This design comes from an exercise in tuning for small area and a short achievable clock period on the open sky130 flow, not from production work. The RTL was checked by simulation tests, not by an equivalence proof against the original design. Not every run is shown, and edits may drop behaviour that the tests do not exercise.

--- flow/design.v: outline only ---
// module mac_port: 423 lines
// module mac_port0: 423 lines
// module mac_prod: 368 lines
// module mac_cs0: 496 lines
// module mac_cs1: 464 lines
// module add4: 135 lines
// module fa: 4 lines
// module ha: 4 lines
// module benc: 13 lines
// module dffre: 14 lines
// module systolic_array_with_skew: 155 lines
module systolic_array_with_skew
#(
  parameter IFMAP_WIDTH = 16,
  parameter WEIGHT_WIDTH = 16,
  parameter OFMAP_WIDTH = 32,
  parameter ARRAY_HEIGHT = 4,
  parameter ARRAY_WIDTH = 4
)(
  input clk,
  input rst_n,
  input en,
  input weight_en,
  input [3:0] weight_wen,
  input [63:0] ifmap_in,
  input [63:0] weight_in,
  input [127:0] ofmap_in,
  output [127:0] ofmap_out
);
  // ...
==> flow/flow/run.sh <==
#!/bin/bash
set -euo pipefail
WORK=$(pwd)
SETUP_MARGIN=6.3
# extra ORFS settings: no dummy clock-tree loads, small port buffers
EXTRA="'CTS_ARGS=-sink_clustering_enable -repair_clock_nets -dont_use_dummy_load' BUFFER_PORTS_ARGS='-buffer_cell sky130_fd_sc_hd__buf_2'"
FLOWDIR=$WORK/flow

# synthesis script: synth_recipe.tcl with the adder mapping in front of the
# first synth call
{
  echo 'proc synth {args} {'
  echo '  if {![info exists ::adders_mapped]} {'
  echo '    set ::adders_mapped 1'
  echo "    yosys techmap -map $FLOWDIR/fa_map.v"
  echo '  }'
  echo '  yosys synth -nofsm -noshare {*}$args'
  echo '}'
  tail -n +2 "$WORK/synth_recipe.tcl"
} > "$WORK/own_synth.tcl"
grep -q '^proc synth {args} { yosys synth -nofsm -noshare {\*}\$args }$' "$WORK/synth_recipe.tcl"

sed "s#SYNTH_SCRIPT=[^ ]*#SYNTH_SCRIPT=$WORK/own_synth.tcl SETUP_SLACK_MARGIN=$SETUP_MARGIN $EXTRA#" "$WORK/standard.sh" > "$WORK/own_standard.sh"
grep -q "SYNTH_SCRIPT=$WORK/own_synth.tcl" "$WORK/own_standard.sh"

bash "$WORK/own_standard.sh" "$@" > "$WORK/orfs_make.log" 2>&1
==> flow/flow/fa_map.v <==
// Maps the design's full and half adder modules straight onto the
// library's adder cells, so the compressor trees keep their structure.
(* techmap_celltype = "fa" *)
module _map_fa (input a, input b, input c, output s, output co);
  sky130_fd_sc_hd__fa_1 _TECHMAP_REPLACE_ (.A(a), .B(b), .CIN(c), .SUM(s), .COUT(co));
endmodule

(* techmap_celltype = "ha" *)
module _map_ha (input a, input b, output s, output co);
  sky130_fd_sc_hd__ha_1 _TECHMAP_REPLACE_ (.A(a), .B(b), .SUM(s), .COUT(co));
endmodule
==> flow/standard.sh <==
#!/bin/bash
# synth_recipe.tcl (not shown) runs the flow's synth.tcl, then flattens the netlist and writes it again
# the make line also repeats each setting of config.mk as NAME=value (left out here)
make -C /OpenROAD-flow-scripts/flow DESIGN_CONFIG=/design/flow/config.mk WORK_HOME=/design/flow/orfs CLKGATE_MAP_FILE= SYNTH_SCRIPT=/design/flow/synth_recipe.tcl "${@:-finish}"
==> flow/config.mk <==
export PLATFORM = sky130hd
export DESIGN_NAME = systolic_array_with_skew
export DESIGN_NICKNAME = systolic_array_with_skew
export VERILOG_FILES = /design/flow/design.v
export SDC_FILE = /design/flow/constraint.sdc
export NUM_CORES = 4
export LEC_CHECK = 0
export ABC_AREA = 1
export CAP_MARGIN = 20
export CORE_MARGIN = 2
export CORE_UTILIZATION = 40
export SLEW_MARGIN = 20
==> flow/constraint.sdc <==
create_clock -name core_clock -period 10.0 [get_ports {clk}]
set_input_delay 2.0000 -clock core_clock [delete_from_list [all_inputs] [get_ports {clk}]]
set_output_delay 2.0000 -clock core_clock [all_outputs]
set_load 0.01 [all_outputs]
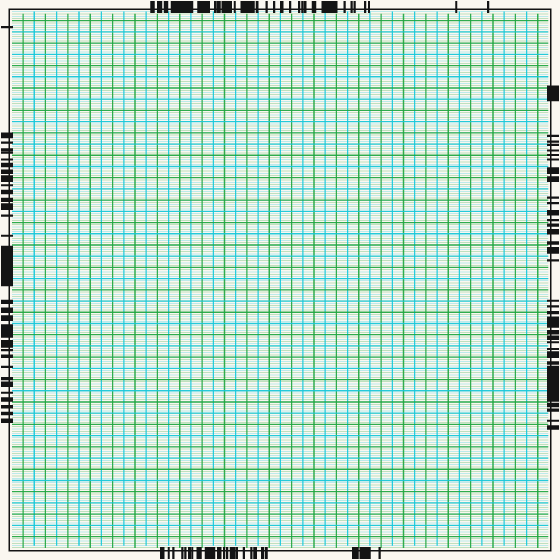
**Above:** run 1 (floorplan with the power grid).
Pins as bars on the die edge.
cyan -> VDD
green -> VSS
rows = 239
met4 straps = 47

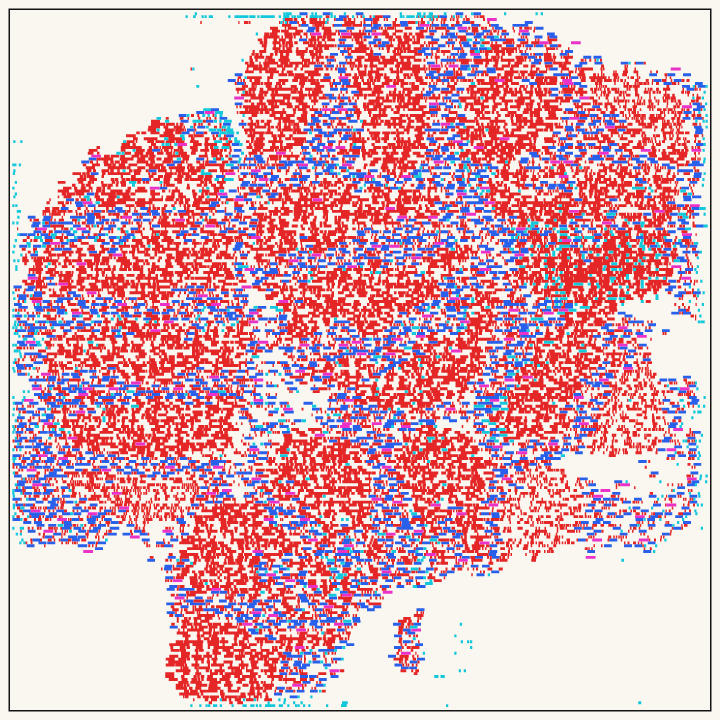
**Above:** run 1 (placement by cell class).
cyan -> other buffers and delay cells  # cells 995, share of their area 4.4%
red -> combinational and other logic  # cells 15,477, share of their area 69%
magenta -> clock drivers  # cells 237, share of their area 3.3%
blue -> flops  # cells 2,008, share of their area 23%

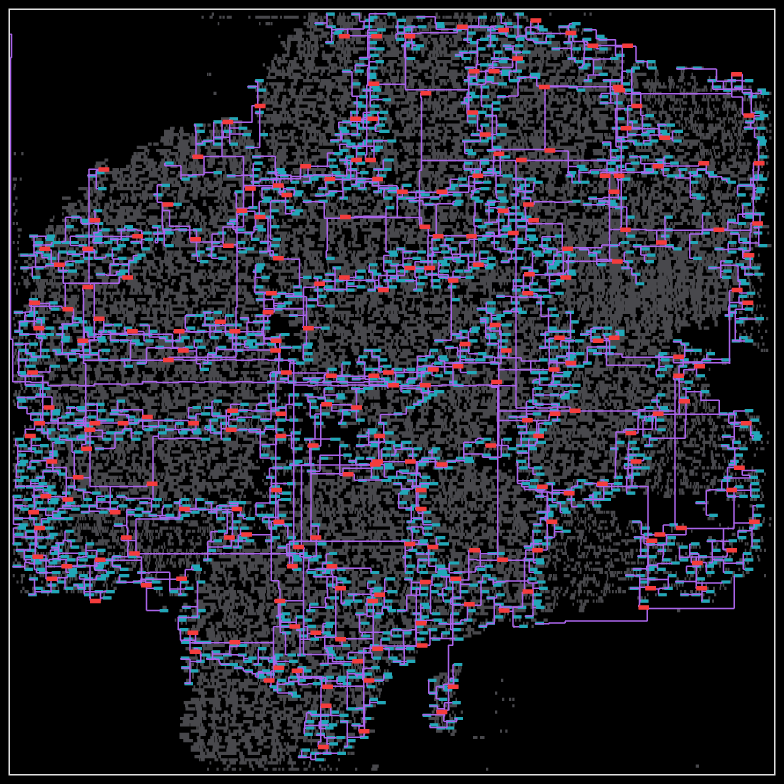
**Above:** run 1 (clock distribution).
red -> clock drivers  # count 237
cyan -> flip-flops  # count 2,008
purple -> clock wires  # length 30.3 mm
flops lie = spread over the die
routed clock nets = 238

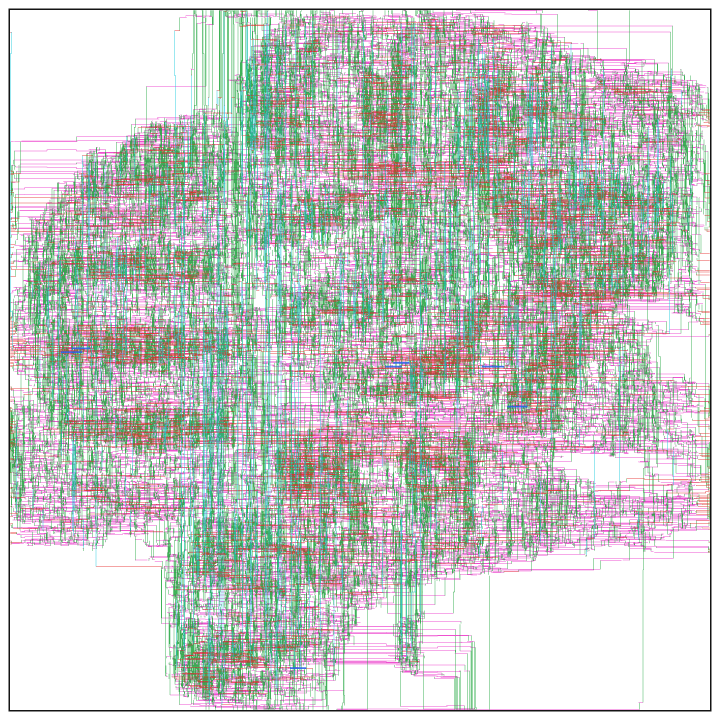
**Above:** run 1 (signal wires by layer).
magenta -> metal 1  # wire length 249 mm
blue -> metal 5  # wire length 112 um
cyan -> metal 4  # wire length 34.3 mm
red -> metal 3  # wire length 53.1 mm
green -> metal 2  # wire length 261 mm

==> results by group, run 1 <==
Run status
  • Outcome: no timing/DRC/antenna violations

Floorplanning
  • Tapcell count: 5,663
  • Placeable Area: 423,000 um2
  • Boundary pin count: 392
  • Chip height: 655 um
  • Die area: 429,000 um2
  • Initial Util: 0.401
  • Row cnt: 239
  • Die width: 655 um

Detailed routing
  • Antenna-violating nets left: 0
  • Drt wl/cell: 24.5 um
  • Drt initial violations: 14,561
  • DRC violations left: 0
  • Final WL: 598,000 um
  • Pre-Repair DR Iteration Count: 7
  • DR vias/cell: 5.70
  • Vias post-DR: 138,960

Global route
  • Number of global-route vias before repair: 137,444
  • Largest net degree at the start of global routing: 235
  • Initial antenna violation count: 35
  • First-pass GRT wire length: 888,000 um
  • Total track usage: 0.270
  • Grt total ovfl: 0

Synth
  • Post-synthesis sequential area ratio: 0.237
  • Main area contributors after synthesis: fa_1, dfxtp_1, xor2_1
  • Top-count cell post-synth: nor2_1
  • Top-area cell type share of the netlist area: 0.273
  • Post-synth EDFFs: 0
  • Mapped cell area: 169,000 um2
  • Ys flop type: dfxtp_1
  • Yosys cell types: 47
  • Cell count after synthesis: 19,453
  • Post-synth top cells: nor2_1, fa_1, xor2_1
  • Post-synth ARST share: 0
  • Mapped Avg Cell Area: 8.71 um2
  • Synth area leader: fa_1
  • Yosys warns: 9
  • #FFs+latches synth: 2,008

Clock network
  • Clock-pin slew on the worst setup and hold paths: 0.06 ns
  • Setup Buffers After CTS: 104
  • Clock latency (worst-skew pair): 0.98 ns
  • Sink Count: 2,008
  • Root buf cell: clkbuf_16
  • H-tree depth: 4
  • Number of gates resized after CTS: 503
  • CTS tree: done
  • Hold buffer count at cts: 0
  • CTS Buffer Depth: 4
  • CTS Buf Count: 237

Timing
  • Worst Max-Slew Pin Slew: 1.19 ns
  • Final Hold Fails: 0
  • Count of final max-slew check failures: 0
  • Final worst path period share: 0.402
  • Min cycle time layout: 4.02 ns
  • Worst clock skew: 0.127 ns
  • Worst relative slew slack: 0.201
  • Setup TNS: 0 ns
  • Peak Freq: 249 MHz
  • Hold Slack: 0.430 ns
  • Number of setup violations in the final report: 0
  • RSZ-0062 raised after global routing: true

Cells and area
  • Seq cells: 2,008
  • Non-clock buffering overhead: 0.0423
  • Commonest non-fill, non-tap cells in the layout: nor2_1, xor2_1, fa_1
  • Share of post-route cells with drive strength above 1: 0.121
  • Ant. Diodes: 13
  • Multi-input combinational area share: 0.644
  • # fillers: 41,400
  • Non-CTS inverters: 1,081
  • Number of non-clock buffers: 995
  • Sequential portion of the cell area: 0.220
  • ClkCell Share: 0.0319
  • Seq. cell area: 40,900 um2
  • Clock Buffer Count: 237
  • Synthesis-to-layout area growth: 9.61%
  • #MultiIn Comb: 14,396
  • Post-Layout Cell Count: 24,393
  • Commonest non-fill, non-tap cell in the layout: nor2_1
  • Nets: 21,742
  • Area of the multi-input gates: 120,000 um2
  • Largest cell class: multi-input combinational cells
  • Number of flip-flops in the largest register: 480

Place
  • Placed insts: 23,852
  • IO Port Bufs: 391
  • Final Wtd Congestion: 0.912
  • DP HPWL: 420,000 um

Setup path
  • Worst Setup Start Kind: input port
  • Data arrival, critical path: 4.81 ns
  • Top cell by count, worst path: fa_2
  • Reg2Reg Depth: 9
  • Slowest cell delay on critical path: 0.54 ns
  • CP Buf/Inv Count: 4
  • R2r setup slk: 6.19 ns
  • Critical path, cell by cell: buf_8 > clkinvlp_4 > buf_6 > buf_6 > o22ai_4 > xor2_1 > fa_2 > fa_2 > fa_2 > fa_2 > nor2_1 > nor2_1
  • Critical path class: input port to register
  • Delay-heaviest family, CP: adder cells
  • Worst EP required: 10.79 ns
  • Crit. path cell count: 12
  • Top fanout value on the critical path: 5
  • Slowest stage cell, crit path: fa_2
  • Critical Path Sink Type: register

Flow run
  • # Max-Cap Violations: 0

Min path
  • Worst Hold Depth: 2
  • Worst Hold Class: register to register
[run 1: cell families (layout without fill, tap and decap cells)]
family / count (synthesis) / in the layout / synth area share
AND/OR/NAND/NOR: 4720 / 4725 / 0.110
AO/OA/AOI/OAI: 4546 / 4546 / 0.152
XOR/XNOR: 2364 / 2364 / 0.122
buffers and inverters: 3055 / 2313 / 0.0724
adder cells (fa/ha/maj): 2759 / 2759 / 0.306
other: 1 / 15 / 0.0000221
flip-flops: 2008 / 2008 / 0.237
[run 1: metrics by stage]
stage,area (um2),worst slack [ns],util
global route,186000,5.94,0.439
finish,186000,5.98,0.439
floorplan,171000,5.38,-
global placement,174000,4.81,0.411
CTS,182000,6.11,0.431
detailed placement,174000,4.73,0.411
[run 1: per-layer routing]
metal / track usage / routed length (um) / share of wire / vias to the layer above
met5: 0 / 112 / 0.00019 / -
met4: 0.131 / 34300 / 0.057 / 14
met3: 0.0487 / 53100 / 0.089 / 1354
met2: 0.409 / 261000 / 0.44 / 7009
met1: 0.371 / 249000 / 0.42 / 68525
li1: - / - / - / 62058
## Run 2: large edit since run 1, in outline
flow/design.v: 2499 -> 3437 lines; modules unchanged: 7
  mac_port0: edited, 423 -> 235 lines
  mac_cs0: edited, 496 -> 656 lines
  mac_cs1: edited, 464 -> 464 lines
  mac_cs2: new, 496 lines
  mac_cs3: new, 464 lines
  systolic_array_with_skew: edited, 155 -> 161 lines
==> module mac_port0 as of run 2 <==
module mac_port0 (
  input [15:0] a,
  input [23:0] w,
  input [31:0] c,
  output [31:0] s,
  output [31:0] co
);
  wire p_e0_0 = (w[0] & a[0]) ^ w[16];
  wire p_e0_1 = ((w[0] & a[1]) | (w[8] & a[0])) ^ w[16];
  wire p_e0_2 = ((w[0] & a[2]) | (w[8] & a[1])) ^ w[16];
  wire p_e0_3 = ((w[0] & a[3]) | (w[8] & a[2])) ^ w[16];
  wire p_e0_4 = ((w[0] & a[4]) | (w[8] & a[3])) ^ w[16];
  wire p_e0_5 = ((w[0] & a[5]) | (w[8] & a[4])) ^ w[16];
  wire p_e0_6 = ((w[0] & a[6]) | (w[8] & a[5])) ^ w[16];
  wire p_e0_7 = ((w[0] & a[7]) | (w[8] & a[6])) ^ w[16];
  wire p_e0_8 = ((w[0] & a[8]) | (w[8] & a[7])) ^ w[16];
  wire p_e0_9 = ((w[0] & a[9]) | (w[8] & a[8])) ^ w[16];
  wire p_e0_10 = ((w[0] & a[10]) | (w[8] & a[9])) ^ w[16];
  wire p_e0_11 = ((w[0] & a[11]) | (w[8] & a[10])) ^ w[16];
  wire p_e0_12 = ((w[0] & a[12]) | (w[8] & a[11])) ^ w[16];
  wire p_e0_13 = ((w[0] & a[13]) | (w[8] & a[12])) ^ w[16];
  wire p_e0_14 = ((w[0] & a[14]) | (w[8] & a[13])) ^ w[16];
  wire p_e0_15 = ((w[0] & a[15]) | (w[8] & a[14])) ^ w[16];
  wire p_e0_16 = ~(((w[0] & a[15]) | (w[8] & a[15])) ^ w[16]);
  wire p_e1_0 = (w[1] & a[0]) ^ w[17];
  wire p_e1_1 = ((w[1] & a[1]) | (w[9] & a[0])) ^ w[17];
  wire p_e1_2 = ((w[1] & a[2]) | (w[9] & a[1])) ^ w[17];
  wire p_e1_3 = ((w[1] & a[3]) | (w[9] & a[2])) ^ w[17];
  wire p_e1_4 = ((w[1] & a[4]) | (w[9] & a[3])) ^ w[17];
  wire p_e1_5 = ((w[1] & a[5]) | (w[9] & a[4])) ^ w[17];
  wire p_e1_6 = ((w[1] & a[6]) | (w[9] & a[5])) ^ w[17];
  wire p_e1_7 = ((w[1] & a[7]) | (w[9] & a[6])) ^ w[17];
  wire p_e1_8 = ((w[1] & a[8]) | (w[9] & a[7])) ^ w[17];
  wire p_e1_9 = ((w[1] & a[9]) | (w[9] & a[8])) ^ w[17];
  wire p_e1_10 = ((w[1] & a[10]) | (w[9] & a[9])) ^ w[17];
  wire p_e1_11 = ((w[1] & a[11]) | (w[9] & a[10])) ^ w[17];
  wire p_e1_12 = ((w[1] & a[12]) | (w[9] & a[11])) ^ w[17];
  wire p_e1_13 = ((w[1] & a[13]) | (w[9] & a[12])) ^ w[17];
  wire p_e1_14 = ((w[1] & a[14]) | (w[9] & a[13])) ^ w[17];
  wire p_e1_15 = ((w[1] & a[15]) | (w[9] & a[14])) ^ w[17];
  wire p_e1_16 = ~(((w[1] & a[15]) | (w[9] & a[15])) ^ w[17]);
  wire p_e2_0 = (w[2] & a[0]) ^ w[18];
  wire p_e2_1 = ((w[2] & a[1]) | (w[10] & a[0])) ^ w[18];
  wire p_e2_2 = ((w[2] & a[2]) | (w[10] & a[1])) ^ w[18];
  wire p_e2_3 = ((w[2] & a[3]) | (w[10] & a[2])) ^ w[18];
  wire p_e2_4 = ((w[2] & a[4]) | (w[10] & a[3])) ^ w[18];
  wire p_e2_5 = ((w[2] & a[5]) | (w[10] & a[4])) ^ w[18];
  wire p_e2_6 = ((w[2] & a[6]) | (w[10] & a[5])) ^ w[18];
  wire p_e2_7 = ((w[2] & a[7]) | (w[10] & a[6])) ^ w[18];
  wire p_e2_8 = ((w[2] & a[8]) | (w[10] & a[7])) ^ w[18];
  wire p_e2_9 = ((w[2] & a[9]) | (w[10] & a[8])) ^ w[18];
  wire p_e2_10 = ((w[2] & a[10]) | (w[10] & a[9])) ^ w[18];
  wire p_e2_11 = ((w[2] & a[11]) | (w[10] & a[10])) ^ w[18];
  wire p_e2_12 = ((w[2] & a[12]) | (w[10] & a[11])) ^ w[18];
  wire p_e2_13 = ((w[2] & a[13]) | (w[10] & a[12])) ^ w[18];
  wire p_e2_14 = ((w[2] & a[14]) | (w[10] & a[13])) ^ w[18];
  wire p_e2_15 = ((w[2] & a[15]) | (w[10] & a[14])) ^ w[18];
  wire p_e2_16 = ~(((w[2] & a[15]) | (w[10] & a[15])) ^ w[18]);
  wire p_e3_0 = (w[3] & a[0]) ^ w[19];
  wire p_e3_1 = ((w[3] & a[1]) | (w[11] & a[0])) ^ w[19];
  wire p_e3_2 = ((w[3] & a[2]) | (w[11] & a[1])) ^ w[19];
  wire p_e3_3 = ((w[3] & a[3]) | (w[11] & a[2])) ^ w[19];
  wire p_e3_4 = ((w[3] & a[4]) | (w[11] & a[3])) ^ w[19];
  wire p_e3_5 = ((w[3] & a[5]) | (w[11] & a[4])) ^ w[19];
  wire p_e3_6 = ((w[3] & a[6]) | (w[11] & a[5])) ^ w[19];
  wire p_e3_7 = ((w[3] & a[7]) | (w[11] & a[6])) ^ w[19];
  wire p_e3_8 = ((w[3] & a[8]) | (w[11] & a[7])) ^ w[19];
  wire p_e3_9 = ((w[3] & a[9]) | (w[11] & a[8])) ^ w[19];
  wire p_e3_10 = ((w[3] & a[10]) | (w[11] & a[9])) ^ w[19];
  wire p_e3_11 = ((w[3] & a[11]) | (w[11] & a[10])) ^ w[19];
  wire p_e3_12 = ((w[3] & a[12]) | (w[11] & a[11])) ^ w[19];
  wire p_e3_13 = ((w[3] & a[13]) | (w[11] & a[12])) ^ w[19];
  wire p_e3_14 = ((w[3] & a[14]) | (w[11] & a[13])) ^ w[19];
  wire p_e3_15 = ((w[3] & a[15]) | (w[11] & a[14])) ^ w[19];
  wire p_e3_16 = ~(((w[3] & a[15]) | (w[11] & a[15])) ^ w[19]);
  wire p_e4_0 = (w[4] & a[0]) ^ w[20];
  wire p_e4_1 = ((w[4] & a[1]) | (w[12] & a[0])) ^ w[20];
  wire p_e4_2 = ((w[4] & a[2]) | (w[12] & a[1])) ^ w[20];
  wire p_e4_3 = ((w[4] & a[3]) | (w[12] & a[2])) ^ w[20];
  wire p_e4_4 = ((w[4] & a[4]) | (w[12] & a[3])) ^ w[20];
  wire p_e4_5 = ((w[4] & a[5]) | (w[12] & a[4])) ^ w[20];
  wire p_e4_6 = ((w[4] & a[6]) | (w[12] & a[5])) ^ w[20];
  wire p_e4_7 = ((w[4] & a[7]) | (w[12] & a[6])) ^ w[20];
  wire p_e4_8 = ((w[4] & a[8]) | (w[12] & a[7])) ^ w[20];
  wire p_e4_9 = ((w[4] & a[9]) | (w[12] & a[8])) ^ w[20];
  wire p_e4_10 = ((w[4] & a[10]) | (w[12] & a[9])) ^ w[20];
  wire p_e4_11 = ((w[4] & a[11]) | (w[12] & a[10])) ^ w[20];
  wire p_e4_12 = ((w[4] & a[12]) | (w[12] & a[11])) ^ w[20];
  wire p_e4_13 = ((w[4] & a[13]) | (w[12] & a[12])) ^ w[20];
  wire p_e4_14 = ((w[4] & a[14]) | (w[12] & a[13])) ^ w[20];
  wire p_e4_15 = ((w[4] & a[15]) | (w[12] & a[14])) ^ w[20];
  wire p_e4_16 = ~(((w[4] & a[15]) | (w[12] & a[15])) ^ w[20]);
  wire t1, t2;
  ha t1_ha (.a(c[6]), .b(p_e0_6), .s(t1), .co(t2));
  wire t3, t4;
  fa t3_fa (.a(c[7]), .b(p_e0_7), .c(p_e1_5), .s(t3), .co(t4));
  wire t5, t6;
  fa t5_fa (.a(c[8]), .b(p_e0_8), .c(p_e1_6), .s(t5), .co(t6));
  wire t7, t8;
  ha t7_ha (.a(p_e2_4), .b(p_e3_2), .s(t7), .co(t8));
  wire t9, t10;
  fa t9_fa (.a(c[9]), .b(p_e0_9), .c(p_e1_7), .s(t9), .co(t10));
  wire t11, t12;
  fa t11_fa (.a(p_e2_5), .b(p_e3_3), .c(p_e4_1), .s(t11), .co(t12));
  wire t13, t14;
  fa t13_fa (.a(c[10]), .b(p_e0_10), .c(p_e1_8), .s(t13), .co(t14));
  wire t15, t16;
  fa t15_fa (.a(p_e2_6), .b(p_e3_4), .c(p_e4_2), .s(t15), .co(t16));
  wire t17, t18;
  fa t17_fa (.a(c[11]), .b(p_e0_11), .c(p_e1_9), .s(t17), .co(t18));
  wire t19, t20;
  fa t19_fa (.a(p_e2_7), .b(p_e3_5), .c(p_e4_3), .s(t19), .co(t20));
  wire t21, t22;
  fa t21_fa (.a(c[12]), .b(p_e0_12), .c(p_e1_10), .s(t21), .co(t22));
  wire t23, t24;
  fa t23_fa (.a(p_e2_8), .b(p_e3_6), .c(p_e4_4), .s(t23), .co(t24));
  wire t25, t26;
  fa t25_fa (.a(c[13]), .b(p_e0_13), .c(p_e1_11), .s(t25), .co(t26));
  wire t27, t28;
  fa t27_fa (.a(p_e2_9), .b(p_e3_7), .c(p_e4_5), .s(t27), .co(t28));
  wire t29, t30;
  fa t29_fa (.a(c[14]), .b(p_e0_14), .c(p_e1_12), .s(t29), .co(t30));
  wire t31, t32;
  fa t31_fa (.a(p_e2_10), .b(p_e3_8), .c(p_e4_6), .s(t31), .co(t32));
  wire t33, t34;
  fa t33_fa (.a(c[15]), .b(p_e0_15), .c(p_e1_13), .s(t33), .co(t34));
  wire t35, t36;
  fa t35_fa (.a(p_e2_11), .b(p_e3_9), .c(p_e4_7), .s(t35), .co(t36));
  wire t37, t38;
  fa t37_fa (.a(c[16]), .b(p_e0_16), .c(p_e1_14), .s(t37), .co(t38));
  wire t39, t40;
  fa t39_fa (.a(p_e2_12), .b(p_e3_10), .c(p_e4_8), .s(t39), .co(t40));
  wire t41, t42;
  fa t41_fa (.a(c[17]), .b(p_e1_15), .c(p_e2_13), .s(t41), .co(t42));
  wire t43, t44;
  ha t43_ha (.a(p_e3_11), .b(p_e4_9), .s(t43), .co(t44));
  wire t45, t46;
  fa t45_fa (.a(c[18]), .b(p_e1_16), .c(p_e2_14), .s(t45), .co(t46));
  wire t47, t48;
  ha t47_ha (.a(p_e3_12), .b(p_e4_10), .s(t47), .co(t48));
  wire t49, t50;
  fa t49_fa (.a(c[19]), .b(p_e2_15), .c(p_e3_13), .s(t49), .co(t50));
  wire t51, t52;
  ha t51_ha (.a(c[20]), .b(p_e2_16), .s(t51), .co(t52));
  wire t53, t54;
  ha t53_ha (.a(c[4]), .b(p_e0_4), .s(t53), .co(t54));
  wire t55, t56;
  fa t55_fa (.a(c[5]), .b(p_e0_5), .c(p_e1_3), .s(t55), .co(t56));
  wire t57, t58;
  fa t57_fa (.a(p_e1_4), .b(p_e2_2), .c(p_e3_0), .s(t57), .co(t58));
  wire t59, t60;
  fa t59_fa (.a(p_e2_3), .b(p_e3_1), .c(t2), .s(t59), .co(t60));
  wire t61, t62;
  fa t61_fa (.a(p_e4_0), .b(t7), .c(t4), .s(t61), .co(t62));
  wire t63, t64;
  fa t63_fa (.a(t8), .b(t6), .c(t9), .s(t63), .co(t64));
  wire t65, t66;
  fa t65_fa (.a(t10), .b(t12), .c(t13), .s(t65), .co(t66));
  wire t67, t68;
  fa t67_fa (.a(t14), .b(t16), .c(t17), .s(t67), .co(t68));
  wire t69, t70;
  fa t69_fa (.a(t18), .b(t20), .c(t21), .s(t69), .co(t70));
  wire t71, t72;
  fa t71_fa (.a(t22), .b(t24), .c(t25), .s(t71), .co(t72));
  wire t73, t74;
  fa t73_fa (.a(t26), .b(t28), .c(t29), .s(t73), .co(t74));
  wire t75, t76;
  fa t75_fa (.a(t30), .b(t32), .c(t33), .s(t75), .co(t76));
  wire t77, t78;
  fa t77_fa (.a(t34), .b(t36), .c(t37), .s(t77), .co(t78));
  wire t79, t80;
  fa t79_fa (.a(t43), .b(t38), .c(t40), .s(t79), .co(t80));
  wire t81, t82;
  fa t81_fa (.a(t44), .b(t47), .c(t42), .s(t81), .co(t82));
  wire t83, t84;
  fa t83_fa (.a(p_e4_11), .b(t48), .c(t46), .s(t83), .co(t84));
  wire t85, t86;
  fa t85_fa (.a(p_e3_14), .b(p_e4_12), .c(t51), .s(t85), .co(t86));
  wire t87, t88;
  fa t87_fa (.a(c[21]), .b(p_e3_15), .c(p_e4_13), .s(t87), .co(t88));
  wire t89, t90;
  ha t89_ha (.a(c[22]), .b(p_e3_16), .s(t89), .co(t90));
  wire t91, t92;
  ha t91_ha (.a(c[0]), .b(p_e0_0), .s(t91), .co(t92));
  wire t93, t94;
  fa t93_fa (.a(c[1]), .b(p_e0_1), .c(t92), .s(t93), .co(t94));
  wire t95, t96;
  fa t95_fa (.a(c[2]), .b(p_e0_2), .c(p_e1_0), .s(t95), .co(t96));
  wire t97, t98;
  fa t97_fa (.a(c[3]), .b(p_e0_3), .c(p_e1_1), .s(t97), .co(t98));
  wire t99, t100;
  fa t99_fa (.a(p_e1_2), .b(p_e2_0), .c(t53), .s(t99), .co(t100));
  wire t101, t102;
  fa t101_fa (.a(p_e2_1), .b(t54), .c(t55), .s(t101), .co(t102));
  wire t103, t104;
  fa t103_fa (.a(t1), .b(t56), .c(t57), .s(t103), .co(t104));
  wire t105, t106;
  fa t105_fa (.a(t58), .b(t3), .c(t59), .s(t105), .co(t106));
  wire t107, t108;
  fa t107_fa (.a(t5), .b(t60), .c(t61), .s(t107), .co(t108));
  wire t109, t110;
  fa t109_fa (.a(t11), .b(t62), .c(t63), .s(t109), .co(t110));
  wire t111, t112;
  fa t111_fa (.a(t15), .b(t64), .c(t65), .s(t111), .co(t112));
  wire t113, t114;
  fa t113_fa (.a(t19), .b(t66), .c(t67), .s(t113), .co(t114));
  wire t115, t116;
  fa t115_fa (.a(t23), .b(t68), .c(t69), .s(t115), .co(t116));
  wire t117, t118;
  fa t117_fa (.a(t27), .b(t70), .c(t71), .s(t117), .co(t118));
  wire t119, t120;
  fa t119_fa (.a(t31), .b(t72), .c(t73), .s(t119), .co(t120));
  wire t121, t122;
  fa t121_fa (.a(t35), .b(t74), .c(t75), .s(t121), .co(t122));
  wire t123, t124;
  fa t123_fa (.a(t39), .b(t76), .c(t77), .s(t123), .co(t124));
  wire t125, t126;
  fa t125_fa (.a(t41), .b(t78), .c(t79), .s(t125), .co(t126));
  wire t127, t128;
  fa t127_fa (.a(t45), .b(t80), .c(t81), .s(t127), .co(t128));
  wire t129, t130;
  fa t129_fa (.a(t49), .b(t82), .c(t83), .s(t129), .co(t130));
  wire t131, t132;
  fa t131_fa (.a(t50), .b(t85), .c(t84), .s(t131), .co(t132));
  wire t133, t134;
  fa t133_fa (.a(t52), .b(t87), .c(t86), .s(t133), .co(t134));
  wire t135, t136;
  fa t135_fa (.a(p_e4_14), .b(t89), .c(t88), .s(t135), .co(t136));
  wire t137, t138;
  fa t137_fa (.a(c[23]), .b(p_e4_15), .c(t90), .s(t137), .co(t138));
  wire t139, t140;
  ha t139_ha (.a(c[24]), .b(p_e4_16), .s(t139), .co(t140));
  assign s = {c[31], c[30], c[29], c[28], c[27], c[26], t140, t138, t136, t134, t132, t130, t128, t126, t124, t122, t120, t118, t116, t114, t112, t110, t108, t106, t104, t102, t100, t98, t96, t94, t93, t91};
  assign co = {1'b0, 1'b0, 1'b0, 1'b0, 1'b0, 1'b0, c[25], t139, t137, t135, t133, t131, t129, t127, t125, t123, t121, t119, t117, t115, t113, t111, t109, t107, t105, t103, t101, t99, t97, t95, 1'b0, 1'b0};
endmodule
==> run 2 against run 1 <==
Net effect: first-iteration DRC count up 5.7%; still clean; largest cell class unchanged; die area about the same; final area down 0.19%.
==> results by group, run 2 <==
Synth
  • #FFs+latches synth: 2,018
  • Mapped Avg Cell Area: 8.71 um2
  • Synth area leader: fa_1
  • Yosys cell types: 42
  • Main area contributors after synthesis: fa_1, dfxtp_1, xor2_1
  • Ys flop type: dfxtp_1
  • Compound-Gate Fraction of Synth Area: 0.152
  • Post-synth top cells: fa_1, nor2_1, xor2_1
  • Post-synth ARST share: 0
  • Post-synthesis sequential area ratio: 0.238
  • Simple-Gate Fraction of Synth Area: 0.109
  • Mapped cell area: 170,000 um2
  • Cell count after synthesis: 19,467
  • Yosys warns: 13
  • Top-area cell type share of the netlist area: 0.273
  • Post-synth EDFFs: 0
  • Post-synthesis mux area share: 0
  • Main combinational cell family by area after synthesis: adder cells
  • Post-synthesis adder-cell area fraction: 0.305
  • Top-count cell post-synth: fa_1
  • Synth Area in XOR/XNOR: 0.122

Timing
  • Final worst path period share: 0.385
  • Fin worst setup slack: 6.15 ns
  • Setup TNS: 0 ns
  • Worst relative slew slack: 0.242
  • Count of final max-slew check failures: 0
  • Peak Freq: 260 MHz
  • Hold Slack: 0.447 ns
  • Worst Max-Slew Pin Slew: 1.14 ns
  • RSZ-0062 raised after global routing: true
  • Number of setup violations in the final report: 0
  • Final Hold Fails: 0
  • Worst clock skew: 0.128 ns
  • Min cycle time layout: 3.85 ns

Floorplanning
  • Die area: 429,000 um2
  • Placeable Area: 423,000 um2
  • Initial Util: 0.401
  • Row cnt: 239
  • Chip height: 655 um
  • Boundary pin count: 392
  • Die width: 655 um

Global route
  • Number of global-route vias before repair: 134,694
  • Largest net degree at the start of global routing: 218
  • M1 GR Usage: 0.374
  • Initial antenna violation count: 32
  • First-pass GRT wire length: 874,000 um
  • Total track usage: 0.264
  • Met2 Track Usage GR: 0.386
  • Most Crowded Layer GR: met2
  • M3 GR Usage: 0.0653
  • Grt total ovfl: 0

Setup path
  • Slowest stage cell, crit path: fa_2
  • Slowest cell delay on critical path: 0.59 ns
  • Critical path, cell by cell: clkinvlp_4 > buf_12 > buf_6 > buf_6 > o22ai_4 > xor2_2 > fa_2 > fa_2 > fa_2 > fa_2 > fa_2 > nor2_1 > nor2_1
  • Crit. path cell count: 13
  • Data arrival, critical path: 4.77 ns
  • Top fanout value on the critical path: 4
  • CP Buf/Inv Count: 4
  • Critical path class: register to register
  • R2r setup slk: 6.15 ns
  • Top cell by count, worst path: fa_2
  • Critical Path Sink Type: register
  • Reg2Reg Depth: 13
  • Worst Setup Start Kind: register
  • Delay-heaviest family, CP: adder cells
  • Worst EP required: 10.92 ns

Place
  • Final Wtd Congestion: 0.928
  • DP Area: 174,000 um2
  • DP HPWL: 415,000 um
  • IO Port Bufs: 391
  • Setup Slack @ Placement: 5.31 ns
  • Placed insts: 23,854

Cells and area
  • Post-Layout Cell Count: 24,412
  • Commonest non-fill, non-tap cell in the layout: nor2_1
  • Final core utilization: 0.438
  • Synthesis-to-layout area growth: 9.38%
  • Commonest non-fill, non-tap cells in the layout: nor2_1, xor2_1, fa_1
  • Share of post-route cells with drive strength above 1: 0.114
  • Nets: 21,743
  • Number of flip-flops in the largest register: 480
  • Final instance area: 185,000 um2

Clock network
  • Root buf cell: clkbuf_16
  • CTS tree: done
  • Sink Count: 2,018
  • H-tree depth: 4
  • Clock latency (worst-skew pair): 0.98 ns
  • Hold buffer count at cts: 0
  • CTS Buf Count: 236
  • CTS Buffer Depth: 4
  • Clock-pin slew on the worst setup and hold paths: 0.06 ns

Detailed routing
  • Pre-Repair DR Iteration Count: 9
  • Vias post-DR: 139,021
  • DR vias/cell: 5.69
  • Final WL: 588,000 um
  • Drt wl/cell: 24.1 um
  • DRC violations left: 0
  • Antenna-violating nets left: 0
  • Drt initial violations: 15,394

Min path
  • Worst Hold Depth: 2
  • Worst Hold Class: register to register

Run status
  • Outcome: no timing/DRC/antenna violations

Flow run
  • # Max-Cap Violations: 0
## run 2: cell count changes in the layout (fill, tap and decap cells not counted), sizes merged, moves of 6 or more
cell and delta:
a21oi +30, buf -14, clkinv +13, clkinvlp -9, dfxtp +10, diode +7, fa -6, inv +15
nand2 +17, nand3 +8, nor2 -54, o21ai +8
## run 2: layout make-up
cell class                      count  area [um2]
Multi-Input combinational cell  14393      119000
Clock buffer                      236        5910
Antenna cell                       20        50.0
Timing Repair Buffer              982        7850
Inverter                         1100        4500
Tap cell                         5663        7090
Fill cell                       41538      237000
Sequential cell                  2018       41200
## run 2: cells by family after synthesis
group,Yosys count
buffers and inverters,3063
AO/OA/AOI/OAI,4580
XOR/XNOR,2367
other,1
flip-flops,2018
adder cells (fa/ha/maj),2748
AND/OR/NAND/NOR,4690
## run 2: timing repair
action / CTS / global route
cloned: 4 / 11
resized for setup: 608 / 485
setup endpoints to repair: 215 / 693
buffers inserted: 111 / 174
pin swaps: 97 / 150
## run 2: routing by layer
layer | vias up | part of all wire
met3 | 1304 | 0.10
met1 | 68319 | 0.43
met4 | 12 | 0.042
met2 | 7176 | 0.42
li1 | 62210 | -
met5 | - | 0.00014
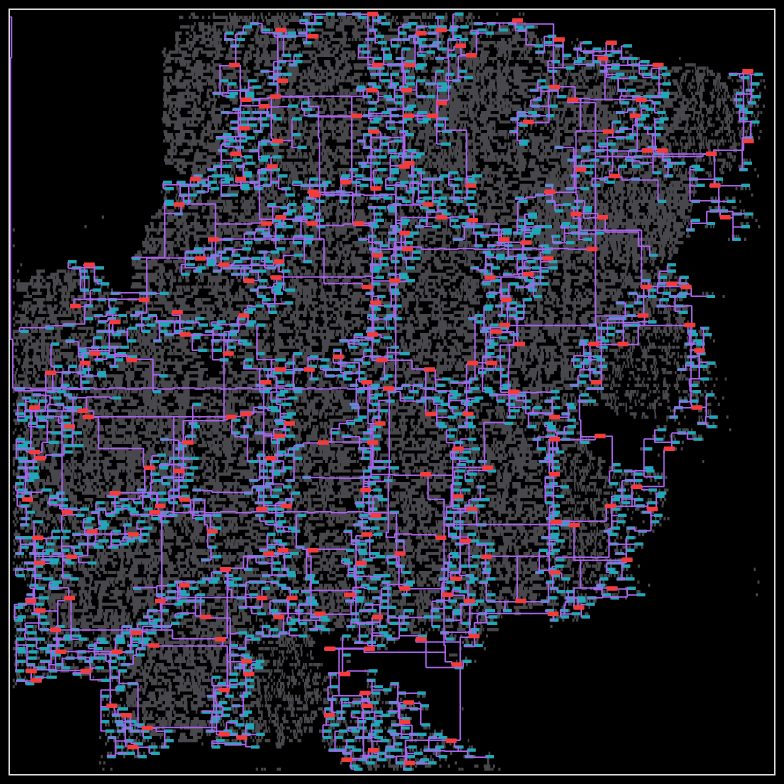
**Above:** run 2 (clock distribution).
cyan -> flip-flops  # count 2,018
purple -> clock wires  # length 30.5 mm
red -> clock drivers  # count 236
routed clock nets = 237

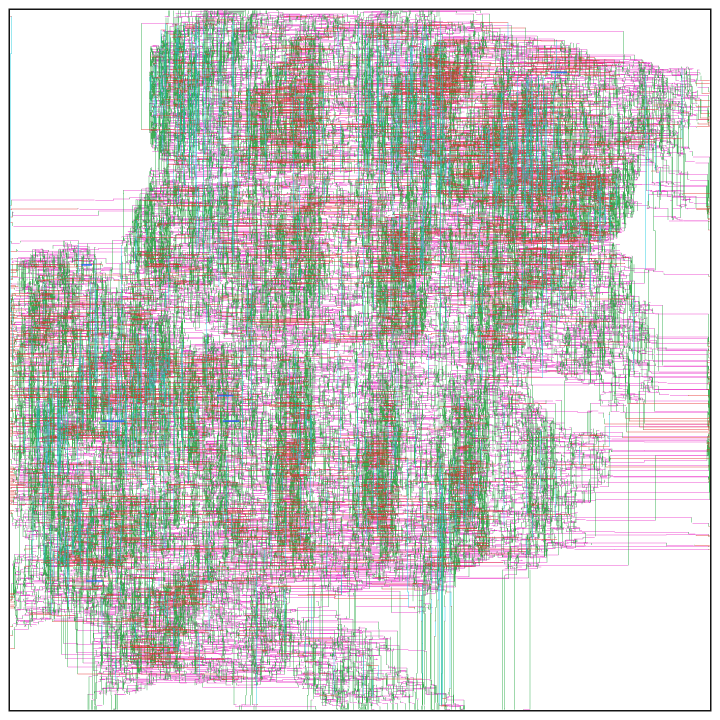
**Above:** run 2 (signal wires by layer).
blue -> metal 5  # wire length 82.8 um
green -> metal 2  # wire length 249 mm
magenta -> metal 1  # wire length 252 mm
cyan -> metal 4  # wire length 25.0 mm
red -> metal 3  # wire length 61.5 mm

==> run 2 -> run 3 <==
--- a/flow/config.mk
+++ b/flow/config.mk
@@ -8,5 +8,5 @@
 export ABC_AREA = 1
 export CAP_MARGIN = 20
 export CORE_MARGIN = 2
-export CORE_UTILIZATION = 40
+export CORE_UTILIZATION = 65
 export SLEW_MARGIN = 20
==> run 3 against run 2 <==
Net effect: still clean; via count is 0.83% higher; register-to-register slack gained 0.02 ns; routed wire length is 6.4% lower.
==> results by group, run 3 <==
Setup path
  • Top cell by count, worst path: fa_2
  • Critical Path Sink Type: register
  • Critical path class: register to register
  • Reg2Reg Depth: 11
  • Top fanout value on the critical path: 6
  • Crit. path cell count: 11
  • Delay-heaviest family, CP: adder cells
  • Slowest stage cell, crit path: fa_2
  • Worst EP required: 10.83 ns

Clock network
  • CTS Buffer Depth: 4
  • Hold buffer count at cts: 0
  • Clock latency (worst-skew pair): 0.94 ns
  • Clock-pin slew on the worst setup and hold paths: 0.06 ns
  • Sink Count: 2,018
  • CTS tree: done

Timing
  • Final worst path period share: 0.383
  • Hold Slack: 0.420 ns
  • Number of setup violations in the final report: 0
  • Peak Freq: 261 MHz
  • Worst clock skew: 0.0820 ns
  • Min cycle time layout: 3.83 ns
  • Worst Max-Slew Pin Slew: 1.10 ns

Floorplanning
  • Die area: 265,000 um2
  • Placeable Area: 259,000 um2

Min path
  • Worst Hold Class: register to register
  • Worst Hold Depth: 2

Detailed routing
  • Drt initial violations: 18,946
  • Pre-Repair DR Iteration Count: 9
  • Antenna-violating nets left: 0
  • Drt wl/cell: 25.0 um
  • DRC violations left: 0
  • Vias post-DR: 140,180

Synth
  • Post-synth ARST share: 0
  • #FFs+latches synth: 2,018
  • Synth area leader: fa_1
  • Main area contributors after synthesis: fa_1, dfxtp_1, xor2_1
  • Cell count after synthesis: 19,467
  • Top-count cell post-synth: fa_1
  • Post-synth top cells: fa_1, nor2_1, xor2_1

Global route
  • Total track usage: 0.402
  • Number of global-route vias before repair: 132,148
  • First-pass GRT wire length: 823,000 um
  • Largest net degree at the start of global routing: 212

Cells and area
  • Post-Layout Cell Count: 22,054
  • Number of flip-flops in the largest register: 480
  • Share of post-route cells with drive strength above 1: 0.106
  • Nets: 21,651
  • Commonest non-fill, non-tap cell in the layout: nor2_1
  • Synthesis-to-layout area growth: 6.84%

Place
  • IO Port Bufs: 391
  • Setup Slack @ Placement: 4.99 ns
  • Final Wtd Congestion: 0.984

Run status
  • Outcome: no timing/DRC/antenna violations
## run 3: layout make-up
| class | instances | area [um2] |
|---|---|---|
| Tap cell | 3402 | 4260 |
| Timing Repair Buffer | 897 | 6940 |
| Clock buffer | 228 | 5710 |
| Inverter | 1100 | 4510 |
| Sequential cell | 2018 | 41200 |
| Fill cell | 21153 | 78400 |
| Antenna cell | 15 | 37.5 |
| Multi-Input combinational cell | 14394 | 119000 |
## run 3: routing by layer
metal	global-route usage	share of wire	vias up
met4	0.127	0.037	16
met1	0.593	0.42	68147
met3	0.132	0.14	1293
li1	-	-	62003
met5	0.00384	0.00087	-
met2	0.554	0.41	8721
## run 3: what timing repair did
item | in CTS | in global routing
pin swaps | 48 | 117
resized for setup | 505 | 468
buffers inserted | 86 | 140
gates cloned | 5 | 12
setup endpoints to repair | 662 | 997
## run 3: kinds of logic after synthesis
| group | count (synthesis) | share of synthesized area |
|---|---|---|
| AND/OR/NAND/NOR | 4690 | 0.109 |
| other | 1 | 0.0000221 |
| AO/OA/AOI/OAI | 4580 | 0.152 |
| flip-flops | 2018 | 0.238 |
| adder cells (fa/ha/maj) | 2748 | 0.305 |
| buffers and inverters | 3063 | 0.0737 |
| XOR/XNOR | 2367 | 0.122 |
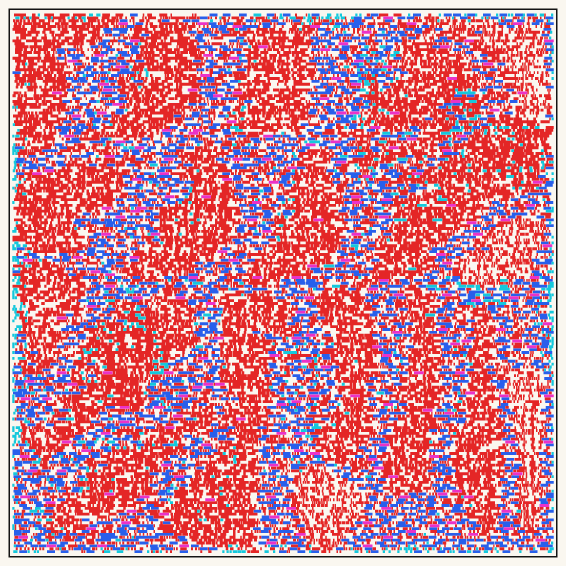
**Above:** run 3 (placement by cell class).
red -> combinational and other logic  # cells 15,494, share of their area 70%
cyan -> other buffers and delay cells  # cells 897, share of their area 3.9%
magenta -> clock drivers  # cells 228, share of their area 3.2%
blue -> flops  # cells 2,018, share of their area 23%
sequential portion of the cell area: 0.227
final core utilization: 0.698
row cnt: 187

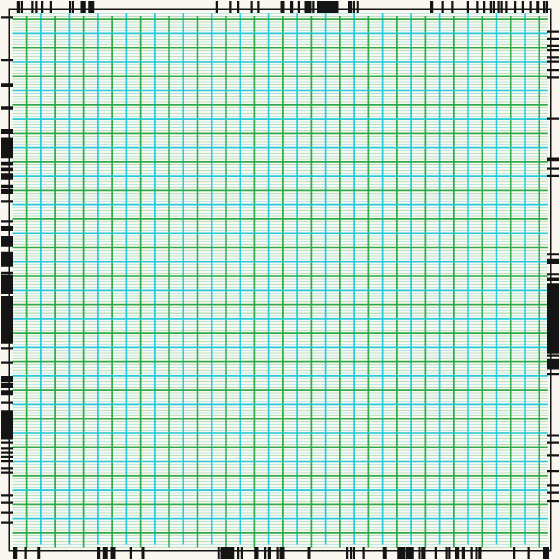
**Above:** run 3 (floorplan with the power grid).
Pins as bars on the die edge.
green -> VSS
cyan -> VDD
met4 straps = 37
met5 straps = 37

==> run 4: too many edits to list; what changed since run 3 <==
flow/design.v: 3437 -> 3936 lines; modules unchanged: 6
  mac_port: edited, 423 -> 423 lines
  mac_prod: edited, 368 -> 368 lines
  mac_cs0: edited, 656 -> 607 lines
  mac_cs1: edited, 464 -> 539 lines
  mac_cs2: edited, 496 -> 464 lines
  mac_cs3: edited, 464 -> 496 lines
  mac_cs4: new, 464 lines
  systolic_array_with_skew: edited, 161 -> 170 lines
==> module systolic_array_with_skew as of run 4 <==
module systolic_array_with_skew
#(
  parameter IFMAP_WIDTH = 16,
  parameter WEIGHT_WIDTH = 16,
  parameter OFMAP_WIDTH = 32,
  parameter ARRAY_HEIGHT = 4,
  parameter ARRAY_WIDTH = 4
)(
  input clk,
  input rst_n,
  input en,
  input weight_en,
  input [3:0] weight_wen,
  input [63:0] ifmap_in,
  input [63:0] weight_in,
  input [127:0] ofmap_in,
  output [127:0] ofmap_out
);
  genvar x, y, j;
  wire [15:0] pix [0:3];
  assign pix[0] = ~ifmap_in[15:0];      
  generate
    for (y = 1; y < 4; y = y + 1) begin : isk
      wire [15:0] st [0:y];
      assign st[0] = ~ifmap_in[y*16 +: 16];
      for (j = 0; j < y; j = j + 1) begin : s
        dffre #(16, 16'hffff) r (.clk(clk), .rst_n(rst_n), .en(en), .d(st[j]), .q(st[j+1]));
      end
      assign pix[y] = st[y];
    end
  endgenerate
  wire [23:0] wenc [0:3];
  wire [23:0] enc3;      
  generate
    for (x = 0; x < 4; x = x + 1) begin : wskw
      wire [15:0] st [0:x];
      assign st[0] = weight_in[x*16 +: 16];
      for (j = 0; j < x; j = j + 1) begin : s
        if (x < 3 || j < x - 1) begin : raw
          dffre #(16) r (.clk(clk), .rst_n(rst_n), .en(weight_en), .d(st[j]), .q(st[j+1]));
        end
      end
      if (x < 3) begin : e
        benc e (.b(st[x]), .e(wenc[x]));
      end else begin : e3
        wire [23:0] enc;
        benc e (.b(st[x-1]), .e(enc));
        assign enc3 = enc;
        dffre #(24, 24'h00ffff) r (.clk(clk), .rst_n(rst_n), .en(weight_en), .d(enc), .q(wenc[x]));
      end
    end
  endgenerate
  wire [3:0] wen [0:3];
  assign wen[0] = weight_wen;
  generate
    for (x = 1; x < 4; x = x + 1) begin : wenr
      dffre #(4) r (.clk(clk), .rst_n(rst_n), .en(weight_en), .d(wen[x-1]), .q(wen[x]));
    end
  endgenerate
  wire [23:0] wr [0:3][0:3];
  wire [15:0] ir [0:3][0:3];
  generate
    for (x = 0; x < 4; x = x + 1) begin : col
      for (y = 0; y < 4; y = y + 1) begin : row
        if (x == 0 && y == 0) begin : w00
          wire [23:0] enct;
          benc #(0) e (.b(weight_in[15:0]), .e(enct));
          dffre #(24) wreg (.clk(clk), .rst_n(rst_n), .en(wen[x][y]), .d(enct), .q(wr[x][y]));
        end else if (!(x == 3 && y == 3)) begin : wn
          dffre #(24, 24'h00ffff) wreg (.clk(clk), .rst_n(rst_n), .en(wen[x][y]), .d(wenc[x]), .q(wr[x][y]));
        end
        if (x < 3) begin : ip
          dffre #(16, 16'hffff) ireg (.clk(clk), .rst_n(rst_n), .en(en),
                            .d(x == 0 ? pix[y] : ir[x == 0 ? 0 : x-1][y]), .q(ir[x][y]));
        end
      end
    end
  endgenerate
  wire negs [0:3];
  generate
    for (x = 1; x < 4; x = x + 1) begin : ngs
      dffre #(1) r (.clk(clk), .rst_n(rst_n), .en(en), .d(wr[x][0][23]), .q(negs[x]));
    end
  endgenerate
  wire [8:0] w00q;
  wire [7:0] n00d;
  dffre #(9) w00snap (.clk(clk), .rst_n(rst_n), .en(en),
                      .d({wr[0][0][23:21], wr[0][0][15:13], wr[0][0][7:5]}), .q(w00q));
  dffre #(8) n00snap (.clk(clk), .rst_n(rst_n), .en(en), .d(wr[0][0][23:16]), .q(n00d));
  wire [23:0] w00d = {w00q[8:6], 5'd0, w00q[5:3], 5'd0, w00q[2:0], 5'd0};
  wire [2:0] w00q2;
  dffre #(3) w00snap2 (.clk(clk), .rst_n(rst_n), .en(en), .d({w00q[8], w00q[5], w00q[2]}), .q(w00q2));
  wire [23:0] w00d2 = {w00q2[2], 7'd0, w00q2[1], 7'd0, w00q2[0], 7'd0};
  wire [31:0] ps [0:3][0:3];
  wire [31:0] pc [0:3][0:3];
  generate
    for (x = 0; x < 4; x = x + 1) begin : mc
      for (y = 0; y < 4; y = y + 1) begin : mr
        if (!(x == 3 && y == 3)) begin : m
          wire [31:0] ns, nc;
          if (x == 0 && y == 0) begin : p0
            mac_port0 u (.a(ifmap_in[15:0]), .w(wr[0][0]), .c(ofmap_in[31:0]), .s(ns), .co(nc));
          end else if (y == 0) begin : p
            mac_port u (.a(ir[x == 0 ? 0 : x-1][0]), .w(wr[x][0]), .c(ofmap_in[x*32 +: 32]), .s(ns), .co(nc));
          end else if (x == 0 && y == 1) begin : c01
            mac_cs0 u (.a(x == 0 ? pix[y] : ir[x == 0 ? 0 : x-1][y]), .w(wr[x][y]),
                      .cs(ps[x][y == 0 ? 0 : y-1]), .cc(pc[x][y == 0 ? 0 : y-1]), .a2(ir[0][0]), .w2(w00d), .ns(n00d), .s(ns), .co(nc));
          end else if (x == 0 && y == 2) begin : c02
            mac_cs1 u (.a(x == 0 ? pix[y] : ir[x == 0 ? 0 : x-1][y]), .w(wr[x][y]),
                      .cs(ps[x][y == 0 ? 0 : y-1]), .cc(pc[x][y == 0 ? 0 : y-1]), .a2(ir[1][0]), .w2(w00d2), .s(ns), .co(nc));
          end else if (x == 0 && y == 3) begin : c03
            mac_cs2 u (.a(x == 0 ? pix[y] : ir[x == 0 ? 0 : x-1][y]), .w(wr[x][y]),
                      .cs(ps[x][y == 0 ? 0 : y-1]), .cc(pc[x][y == 0 ? 0 : y-1]), .s(ns), .co(nc));
          end else if (x == 1 && y == 1) begin : c11
            mac_cs3 u (.a(x == 0 ? pix[y] : ir[x == 0 ? 0 : x-1][y]), .w(wr[x][y]),
                      .cs(ps[x][y == 0 ? 0 : y-1]), .cc(pc[x][y == 0 ? 0 : y-1]), .ns(negs[x]), .s(ns), .co(nc));
          end else if (x == 1 && y == 2) begin : c12
            mac_cs4 u (.a(x == 0 ? pix[y] : ir[x == 0 ? 0 : x-1][y]), .w(wr[x][y]),
                      .cs(ps[x][y == 0 ? 0 : y-1]), .cc(pc[x][y == 0 ? 0 : y-1]), .s(ns), .co(nc));
          end else if (x == 1 && y == 3) begin : c13
            mac_cs4 u (.a(x == 0 ? pix[y] : ir[x == 0 ? 0 : x-1][y]), .w(wr[x][y]),
                      .cs(ps[x][y == 0 ? 0 : y-1]), .cc(pc[x][y == 0 ? 0 : y-1]), .s(ns), .co(nc));
          end else if (x == 2 && y == 1) begin : c21
            mac_cs3 u (.a(x == 0 ? pix[y] : ir[x == 0 ? 0 : x-1][y]), .w(wr[x][y]),
                      .cs(ps[x][y == 0 ? 0 : y-1]), .cc(pc[x][y == 0 ? 0 : y-1]), .ns(negs[x]), .s(ns), .co(nc));
          end else if (x == 2 && y == 2) begin : c22
            mac_cs4 u (.a(x == 0 ? pix[y] : ir[x == 0 ? 0 : x-1][y]), .w(wr[x][y]),
                      .cs(ps[x][y == 0 ? 0 : y-1]), .cc(pc[x][y == 0 ? 0 : y-1]), .s(ns), .co(nc));
          end else if (x == 2 && y == 3) begin : c23
            mac_cs4 u (.a(x == 0 ? pix[y] : ir[x == 0 ? 0 : x-1][y]), .w(wr[x][y]),
                      .cs(ps[x][y == 0 ? 0 : y-1]), .cc(pc[x][y == 0 ? 0 : y-1]), .s(ns), .co(nc));
          end else if (x == 3 && y == 1) begin : c31
            mac_cs3 u (.a(x == 0 ? pix[y] : ir[x == 0 ? 0 : x-1][y]), .w(wr[x][y]),
                      .cs(ps[x][y == 0 ? 0 : y-1]), .cc(pc[x][y == 0 ? 0 : y-1]), .ns(negs[x]), .s(ns), .co(nc));
          end else if (x == 3 && y == 2) begin : c32
            mac_cs4 u (.a(x == 0 ? pix[y] : ir[x == 0 ? 0 : x-1][y]), .w(wr[x][y]),
                      .cs(ps[x][y == 0 ? 0 : y-1]), .cc(pc[x][y == 0 ? 0 : y-1]), .s(ns), .co(nc));
          end else begin : none
          end
          dffre #(32, (x == 0 && y == 0) ? 32'h01550000 : (x == 0 && y == 1) ? 32'hc0000000 : 32'h0) sreg (.clk(clk), .rst_n(rst_n), .en(en), .d(ns), .q(ps[x][y]));
          dffre #(32) creg (.clk(clk), .rst_n(rst_n), .en(en), .d(nc), .q(pc[x][y]));
        end
      end
    end
  endgenerate
  wire wen33_n = weight_en ? wen[2][3] : wen[3][3];
  wire [23:0] wenc3_n = weight_en ? enc3 : wenc[3];
  wire [23:0] w33a;
  dffre #(24, 24'h00ffff) w33reg (.clk(clk), .rst_n(rst_n), .en(1'b1),
                                  .d(wen33_n ? wenc3_n : w33a), .q(w33a));
  wire [31:0] m1s, m1c, m2s, m2c, xs, xc, ys, yc;
  mac_prod m1 (.a(ir[1][3]), .w(w33a), .s(m1s), .co(m1c));
  mac_prod m2 (.a(ir[2][3]), .w(wenc[3]), .s(m2s), .co(m2c));
  dffre #(64) xreg (.clk(clk), .rst_n(rst_n), .en(en | wen[3][3]),
                    .d(en ? {m1s, m1c} : {m2s, m2c}), .q({xs, xc}));
  add4 a33 (.xs(xs), .xc(xc), .ys(ps[3][2]), .yc(pc[3][2]), .s(ys), .co(yc));
  wire [31:0] o33;
  dffre #(32) o33reg (.clk(clk), .rst_n(rst_n), .en(en), .d(ys + yc), .q(o33));
  assign ofmap_out[127:96] = o33;
  generate
    for (x = 0; x < 3; x = x + 1) begin : dsk
      wire [31:0] st [0:3-x];
      assign st[0] = ps[x][3] + pc[x][3];
      for (j = 0; j < 3 - x; j = j + 1) begin : s
        dffre #(32) r (.clk(clk), .rst_n(rst_n), .en(en), .d(st[j]), .q(st[j+1]));
      end
      assign ofmap_out[x*32 +: 32] = st[3-x];
    end
  endgenerate
endmodule
==> run 4 against run 3 <==
Net effect: critical endpoint is now mc[0].mr[3].m.creg.r[17]; final cell count fell by 0.74%; utilization fell by 1.1 points; fmax up 2.7%; still clean on timing, DRC and antenna; clock skew fell by 0.00070 ns; synthesized cell count about the same.
==> results by group, run 4 <==
Run status
  • Outcome: no timing/DRC/antenna violations

Floorplanning
  • Die area: 266,000 um2
  • Boundary pin count: 392
  • Row cnt: 187
  • Chip height: 515 um
  • Die width: 515 um
  • Initial Util: 0.654

Timing
  • Worst relative slew slack: 0.254
  • Min cycle time layout: 3.73 ns
  • Setup TNS: 0 ns
  • Worst Max-Slew Pin Slew: 1.12 ns
  • Worst clock skew: 0.0813 ns
  • Final worst path period share: 0.373
  • RSZ-0062 raised after global routing: true
  • Hold Slack: 0.435 ns
  • Final Hold Fails: 0
  • Peak Freq: 268 MHz
  • Fin worst setup slack: 6.27 ns
  • Number of setup violations in the final report: 0
  • Count of final max-slew check failures: 0

Setup path
  • R2r setup slk: 6.29 ns
  • Critical path, cell by cell: buf_8 > clkinv_16 > buf_16 > buf_6 > nor2_1 > nor2_1
  • Critical path class: input port to register
  • Worst EP required: 10.75 ns
  • Crit. path cell count: 6
  • Slowest cell delay on critical path: 0.47 ns
  • Top cell by count, worst path: nor2_1
  • Data arrival, critical path: 4.48 ns
  • Slowest stage cell, crit path: buf_6
  • Reg2Reg Depth: 11
  • Top fanout value on the critical path: 162
  • Delay-heaviest family, CP: buffers and inverters
  • CP Buf/Inv Count: 4
  • Worst Setup Start Kind: input port
  • Critical Path Sink Type: register

Clock network
  • Sink Count: 2,021
  • Clock-pin slew on the worst setup and hold paths: 0.06 ns
  • Clock latency (worst-skew pair): 0.95 ns
  • Root buf cell: clkbuf_16
  • Hold buffer count at cts: 0
  • CTS tree: done
  • H-tree depth: 4
  • CTS Buffer Depth: 4
  • CTS Buf Count: 226

Detailed routing
  • DRC violations left: 0
  • Drt wl/cell: 25.2 um
  • Vias post-DR: 139,551
  • M1 WL: 229,000 um
  • Drt initial violations: 17,874
  • DR vias/cell: 6.37
  • Pre-Repair DR Iteration Count: 8
  • Met2 wire len: 227,000 um
  • Routed length on met3: 71,900 um
  • Max Used Layer: met5
  • Antenna-violating nets left: 0
  • Final WL: 551,000 um

Synth
  • Post-synth ARST share: 0
  • Top-count cell post-synth: fa_1
  • Mapped cell area: 170,000 um2
  • Yosys cell types: 41
  • Main area contributors after synthesis: fa_1, dfxtp_1, xor2_1
  • Post-synth top cells: fa_1, xor2_1, nor2_1
  • Synth area leader: fa_1
  • Mapped Avg Cell Area: 8.73 um2
  • Top-area cell type share of the netlist area: 0.272
  • Ys flop type: dfxtp_1
  • Post-synth EDFFs: 0
  • Post-synthesis sequential area ratio: 0.238
  • #FFs+latches synth: 2,021
  • Yosys warns: 15
  • Cell count after synthesis: 19,465

Global route
  • First-pass GRT wire length: 828,000 um
  • Number of global-route vias before repair: 133,375
  • M1 GR Usage: 0.593
  • Total track usage: 0.405
  • Most Crowded Layer GR: met1
  • Largest net degree at the start of global routing: 242
  • Met2 Track Usage GR: 0.568
  • Initial antenna violation count: 25
  • M3 GR Usage: 0.112
  • Grt total ovfl: 0

Place
  • DP Area: 170,000 um2
  • Placed insts: 21,531
  • Final Wtd Congestion: 0.989
  • DP HPWL: 391,000 um
  • IO Port Bufs: 391
  • Setup Slack @ Placement: 4.90 ns

Cells and area
  • Commonest non-fill, non-tap cell in the layout: xor2_1
  • Nets: 21,497
  • Commonest non-fill, non-tap cells in the layout: xor2_1, nor2_1, fa_1
  • Synthesis-to-layout area growth: 4.98%
  • Share of post-route cells with drive strength above 1: 0.0860
  • Number of flip-flops in the largest register: 480
  • Post-Layout Cell Count: 21,891

Min path
  • Worst Hold Depth: 2
  • Worst Hold Class: register to register

Flow run
  • # Max-Cap Violations: 0
[run 4: cell types whose count changed in the layout (fill, tap and decap cells not counted), moves of 32 or more]
cell,delta
buf_4,-94
dfxtp_1,-38
dfxtp_4,+40
fa_1,+185
fa_2,-183
nand2_1,+68
nand3_1,-93
o211ai_1,+33
xor2_1,+32
[run 4: logic make-up (layout without fill, tap and decap cells)]
| group | count (synthesis) | in the layout | share of synthesized area |
|---|---|---|---|
| AOI/OAI and AO/OA | 4627 | 4627 | 0.152 |
| xor gates and xnor gates | 2367 | 2367 | 0.122 |
| adders and majority gates | 2759 | 2759 | 0.305 |
| buffers and inverters | 3082 | 2088 | 0.0757 |
| DFF | 2021 | 2021 | 0.238 |
| other | 1 | 19 | 0.0000221 |
| and+or+nand+nor | 4608 | 4608 | 0.106 |
[run 4: repair_timing]
action,in CTS,in global routing
gates resized for setup,396,337
gates cloned,3,3
endpoints found under the hold margin,0,0
buffers inserted,48,61
pin swaps,2,27
setup endpoints to repair,491,640
[run 4: final cells by class]
type	instances	area, um2
timing repair inverter	1	11.3
tap	3402	4260
inverter	1105	4380
timing repair buffer	756	5450
sequential	2021	41400
antenna	17	42.5
multi-input combinational	14363	117000
clock buffer	226	5660
fill	21529	81300
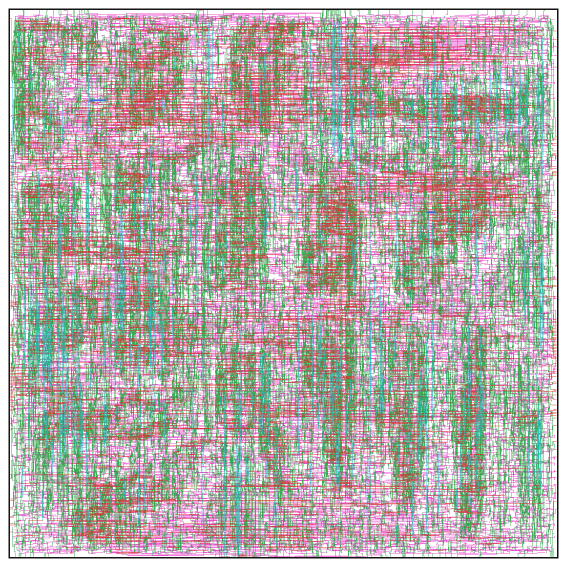
**Above:** run 4 (signal wires by layer).
red -> metal 3  # wire length 71.9 mm
blue -> metal 5  # wire length 21.2 um
cyan -> metal 4  # wire length 23.6 mm
magenta -> metal 1  # wire length 229 mm
green -> metal 2  # wire length 227 mm

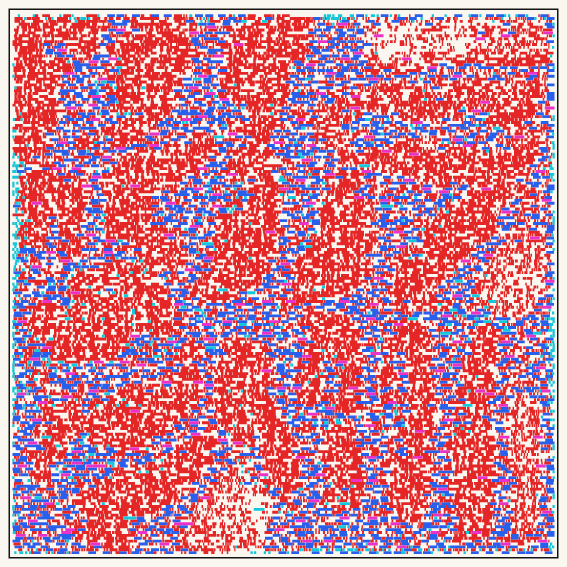
**Above:** run 4 (placement by cell class).
magenta -> clock drivers  # cells 226, share of their area 3.2%
blue -> flops  # cells 2,021, share of their area 24%
cyan -> other buffers and delay cells  # cells 756, share of their area 3.1%
red -> combinational and other logic  # cells 15,469, share of their area 70%
final instance area: 178,000 um2
sequential portion of the cell area: 0.232
final core utilization: 0.687
Placeable Area: 260,000 um2

==> run 4 -> run 5 <==
--- a/flow/flow/run.sh
+++ b/flow/flow/run.sh
@@ -1,7 +1,7 @@
 #!/bin/bash
 set -euo pipefail
 WORK=$(pwd)
-SETUP_MARGIN=6.3
+SETUP_MARGIN=6.5
 # extra ORFS settings: no dummy clock-tree loads, small port buffers
 EXTRA="'CTS_ARGS=-sink_clustering_enable -repair_clock_nets -dont_use_dummy_load' BUFFER_PORTS_ARGS='-buffer_cell sky130_fd_sc_hd__buf_2'"
 FLOWDIR=$WORK/flow
==> run 5 against run 4 <==
Net effect: final cell count increased by 1.8%; final area increased by 3.6%; non-clock buffer count rose by 381; highest routed layer unchanged; sequential share of layout area is 0.62 points lower; global-route usage rose by 0.76 points; routed wire length increased by 3.0%; first-iteration DRC count is 6.4% higher.
==> results by group, run 5 <==
Run status
  • Outcome: no timing/DRC/antenna violations

Place
  • Final Wtd Congestion: 1.01
  • IO Port Bufs: 391
  • DP HPWL: 390,000 um
  • DP Area: 171,000 um2

Global route
  • Total track usage: 0.412
  • Initial antenna violation count: 30
  • Number of global-route vias before repair: 135,745
  • First-pass GRT wire length: 842,000 um
  • Grt total ovfl: 0

Setup path
  • R2r setup slk: 6.36 ns
  • Critical path class: register to register
  • Crit. path cell count: 10
  • Slowest cell delay on critical path: 0.54 ns
  • CP Buf/Inv Count: 1
  • Critical Path Sink Type: register
  • Top cell by count, worst path: fa_1
  • Slowest stage cell, crit path: fa_1
  • Data arrival, critical path: 4.45 ns
  • Reg2Reg Depth: 10
  • Delay-heaviest family, CP: adder cells

Floorplanning
  • Die area: 266,000 um2
  • Row cnt: 187
  • Initial Util: 0.654
  • Die width: 515 um
  • Boundary pin count: 392
  • Placeable Area: 260,000 um2

Flow run
  • # Max-Cap Violations: 0

Synth
  • Top-count cell post-synth: fa_1
  • Mapped Avg Cell Area: 8.73 um2
  • Post-synth EDFFs: 0
  • Post-synthesis sequential area ratio: 0.238
  • Ys flop type: dfxtp_1
  • Yosys warns: 15
  • Main area contributors after synthesis: fa_1, dfxtp_1, xor2_1

Cells and area
  • Synthesis-to-layout area growth: 8.74%
  • Final instance area: 185,000 um2
  • Nets: 21,880

Clock network
  • Hold buffer count at cts: 0
  • Clock-pin slew on the worst setup and hold paths: 0.07 ns
  • Root buf cell: clkbuf_16
  • Sink Count: 2,021
  • Number of gates resized after CTS: 893

Detailed routing
  • DRC violations left: 0
  • Drt wl/cell: 25.5 um
  • Vias post-DR: 142,577

Timing
  • Worst Max-Slew Pin Slew: 0.997 ns
  • Peak Freq: 275 MHz
  • Final Hold Fails: 0
  • RSZ-0062 raised after global routing: true
  • Count of final max-slew check failures: 0

Min path
  • Worst Hold Depth: 2
run 5: changes by cell type in the layout (fill, tap and decap cells not counted), moves of 58 or more:
cell	previous run	this run
buf_4	285	558
fa_1	2212	2013
fa_2	99	298
dfxtp_1	1646	1541
o22ai_1	2018	1934
dfxtp_4	174	253
o22ai_2	22	80
run 5: logic make-up after synthesis:
family	Yosys count	synth area share
simple gates	4608	0.106
other cells	1	0.0000221
compound gates	4627	0.152
buf+inv	3082	0.0757
flops	2021	0.238
fa+ha+maj	2759	0.305
xor+xnor	2367	0.122
run 5: routing by layer:
layer  share of wire  track usage
met1            0.40        0.596
met2            0.42        0.581
met3            0.13        0.114
met4           0.050        0.168
met5         0.00015            0
run 5: layout make-up:
type | count | area, um2
Fill cell | 20662 | 75000
Tap cell | 3402 | 4260
Clock buffer | 226 | 5660
Timing Repair Buffer | 1137 | 9570
Multi-Input combinational cell | 14365 | 119000
Timing Repair inverter | 1 | 8.76
Inverter | 1105 | 4490
Sequential cell | 2021 | 41700
Antenna cell | 21 | 52.6
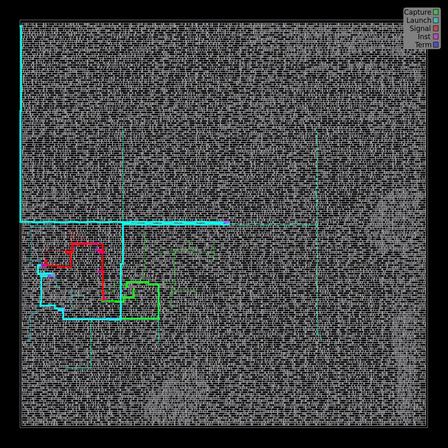
**Above:** run 5 (path with the least slack).
final core utilization: 0.711
setup TNS: 0 ns
Post-Layout Cell Count: 22,278
min cycle time layout: 3.64 ns
fin worst setup slack: 6.36 ns

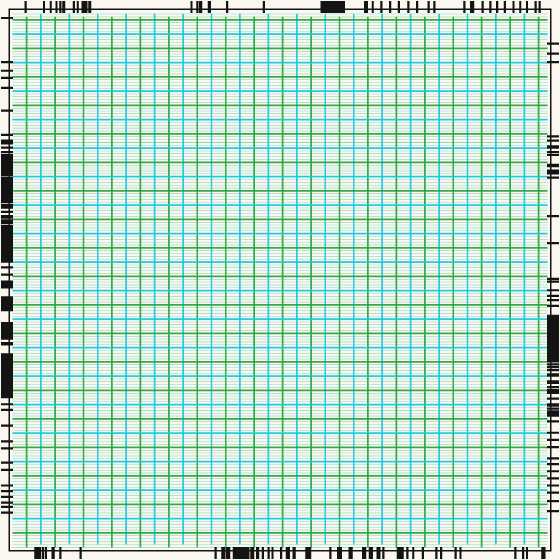
**Above:** run 5 (floorplan with the power grid).
Pins as bars on the die edge.
green -> VSS
cyan -> VDD
met1 rails = 188
rows = 187
met5 straps = 37
met4 straps = 37
signal pins = 392

==> run 5 -> run 6 <==
--- a/flow/flow/run.sh
+++ b/flow/flow/run.sh
@@ -1,9 +1,10 @@
 #!/bin/bash
 set -euo pipefail
 WORK=$(pwd)
-SETUP_MARGIN=6.5
-# extra ORFS settings: no dummy clock-tree loads, small port buffers
-EXTRA="'CTS_ARGS=-sink_clustering_enable -repair_clock_nets -dont_use_dummy_load' BUFFER_PORTS_ARGS='-buffer_cell sky130_fd_sc_hd__buf_2'"
+SETUP_MARGIN=6.4
+# extra ORFS settings: no dummy clock-tree loads, clkbuf_8 clock buffers,
+# small port buffers
+EXTRA="'CTS_ARGS=-sink_clustering_enable -repair_clock_nets -dont_use_dummy_load -buf_list sky130_fd_sc_hd__clkbuf_8' BUFFER_PORTS_ARGS='-buffer_cell sky130_fd_sc_hd__buf_2'"
 FLOWDIR=$WORK/flow
 
 # synthesis script: synth_recipe.tcl with the adder mapping in front of the
--- a/flow/config.mk
+++ b/flow/config.mk
@@ -8,5 +8,6 @@
 export ABC_AREA = 1
 export CAP_MARGIN = 20
 export CORE_MARGIN = 2
-export CORE_UTILIZATION = 65
+export CORE_UTILIZATION = 70
+export PLACE_DENSITY = 0.78
 export SLEW_MARGIN = 20
==> run 6 against run 5 <==
Net effect: first-iteration DRC count grew 6.2%; fmax shrank 5.2%; routed wire length shrank 3.4%; hold slack lost 0.026 ns; utilization grew 3.8 points; global-route usage grew 2.0 points; non-clock buffer count shrank 213; area after synthesis is the same; setup slack lost 0.20 ns; critical endpoint is now mc[0].mr[1].m.creg.r[19]; largest cell class unchanged.
==> results by group, run 6 <==
Global route
  • Most Crowded Layer GR: met2
  • M3 GR Usage: 0.160
  • First-pass GRT wire length: 826,000 um
  • Initial antenna violation count: 26
  • Largest net degree at the start of global routing: 230
  • Total track usage: 0.432
  • Number of global-route vias before repair: 139,255
  • M1 GR Usage: 0.599
  • Met2 Track Usage GR: 0.606
  • Grt total ovfl: 0

Place
  • DP Area: 170,000 um2
  • Final Wtd Congestion: 1.01
  • IO Port Bufs: 391
  • Placed insts: 21,323
  • DP HPWL: 383,000 um
  • Setup Slack @ Placement: 4.95 ns

Cells and area
  • Final core utilization: 0.750
  • Share of post-route cells with drive strength above 1: 0.119
  • Nets: 21,797
  • Commonest non-fill, non-tap cell in the layout: nor2_1
  • Final instance area: 181,000 um2
  • Commonest non-fill, non-tap cells in the layout: nor2_1, xor2_1, fa_1
  • Synthesis-to-layout area growth: 6.31%
  • Number of flip-flops in the largest register: 480

Setup path
  • Worst Setup Start Kind: register
  • Top fanout value on the critical path: 17
  • Reg2Reg Depth: 9
  • R2r setup slk: 6.16 ns
  • Critical path class: register to register
  • Worst EP required: 10.88 ns
  • Critical Path Sink Type: register
  • Data arrival, critical path: 4.71 ns

Detailed routing
  • Drt initial violations: 20,181
  • Pre-Repair DR Iteration Count: 8
  • Antenna-violating nets left: 0
  • Drt wl/cell: 25.0 um
  • Final WL: 549,000 um
  • DR vias/cell: 6.58
  • DRC violations left: 0
  • Vias post-DR: 144,692

Synth
  • Yosys cell types: 41
  • Top-area cell type share of the netlist area: 0.272
  • Ys flop type: dfxtp_1
  • Yosys warns: 15
  • Synth area leader: fa_1
  • Post-synth top cells: fa_1, xor2_1, nor2_1
  • Post-synth ARST share: 0
  • Mapped cell area: 170,000 um2
  • #FFs+latches synth: 2,021
  • Mapped Avg Cell Area: 8.73 um2
  • Top-count cell post-synth: fa_1
  • Cell count after synthesis: 19,465
  • Post-synth EDFFs: 0
  • Main area contributors after synthesis: fa_1, dfxtp_1, xor2_1
  • Post-synthesis sequential area ratio: 0.238

Timing
  • Fin worst setup slack: 6.16 ns
  • Number of setup violations in the final report: 0
  • Setup TNS: 0 ns
  • RSZ-0062 raised after global routing: true
  • Hold Slack: 0.391 ns
  • Final Hold Fails: 0
  • Count of final max-slew check failures: 0
  • Peak Freq: 261 MHz
  • Worst relative slew slack: 0.276
  • Worst Max-Slew Pin Slew: 1.08 ns
  • Final worst path period share: 0.384

Min path
  • Worst Hold Depth: 2
  • Worst Hold Class: register to register

Clock network
  • Clock latency (worst-skew pair): 1.12 ns
  • Root buf cell: clkbuf_8
  • Hold buffer count at cts: 0
  • Clock-pin slew on the worst setup and hold paths: 0.06 ns
  • CTS tree: done
  • CTS Buf Count: 358
  • Sink Count: 2,021
  • CTS Buffer Depth: 4
  • Setup Buffers After CTS: 108
  • H-tree depth: 5
  • Number of gates resized after CTS: 704

Floorplanning
  • Die area: 247,000 um2
  • Boundary pin count: 392
  • Chip height: 497 um
  • Placeable Area: 241,000 um2
  • Initial Util: 0.705
  • Die width: 497 um
  • Row cnt: 180

Flow run
  • # Max-Cap Violations: 0

Run status
  • Outcome: no timing/DRC/antenna violations
## run 6: layer usage
layer / up-vias / part of all wire
met2: 10891 / 0.41
met3: 2139 / 0.15
met5: - / 0.00018
met1: 69454 / 0.38
li1: 62198 / -
met4: 10 / 0.053
## run 6: cell type report
cell class              instances  area (um2)
diodes                         27        67.6
clock buffers                 358        4930
fillers                     17938       60400
inverters                    1105        4450
multi-input cells           14363      118000
flip-flops and latches       2021       41600
well taps                    3185        3990
repair buffers                924        7340
repair inverters                1        11.3
## run 6: kinds of logic (layout without fill, tap and decap cells)
| logic type | Yosys count | count (layout) | synth area share |
|---|---|---|---|
| other cells | 1 | 29 | 0.0000221 |
| flops | 2021 | 2021 | 0.238 |
| compound gates | 4627 | 4627 | 0.152 |
| simple gates | 4608 | 4608 | 0.106 |
| buf+inv | 3082 | 2388 | 0.0757 |
| fa+ha+maj | 2759 | 2759 | 0.305 |
| xor+xnor | 2367 | 2367 | 0.122 |
## run 6: worst max-delay path: stages, from the launching register on
cell and delay (ns):
dfxtp_4 0.43, o22ai_1 0.21, xor2_1 0.23, fa_1 0.49, fa_2 0.51, fa_2 0.39
fa_2 0.65, fa_2 0.52, o21ai_2 0.13, a21oi_1 0.05
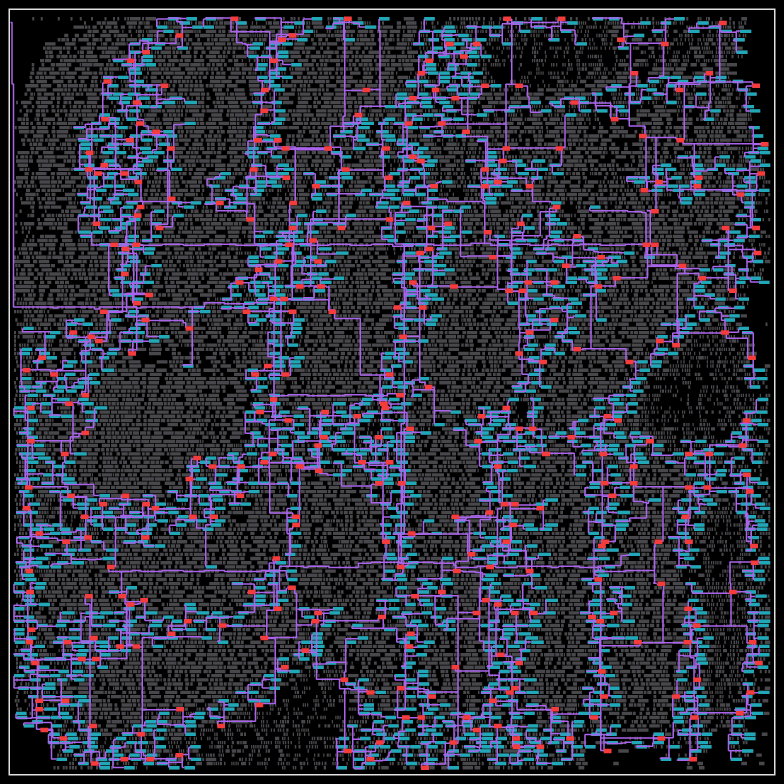
**Above:** run 6 (clock distribution).
purple -> clock wires  # length 27.0 mm
cyan -> flip-flops  # count 2,021
red -> clock drivers  # count 358
routed clock nets = 359
worst clock skew: 0.129 ns

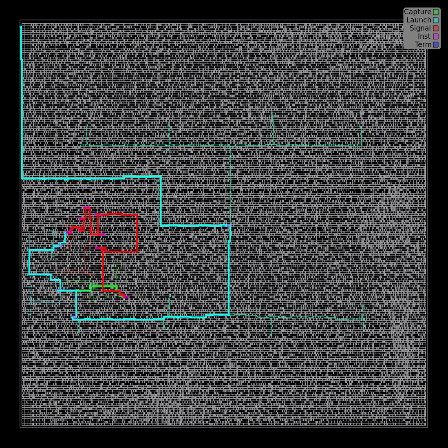
**Above:** run 6 (path with the least slack).
min cycle time layout: 3.84 ns
Post-Layout Cell Count: 21,984

--- run 7: outline of the changes from run 6 ---
flow/design.v: 3936 -> 1937 lines; modules unchanged: 0
  mac_cs: new, 483 lines
  mac_port: edited, 423 -> 450 lines
  mac_dbl: new, 890 lines
  dffre: edited, 14 -> 14 lines
  systolic_array_with_skew: edited, 170 -> 100 lines
  removed: mac_port0, mac_prod, mac_cs0, mac_cs1, mac_cs2, mac_cs3, mac_cs4, add4, fa, ha, benc
==> module systolic_array_with_skew as of run 7 <==
module systolic_array_with_skew
#(
  parameter IFMAP_WIDTH = 16,
  parameter WEIGHT_WIDTH = 16,
  parameter OFMAP_WIDTH = 32,
  parameter ARRAY_HEIGHT = 4,
  parameter ARRAY_WIDTH = 4
)(
  input clk,
  input rst_n,
  input en,
  input weight_en,
  input [3:0] weight_wen,
  input [63:0] ifmap_in,
  input [63:0] weight_in,
  input [127:0] ofmap_in,
  output [127:0] ofmap_out
);
  genvar x, y, j;
  wire [15:0] pix [0:3];
  assign pix[0] = ifmap_in[15:0];
  generate
    for (y = 1; y < 4; y = y + 1) begin : isk
      wire [15:0] st [0:y];
      assign st[0] = ifmap_in[y*16 +: 16];
      for (j = 0; j < y; j = j + 1) begin : s
        dffre #(16) r (.clk(clk), .rst_n(rst_n), .en(en), .d(st[j]), .q(st[j+1]));
      end
      assign pix[y] = st[y];
    end
  endgenerate
  wire [15:0] wsk [0:3];
  assign wsk[0] = weight_in[15:0];
  generate
    for (x = 1; x < 4; x = x + 1) begin : wskw
      wire [15:0] st [0:x];
      assign st[0] = weight_in[x*16 +: 16];
      for (j = 0; j < x; j = j + 1) begin : s
        dffre #(16) r (.clk(clk), .rst_n(rst_n), .en(weight_en), .d(st[j]), .q(st[j+1]));
      end
      assign wsk[x] = st[x];
    end
  endgenerate
  wire [3:0] wen [0:3];
  assign wen[0] = weight_wen;
  generate
    for (x = 1; x < 4; x = x + 1) begin : wenr
      dffre #(4) r (.clk(clk), .rst_n(rst_n), .en(weight_en), .d(wen[x-1]), .q(wen[x]));
    end
  endgenerate
  wire [15:0] wr [0:3][0:3];
  wire [15:0] ir [0:3][0:3];
  generate
    for (x = 0; x < 4; x = x + 1) begin : col
      for (y = 0; y < 4; y = y + 1) begin : row
        dffre #(16) wreg (.clk(clk), .rst_n(rst_n), .en(wen[x][y]), .d(wsk[x]), .q(wr[x][y]));
        if (x < 3) begin : ip
          dffre #(16) ireg (.clk(clk), .rst_n(rst_n), .en(en),
                            .d(x == 0 ? pix[y] : ir[x == 0 ? 0 : x-1][y]), .q(ir[x][y]));
        end
      end
    end
  endgenerate
  wire [15:0] w00s;
  wire [31:0] c00;
  dffre #(16) w00snap (.clk(clk), .rst_n(rst_n), .en(en), .d(wr[0][0]), .q(w00s));
  dffre #(32) c00reg (.clk(clk), .rst_n(rst_n), .en(en), .d(ofmap_in[31:0]), .q(c00));
  wire [31:0] ps [0:3][0:3];
  wire [31:0] pc [0:3][0:3];
  generate
    for (x = 0; x < 4; x = x + 1) begin : mc
      for (y = 0; y < 4; y = y + 1) begin : mr
        if (!(x == 0 && y == 0)) begin : m
          wire [31:0] ns, nc;
          if (x == 0 && y == 1) begin : d
            mac_dbl u (.a(pix[1]), .w(wr[0][1]), .a2(ir[0][0]), .w2(w00s), .c(c00), .s(ns), .co(nc));
          end else if (y == 0) begin : p
            mac_port u (.a(ir[x == 0 ? 0 : x-1][0]), .w(wr[x][0]), .c(ofmap_in[x*32 +: 32]), .s(ns), .co(nc));
          end else begin : c
            mac_cs u (.a(x == 0 ? pix[y] : ir[x == 0 ? 0 : x-1][y]), .w(wr[x][y]),
                      .cs(ps[x][y == 0 ? 0 : y-1]), .cc(pc[x][y == 0 ? 0 : y-1]), .s(ns), .co(nc));
          end
          dffre #(32) sreg (.clk(clk), .rst_n(rst_n), .en(en), .d(ns), .q(ps[x][y]));
          dffre #(32) creg (.clk(clk), .rst_n(rst_n), .en(en), .d(nc), .q(pc[x][y]));
        end
      end
    end
  endgenerate
  generate
    for (x = 0; x < 3; x = x + 1) begin : dsk
      wire [31:0] st [0:3-x];
      assign st[0] = ps[x][3] + pc[x][3];
      for (j = 0; j < 3 - x; j = j + 1) begin : s
        dffre #(32) r (.clk(clk), .rst_n(rst_n), .en(en), .d(st[j]), .q(st[j+1]));
      end
      assign ofmap_out[x*32 +: 32] = st[3-x];
    end
  endgenerate
  assign ofmap_out[127:96] = ps[3][3] + pc[3][3];
endmodule
==> module dffre as of run 7 <==
module dffre #(parameter N = 1) (
  input clk,
  input rst_n,
  input en,
  input [N-1:0] d,
  output [N-1:0] q
);
  reg [N-1:0] r;
  always @(posedge clk) begin
    if (!rst_n) r <= {N{1'b0}};
    else if (en) r <= d;
  end
  assign q = r;
endmodule
==> flow/run.sh (new file) <==
#!/bin/bash
# synth_recipe.tcl (not shown) runs the flow's synth.tcl, then flattens the netlist and writes it again
# the make line also repeats each setting of config.mk as NAME=value (left out here)
make -C /OpenROAD-flow-scripts/flow DESIGN_CONFIG=/design/flow/config.mk WORK_HOME=/design/flow/orfs CLKGATE_MAP_FILE= SYNTH_SCRIPT=/design/flow/synth_recipe.tcl finish
--- a/flow/config.mk
+++ b/flow/config.mk
@@ -6,8 +6,6 @@
 export NUM_CORES = 4
 export LEC_CHECK = 0
-export ABC_AREA = 1
 export CAP_MARGIN = 20
 export CORE_MARGIN = 2
-export CORE_UTILIZATION = 70
-export PLACE_DENSITY = 0.78
+export CORE_UTILIZATION = 40
 export SLEW_MARGIN = 20
removed: flow/flow/run.sh
removed: flow/flow/fa_map.v
removed: flow/standard.sh
==> run 7 against run 6 <==
Net effect: fmax fell by 42%; utilization fell by 32 points; final cell count rose by 43%; largest cell class unchanged.
==> results by group, run 7 <==
Synth
  • Main combinational cell family by area after synthesis: adder cells
  • Post-synth top cells: nand2_1, nor2_1, inv_1
  • Post-synthesis sequential area ratio: 0.184
  • Ys flop type: dfxtp_1
  • Mapped Avg Cell Area: 7.54 um2
  • Simple-Gate Fraction of Synth Area: 0.158
  • Post-synth EDFFs: 0
  • Synth area leader: fa_1
  • Synth Area in XOR/XNOR: 0.0267
  • Cell count after synthesis: 26,212
  • Main area contributors after synthesis: fa_1, dfxtp_1, mux2i_1
  • Post-synthesis adder-cell area fraction: 0.262
  • Mapped cell area: 198,000 um2
  • Top-area cell type share of the netlist area: 0.219
  • #FFs+latches synth: 1,822
  • Post-synth ARST share: 0
  • Yosys warns: 4

Cells and area
  • Number of flip-flops in the largest register: 480
  • Commonest non-fill, non-tap cells in the layout: nand2_1, nor2_1, inv_1
  • # fillers: 49,123
  • Commonest non-fill, non-tap cell in the layout: nand2_1
  • Share of post-route cells with drive strength above 1: 0.0471
  • Nets: 27,606

Global route
  • First-pass GRT wire length: 1,010,000 um
  • Initial antenna violation count: 28
  • Largest net degree at the start of global routing: 223
  • Number of global-route vias before repair: 161,566
  • Grt total ovfl: 0

Floorplanning
  • Row cnt: 258
  • Die width: 707 um
  • Chip height: 707 um
  • Boundary pin count: 392
  • Placeable Area: 493,000 um2
  • Die area: 500,000 um2
  • Initial Util: 0.401

Min path
  • Worst Hold Depth: 2
  • Worst Hold Class: register to register

Clock network
  • Clock latency (worst-skew pair): 1.01 ns
  • Sink Count: 1,822
  • Clock-pin slew on the worst setup and hold paths: 0.06 ns
  • Setup Buffers After CTS: 0
  • CTS Buf Count: 230
  • Hold buffer count at cts: 0
  • CTS tree: done
  • Root buf cell: clkbuf_16

Detailed routing
  • Antenna-violating nets left: 0
  • DR vias/cell: 5.56
  • Drt initial violations: 17,936
  • DRC violations left: 0
  • Pre-Repair DR Iteration Count: 9

Place
  • IO Port Bufs: 391
  • DP HPWL: 483,000 um
  • Setup Slack @ Placement: 4.15 ns
  • Final Wtd Congestion: 0.932

Timing
  • Setup TNS: 0 ns
  • Worst Max-Slew Pin Slew: 1.12 ns
  • Final worst path period share: 0.661
  • Fin worst setup slack: 3.39 ns
  • Peak Freq: 151 MHz
  • Min cycle time layout: 6.61 ns
  • RSZ-0062 raised after global routing: false
  • Final Hold Fails: 0
  • Count of final max-slew check failures: 0
  • Number of setup violations in the final report: 0
  • Worst relative slew slack: 0.249
  • Worst clock skew: 0.0628 ns

Setup path
  • Critical path class: register to output pin
  • Worst Setup Start Kind: register
  • Crit. path cell count: 13
  • Slowest cell delay on critical path: 0.71 ns
  • Top cell by count, worst path: o21ai_0
  • Slowest stage cell, crit path: a2111oi_2
  • Delay-heaviest family, CP: compound AO/OA/AOI/OAI gates
  • CP Buf/Inv Count: 2
  • R2r setup slk: 4.11 ns
  • Critical path, cell by cell: ha_1 > inv_1 > fa_1 > nor2b_1 > o21ai_1 > a211oi_2 > o211ai_2 > a2111oi_2 > nor3_1 > o21ai_0 > o21ai_0 > xnor2_1 > clkdlybuf4s50_1

Run status
  • Outcome: no timing/DRC/antenna violations

Flow run
  • # Max-Cap Violations: 0
==> run 7: cell types whose count changed after synthesis, sizes merged, moves of 1176 or more <==
cell | previous run | this run
xor2 | 2261 | 417
a21oi | 913 | 2089
mux2i | 0 | 1723
inv | 1087 | 2527
nand2 | 1842 | 3964
o22ai | 2043 | 226
==> run 7: through the flow <==
stage	utilization	hold WS, ns	instances	cell area (um2)
floorplan	-	0.425	26212	198000
global placement	0.415	0.437	31042	204000
detailed placement	0.415	0.443	31043	204000
CTS	0.431	0.452	31463	213000
global route	0.431	0.471	31464	213000
finish	0.431	0.452	31470	213000
==> run 7: layout make-up <==
type,instances,area [um2],area share
antenna,7,17.5,0.0000824
clock buffer,291,6360,0.0299
clock inverter,129,1790,0.00841
inverter,2532,9510,0.0447
multi-input combinational,19245,142000,0.668
sequential,1822,36600,0.172
tap,6500,8130,0.0382
timing repair buffer,944,8270,0.0389
==> run 7: routing by layer <==
metal	wire, um	vias to the layer above	share of wire	global-route usage
met5	27	-	0.000041	0
met4	27700	4	0.042	0.0943
met3	43400	947	0.066	0.0288
met2	303000	6534	0.46	0.413
met1	285000	84533	0.43	0.350
li1	-	82926	-	-
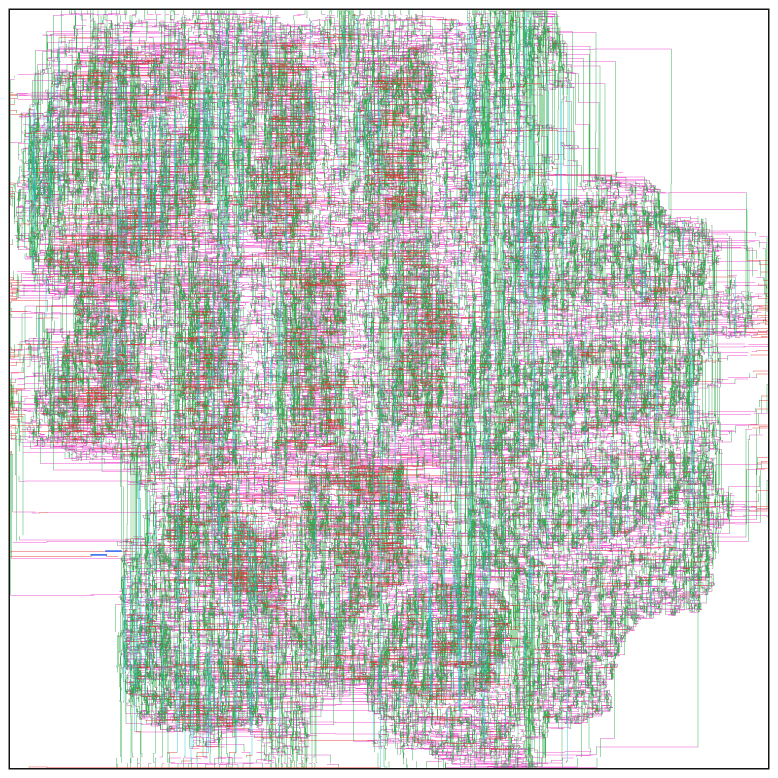
**Above:** run 7 (signal wires by layer).
magenta -> metal 1  # wire length 285 mm
blue -> metal 5  # wire length 27.6 um
green -> metal 2  # wire length 303 mm
red -> metal 3  # wire length 43.4 mm
cyan -> metal 4  # wire length 27.7 mm
drt wl/cell: 20.9 um
total track usage: 0.255
final WL: 659,000 um
vias post-DR: 174,944

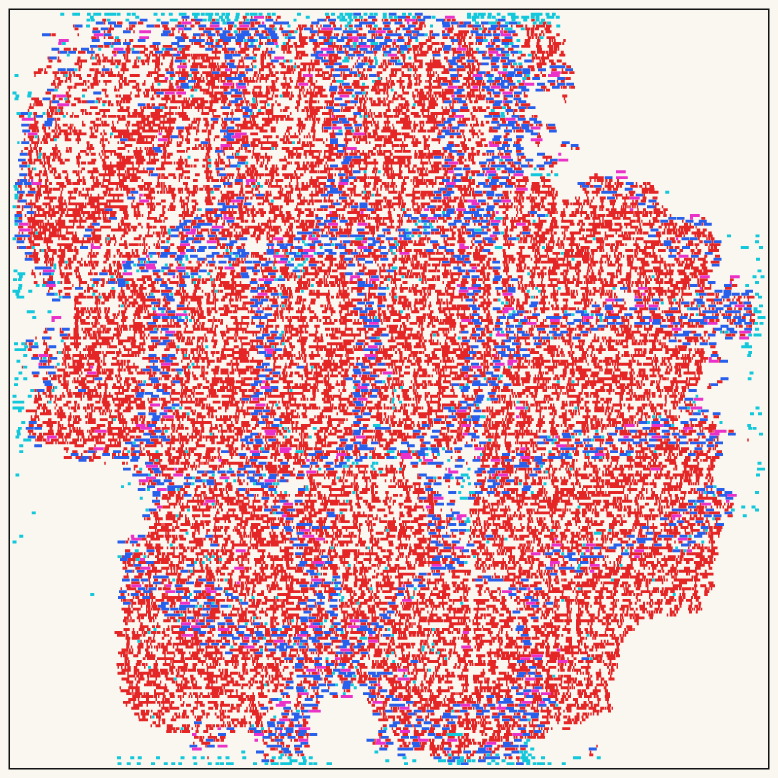
**Above:** run 7 (placement by cell class).
cyan -> other buffers and delay cells  # cells 944, share of their area 4.0%
blue -> flops  # cells 1,822, share of their area 18%
red -> combinational and other logic  # cells 21,777, share of their area 74%
magenta -> clock drivers and dummy loads  # cells 420, share of their area 4.0%


==> gallery <==
Placement by cell class.
Plate I
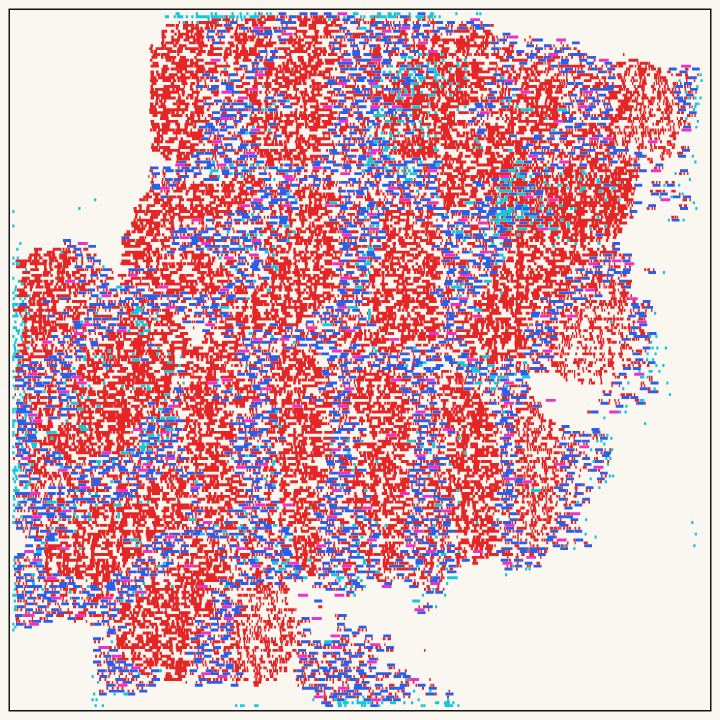
Plate II
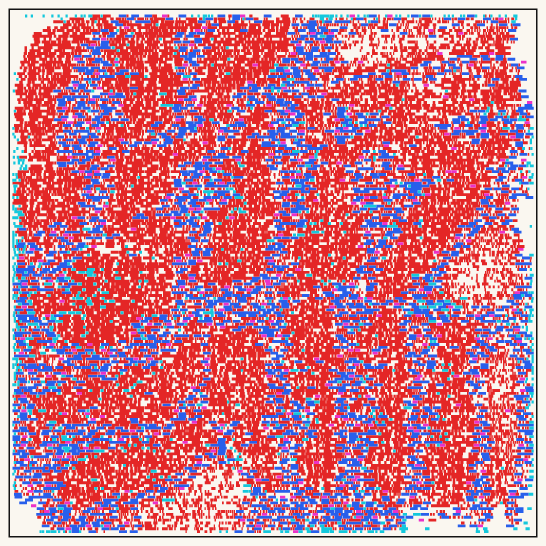
Plate III
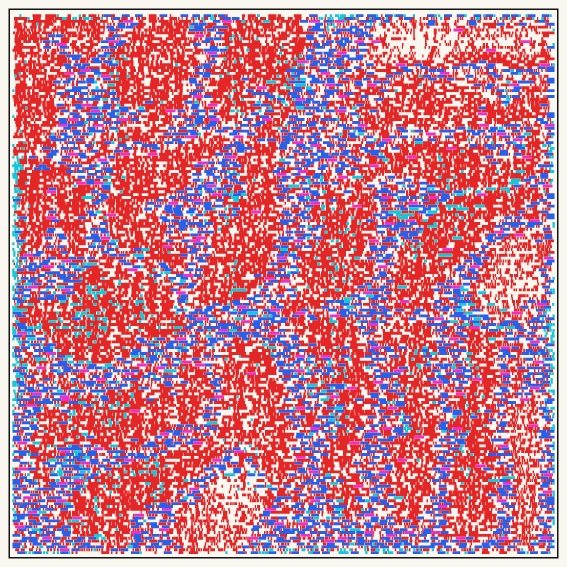
Plate I: run 2
Plate III: run 5
Plate II: run 6
Of these, lowest utilization: Plate I

Key to Plate III:
magenta -> clock drivers  # cells 226, share of their area 3.1%
cyan -> other buffers and delay cells  # cells 1,137, share of their area 5.3%
blue -> flops  # cells 2,021, share of their area 23%
red -> combinational and other logic  # cells 15,471, share of their area 68%


==> gallery <==
Signal wires by layer.
image #1
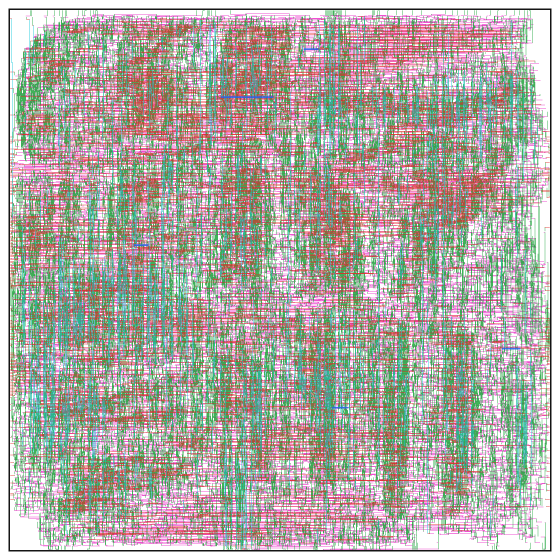
image #2
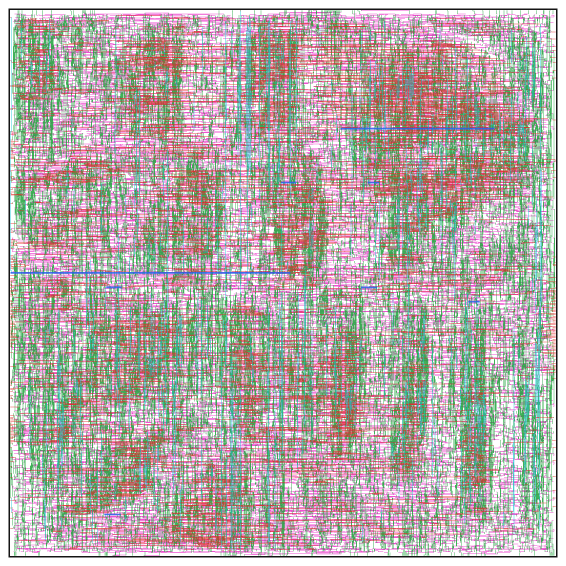
run 6 -> image #1
run 3 -> image #2

## re-timing with driven ports
The flow's constraints put no driver on any port. The routed layouts listed below were extracted and timed again, unchanged, in two steps.
Step 1: set_driving_cell puts a clkbuf_16 on clk and a buf_2 on each other input, an assumption about the parent block.
Step 2, shift: input delay + t, output delay - t, t = (earliest + latest rising clock arrival at the registers) / 2. This alone moves slack from input paths to output paths.
a / b / c = ideal ports / drivers / drivers and shift; a / b = the first two.
run	shift t [ns]	slack for setup (ns)	worst setup path after step 2	worst register clock-pin slew, ns	worst slew at a driven data input, ns
run 1	1.034	5.980 / 5.984 / 4.950	input to register	0.07 / 0.07	0.21
run 2	1.041	6.150 / 6.150 / 5.417	input to register	0.06 / 0.06	0.25
run 3	0.998	6.169 / 6.169 / 5.452	input to register	0.06 / 0.06	0.24
run 4	1.014	6.270 / 6.290 / 5.321	input to register	0.07 / 0.07	0.18
run 5	1.006	6.363 / 6.363 / 5.460	input to register	0.07 / 0.07	0.18
run 6	1.165	6.162 / 6.162 / 5.382	input to register	0.07 / 0.07	0.16
run 7	1.083	3.392 / 3.271 / 4.113	register to register	0.07 / 0.07	0.14
After both steps setup and hold are still met in every run listed. The setup slack of run 1, which loses most, moves by +0.004 ns with the drivers and by -1.030 ns with both steps.
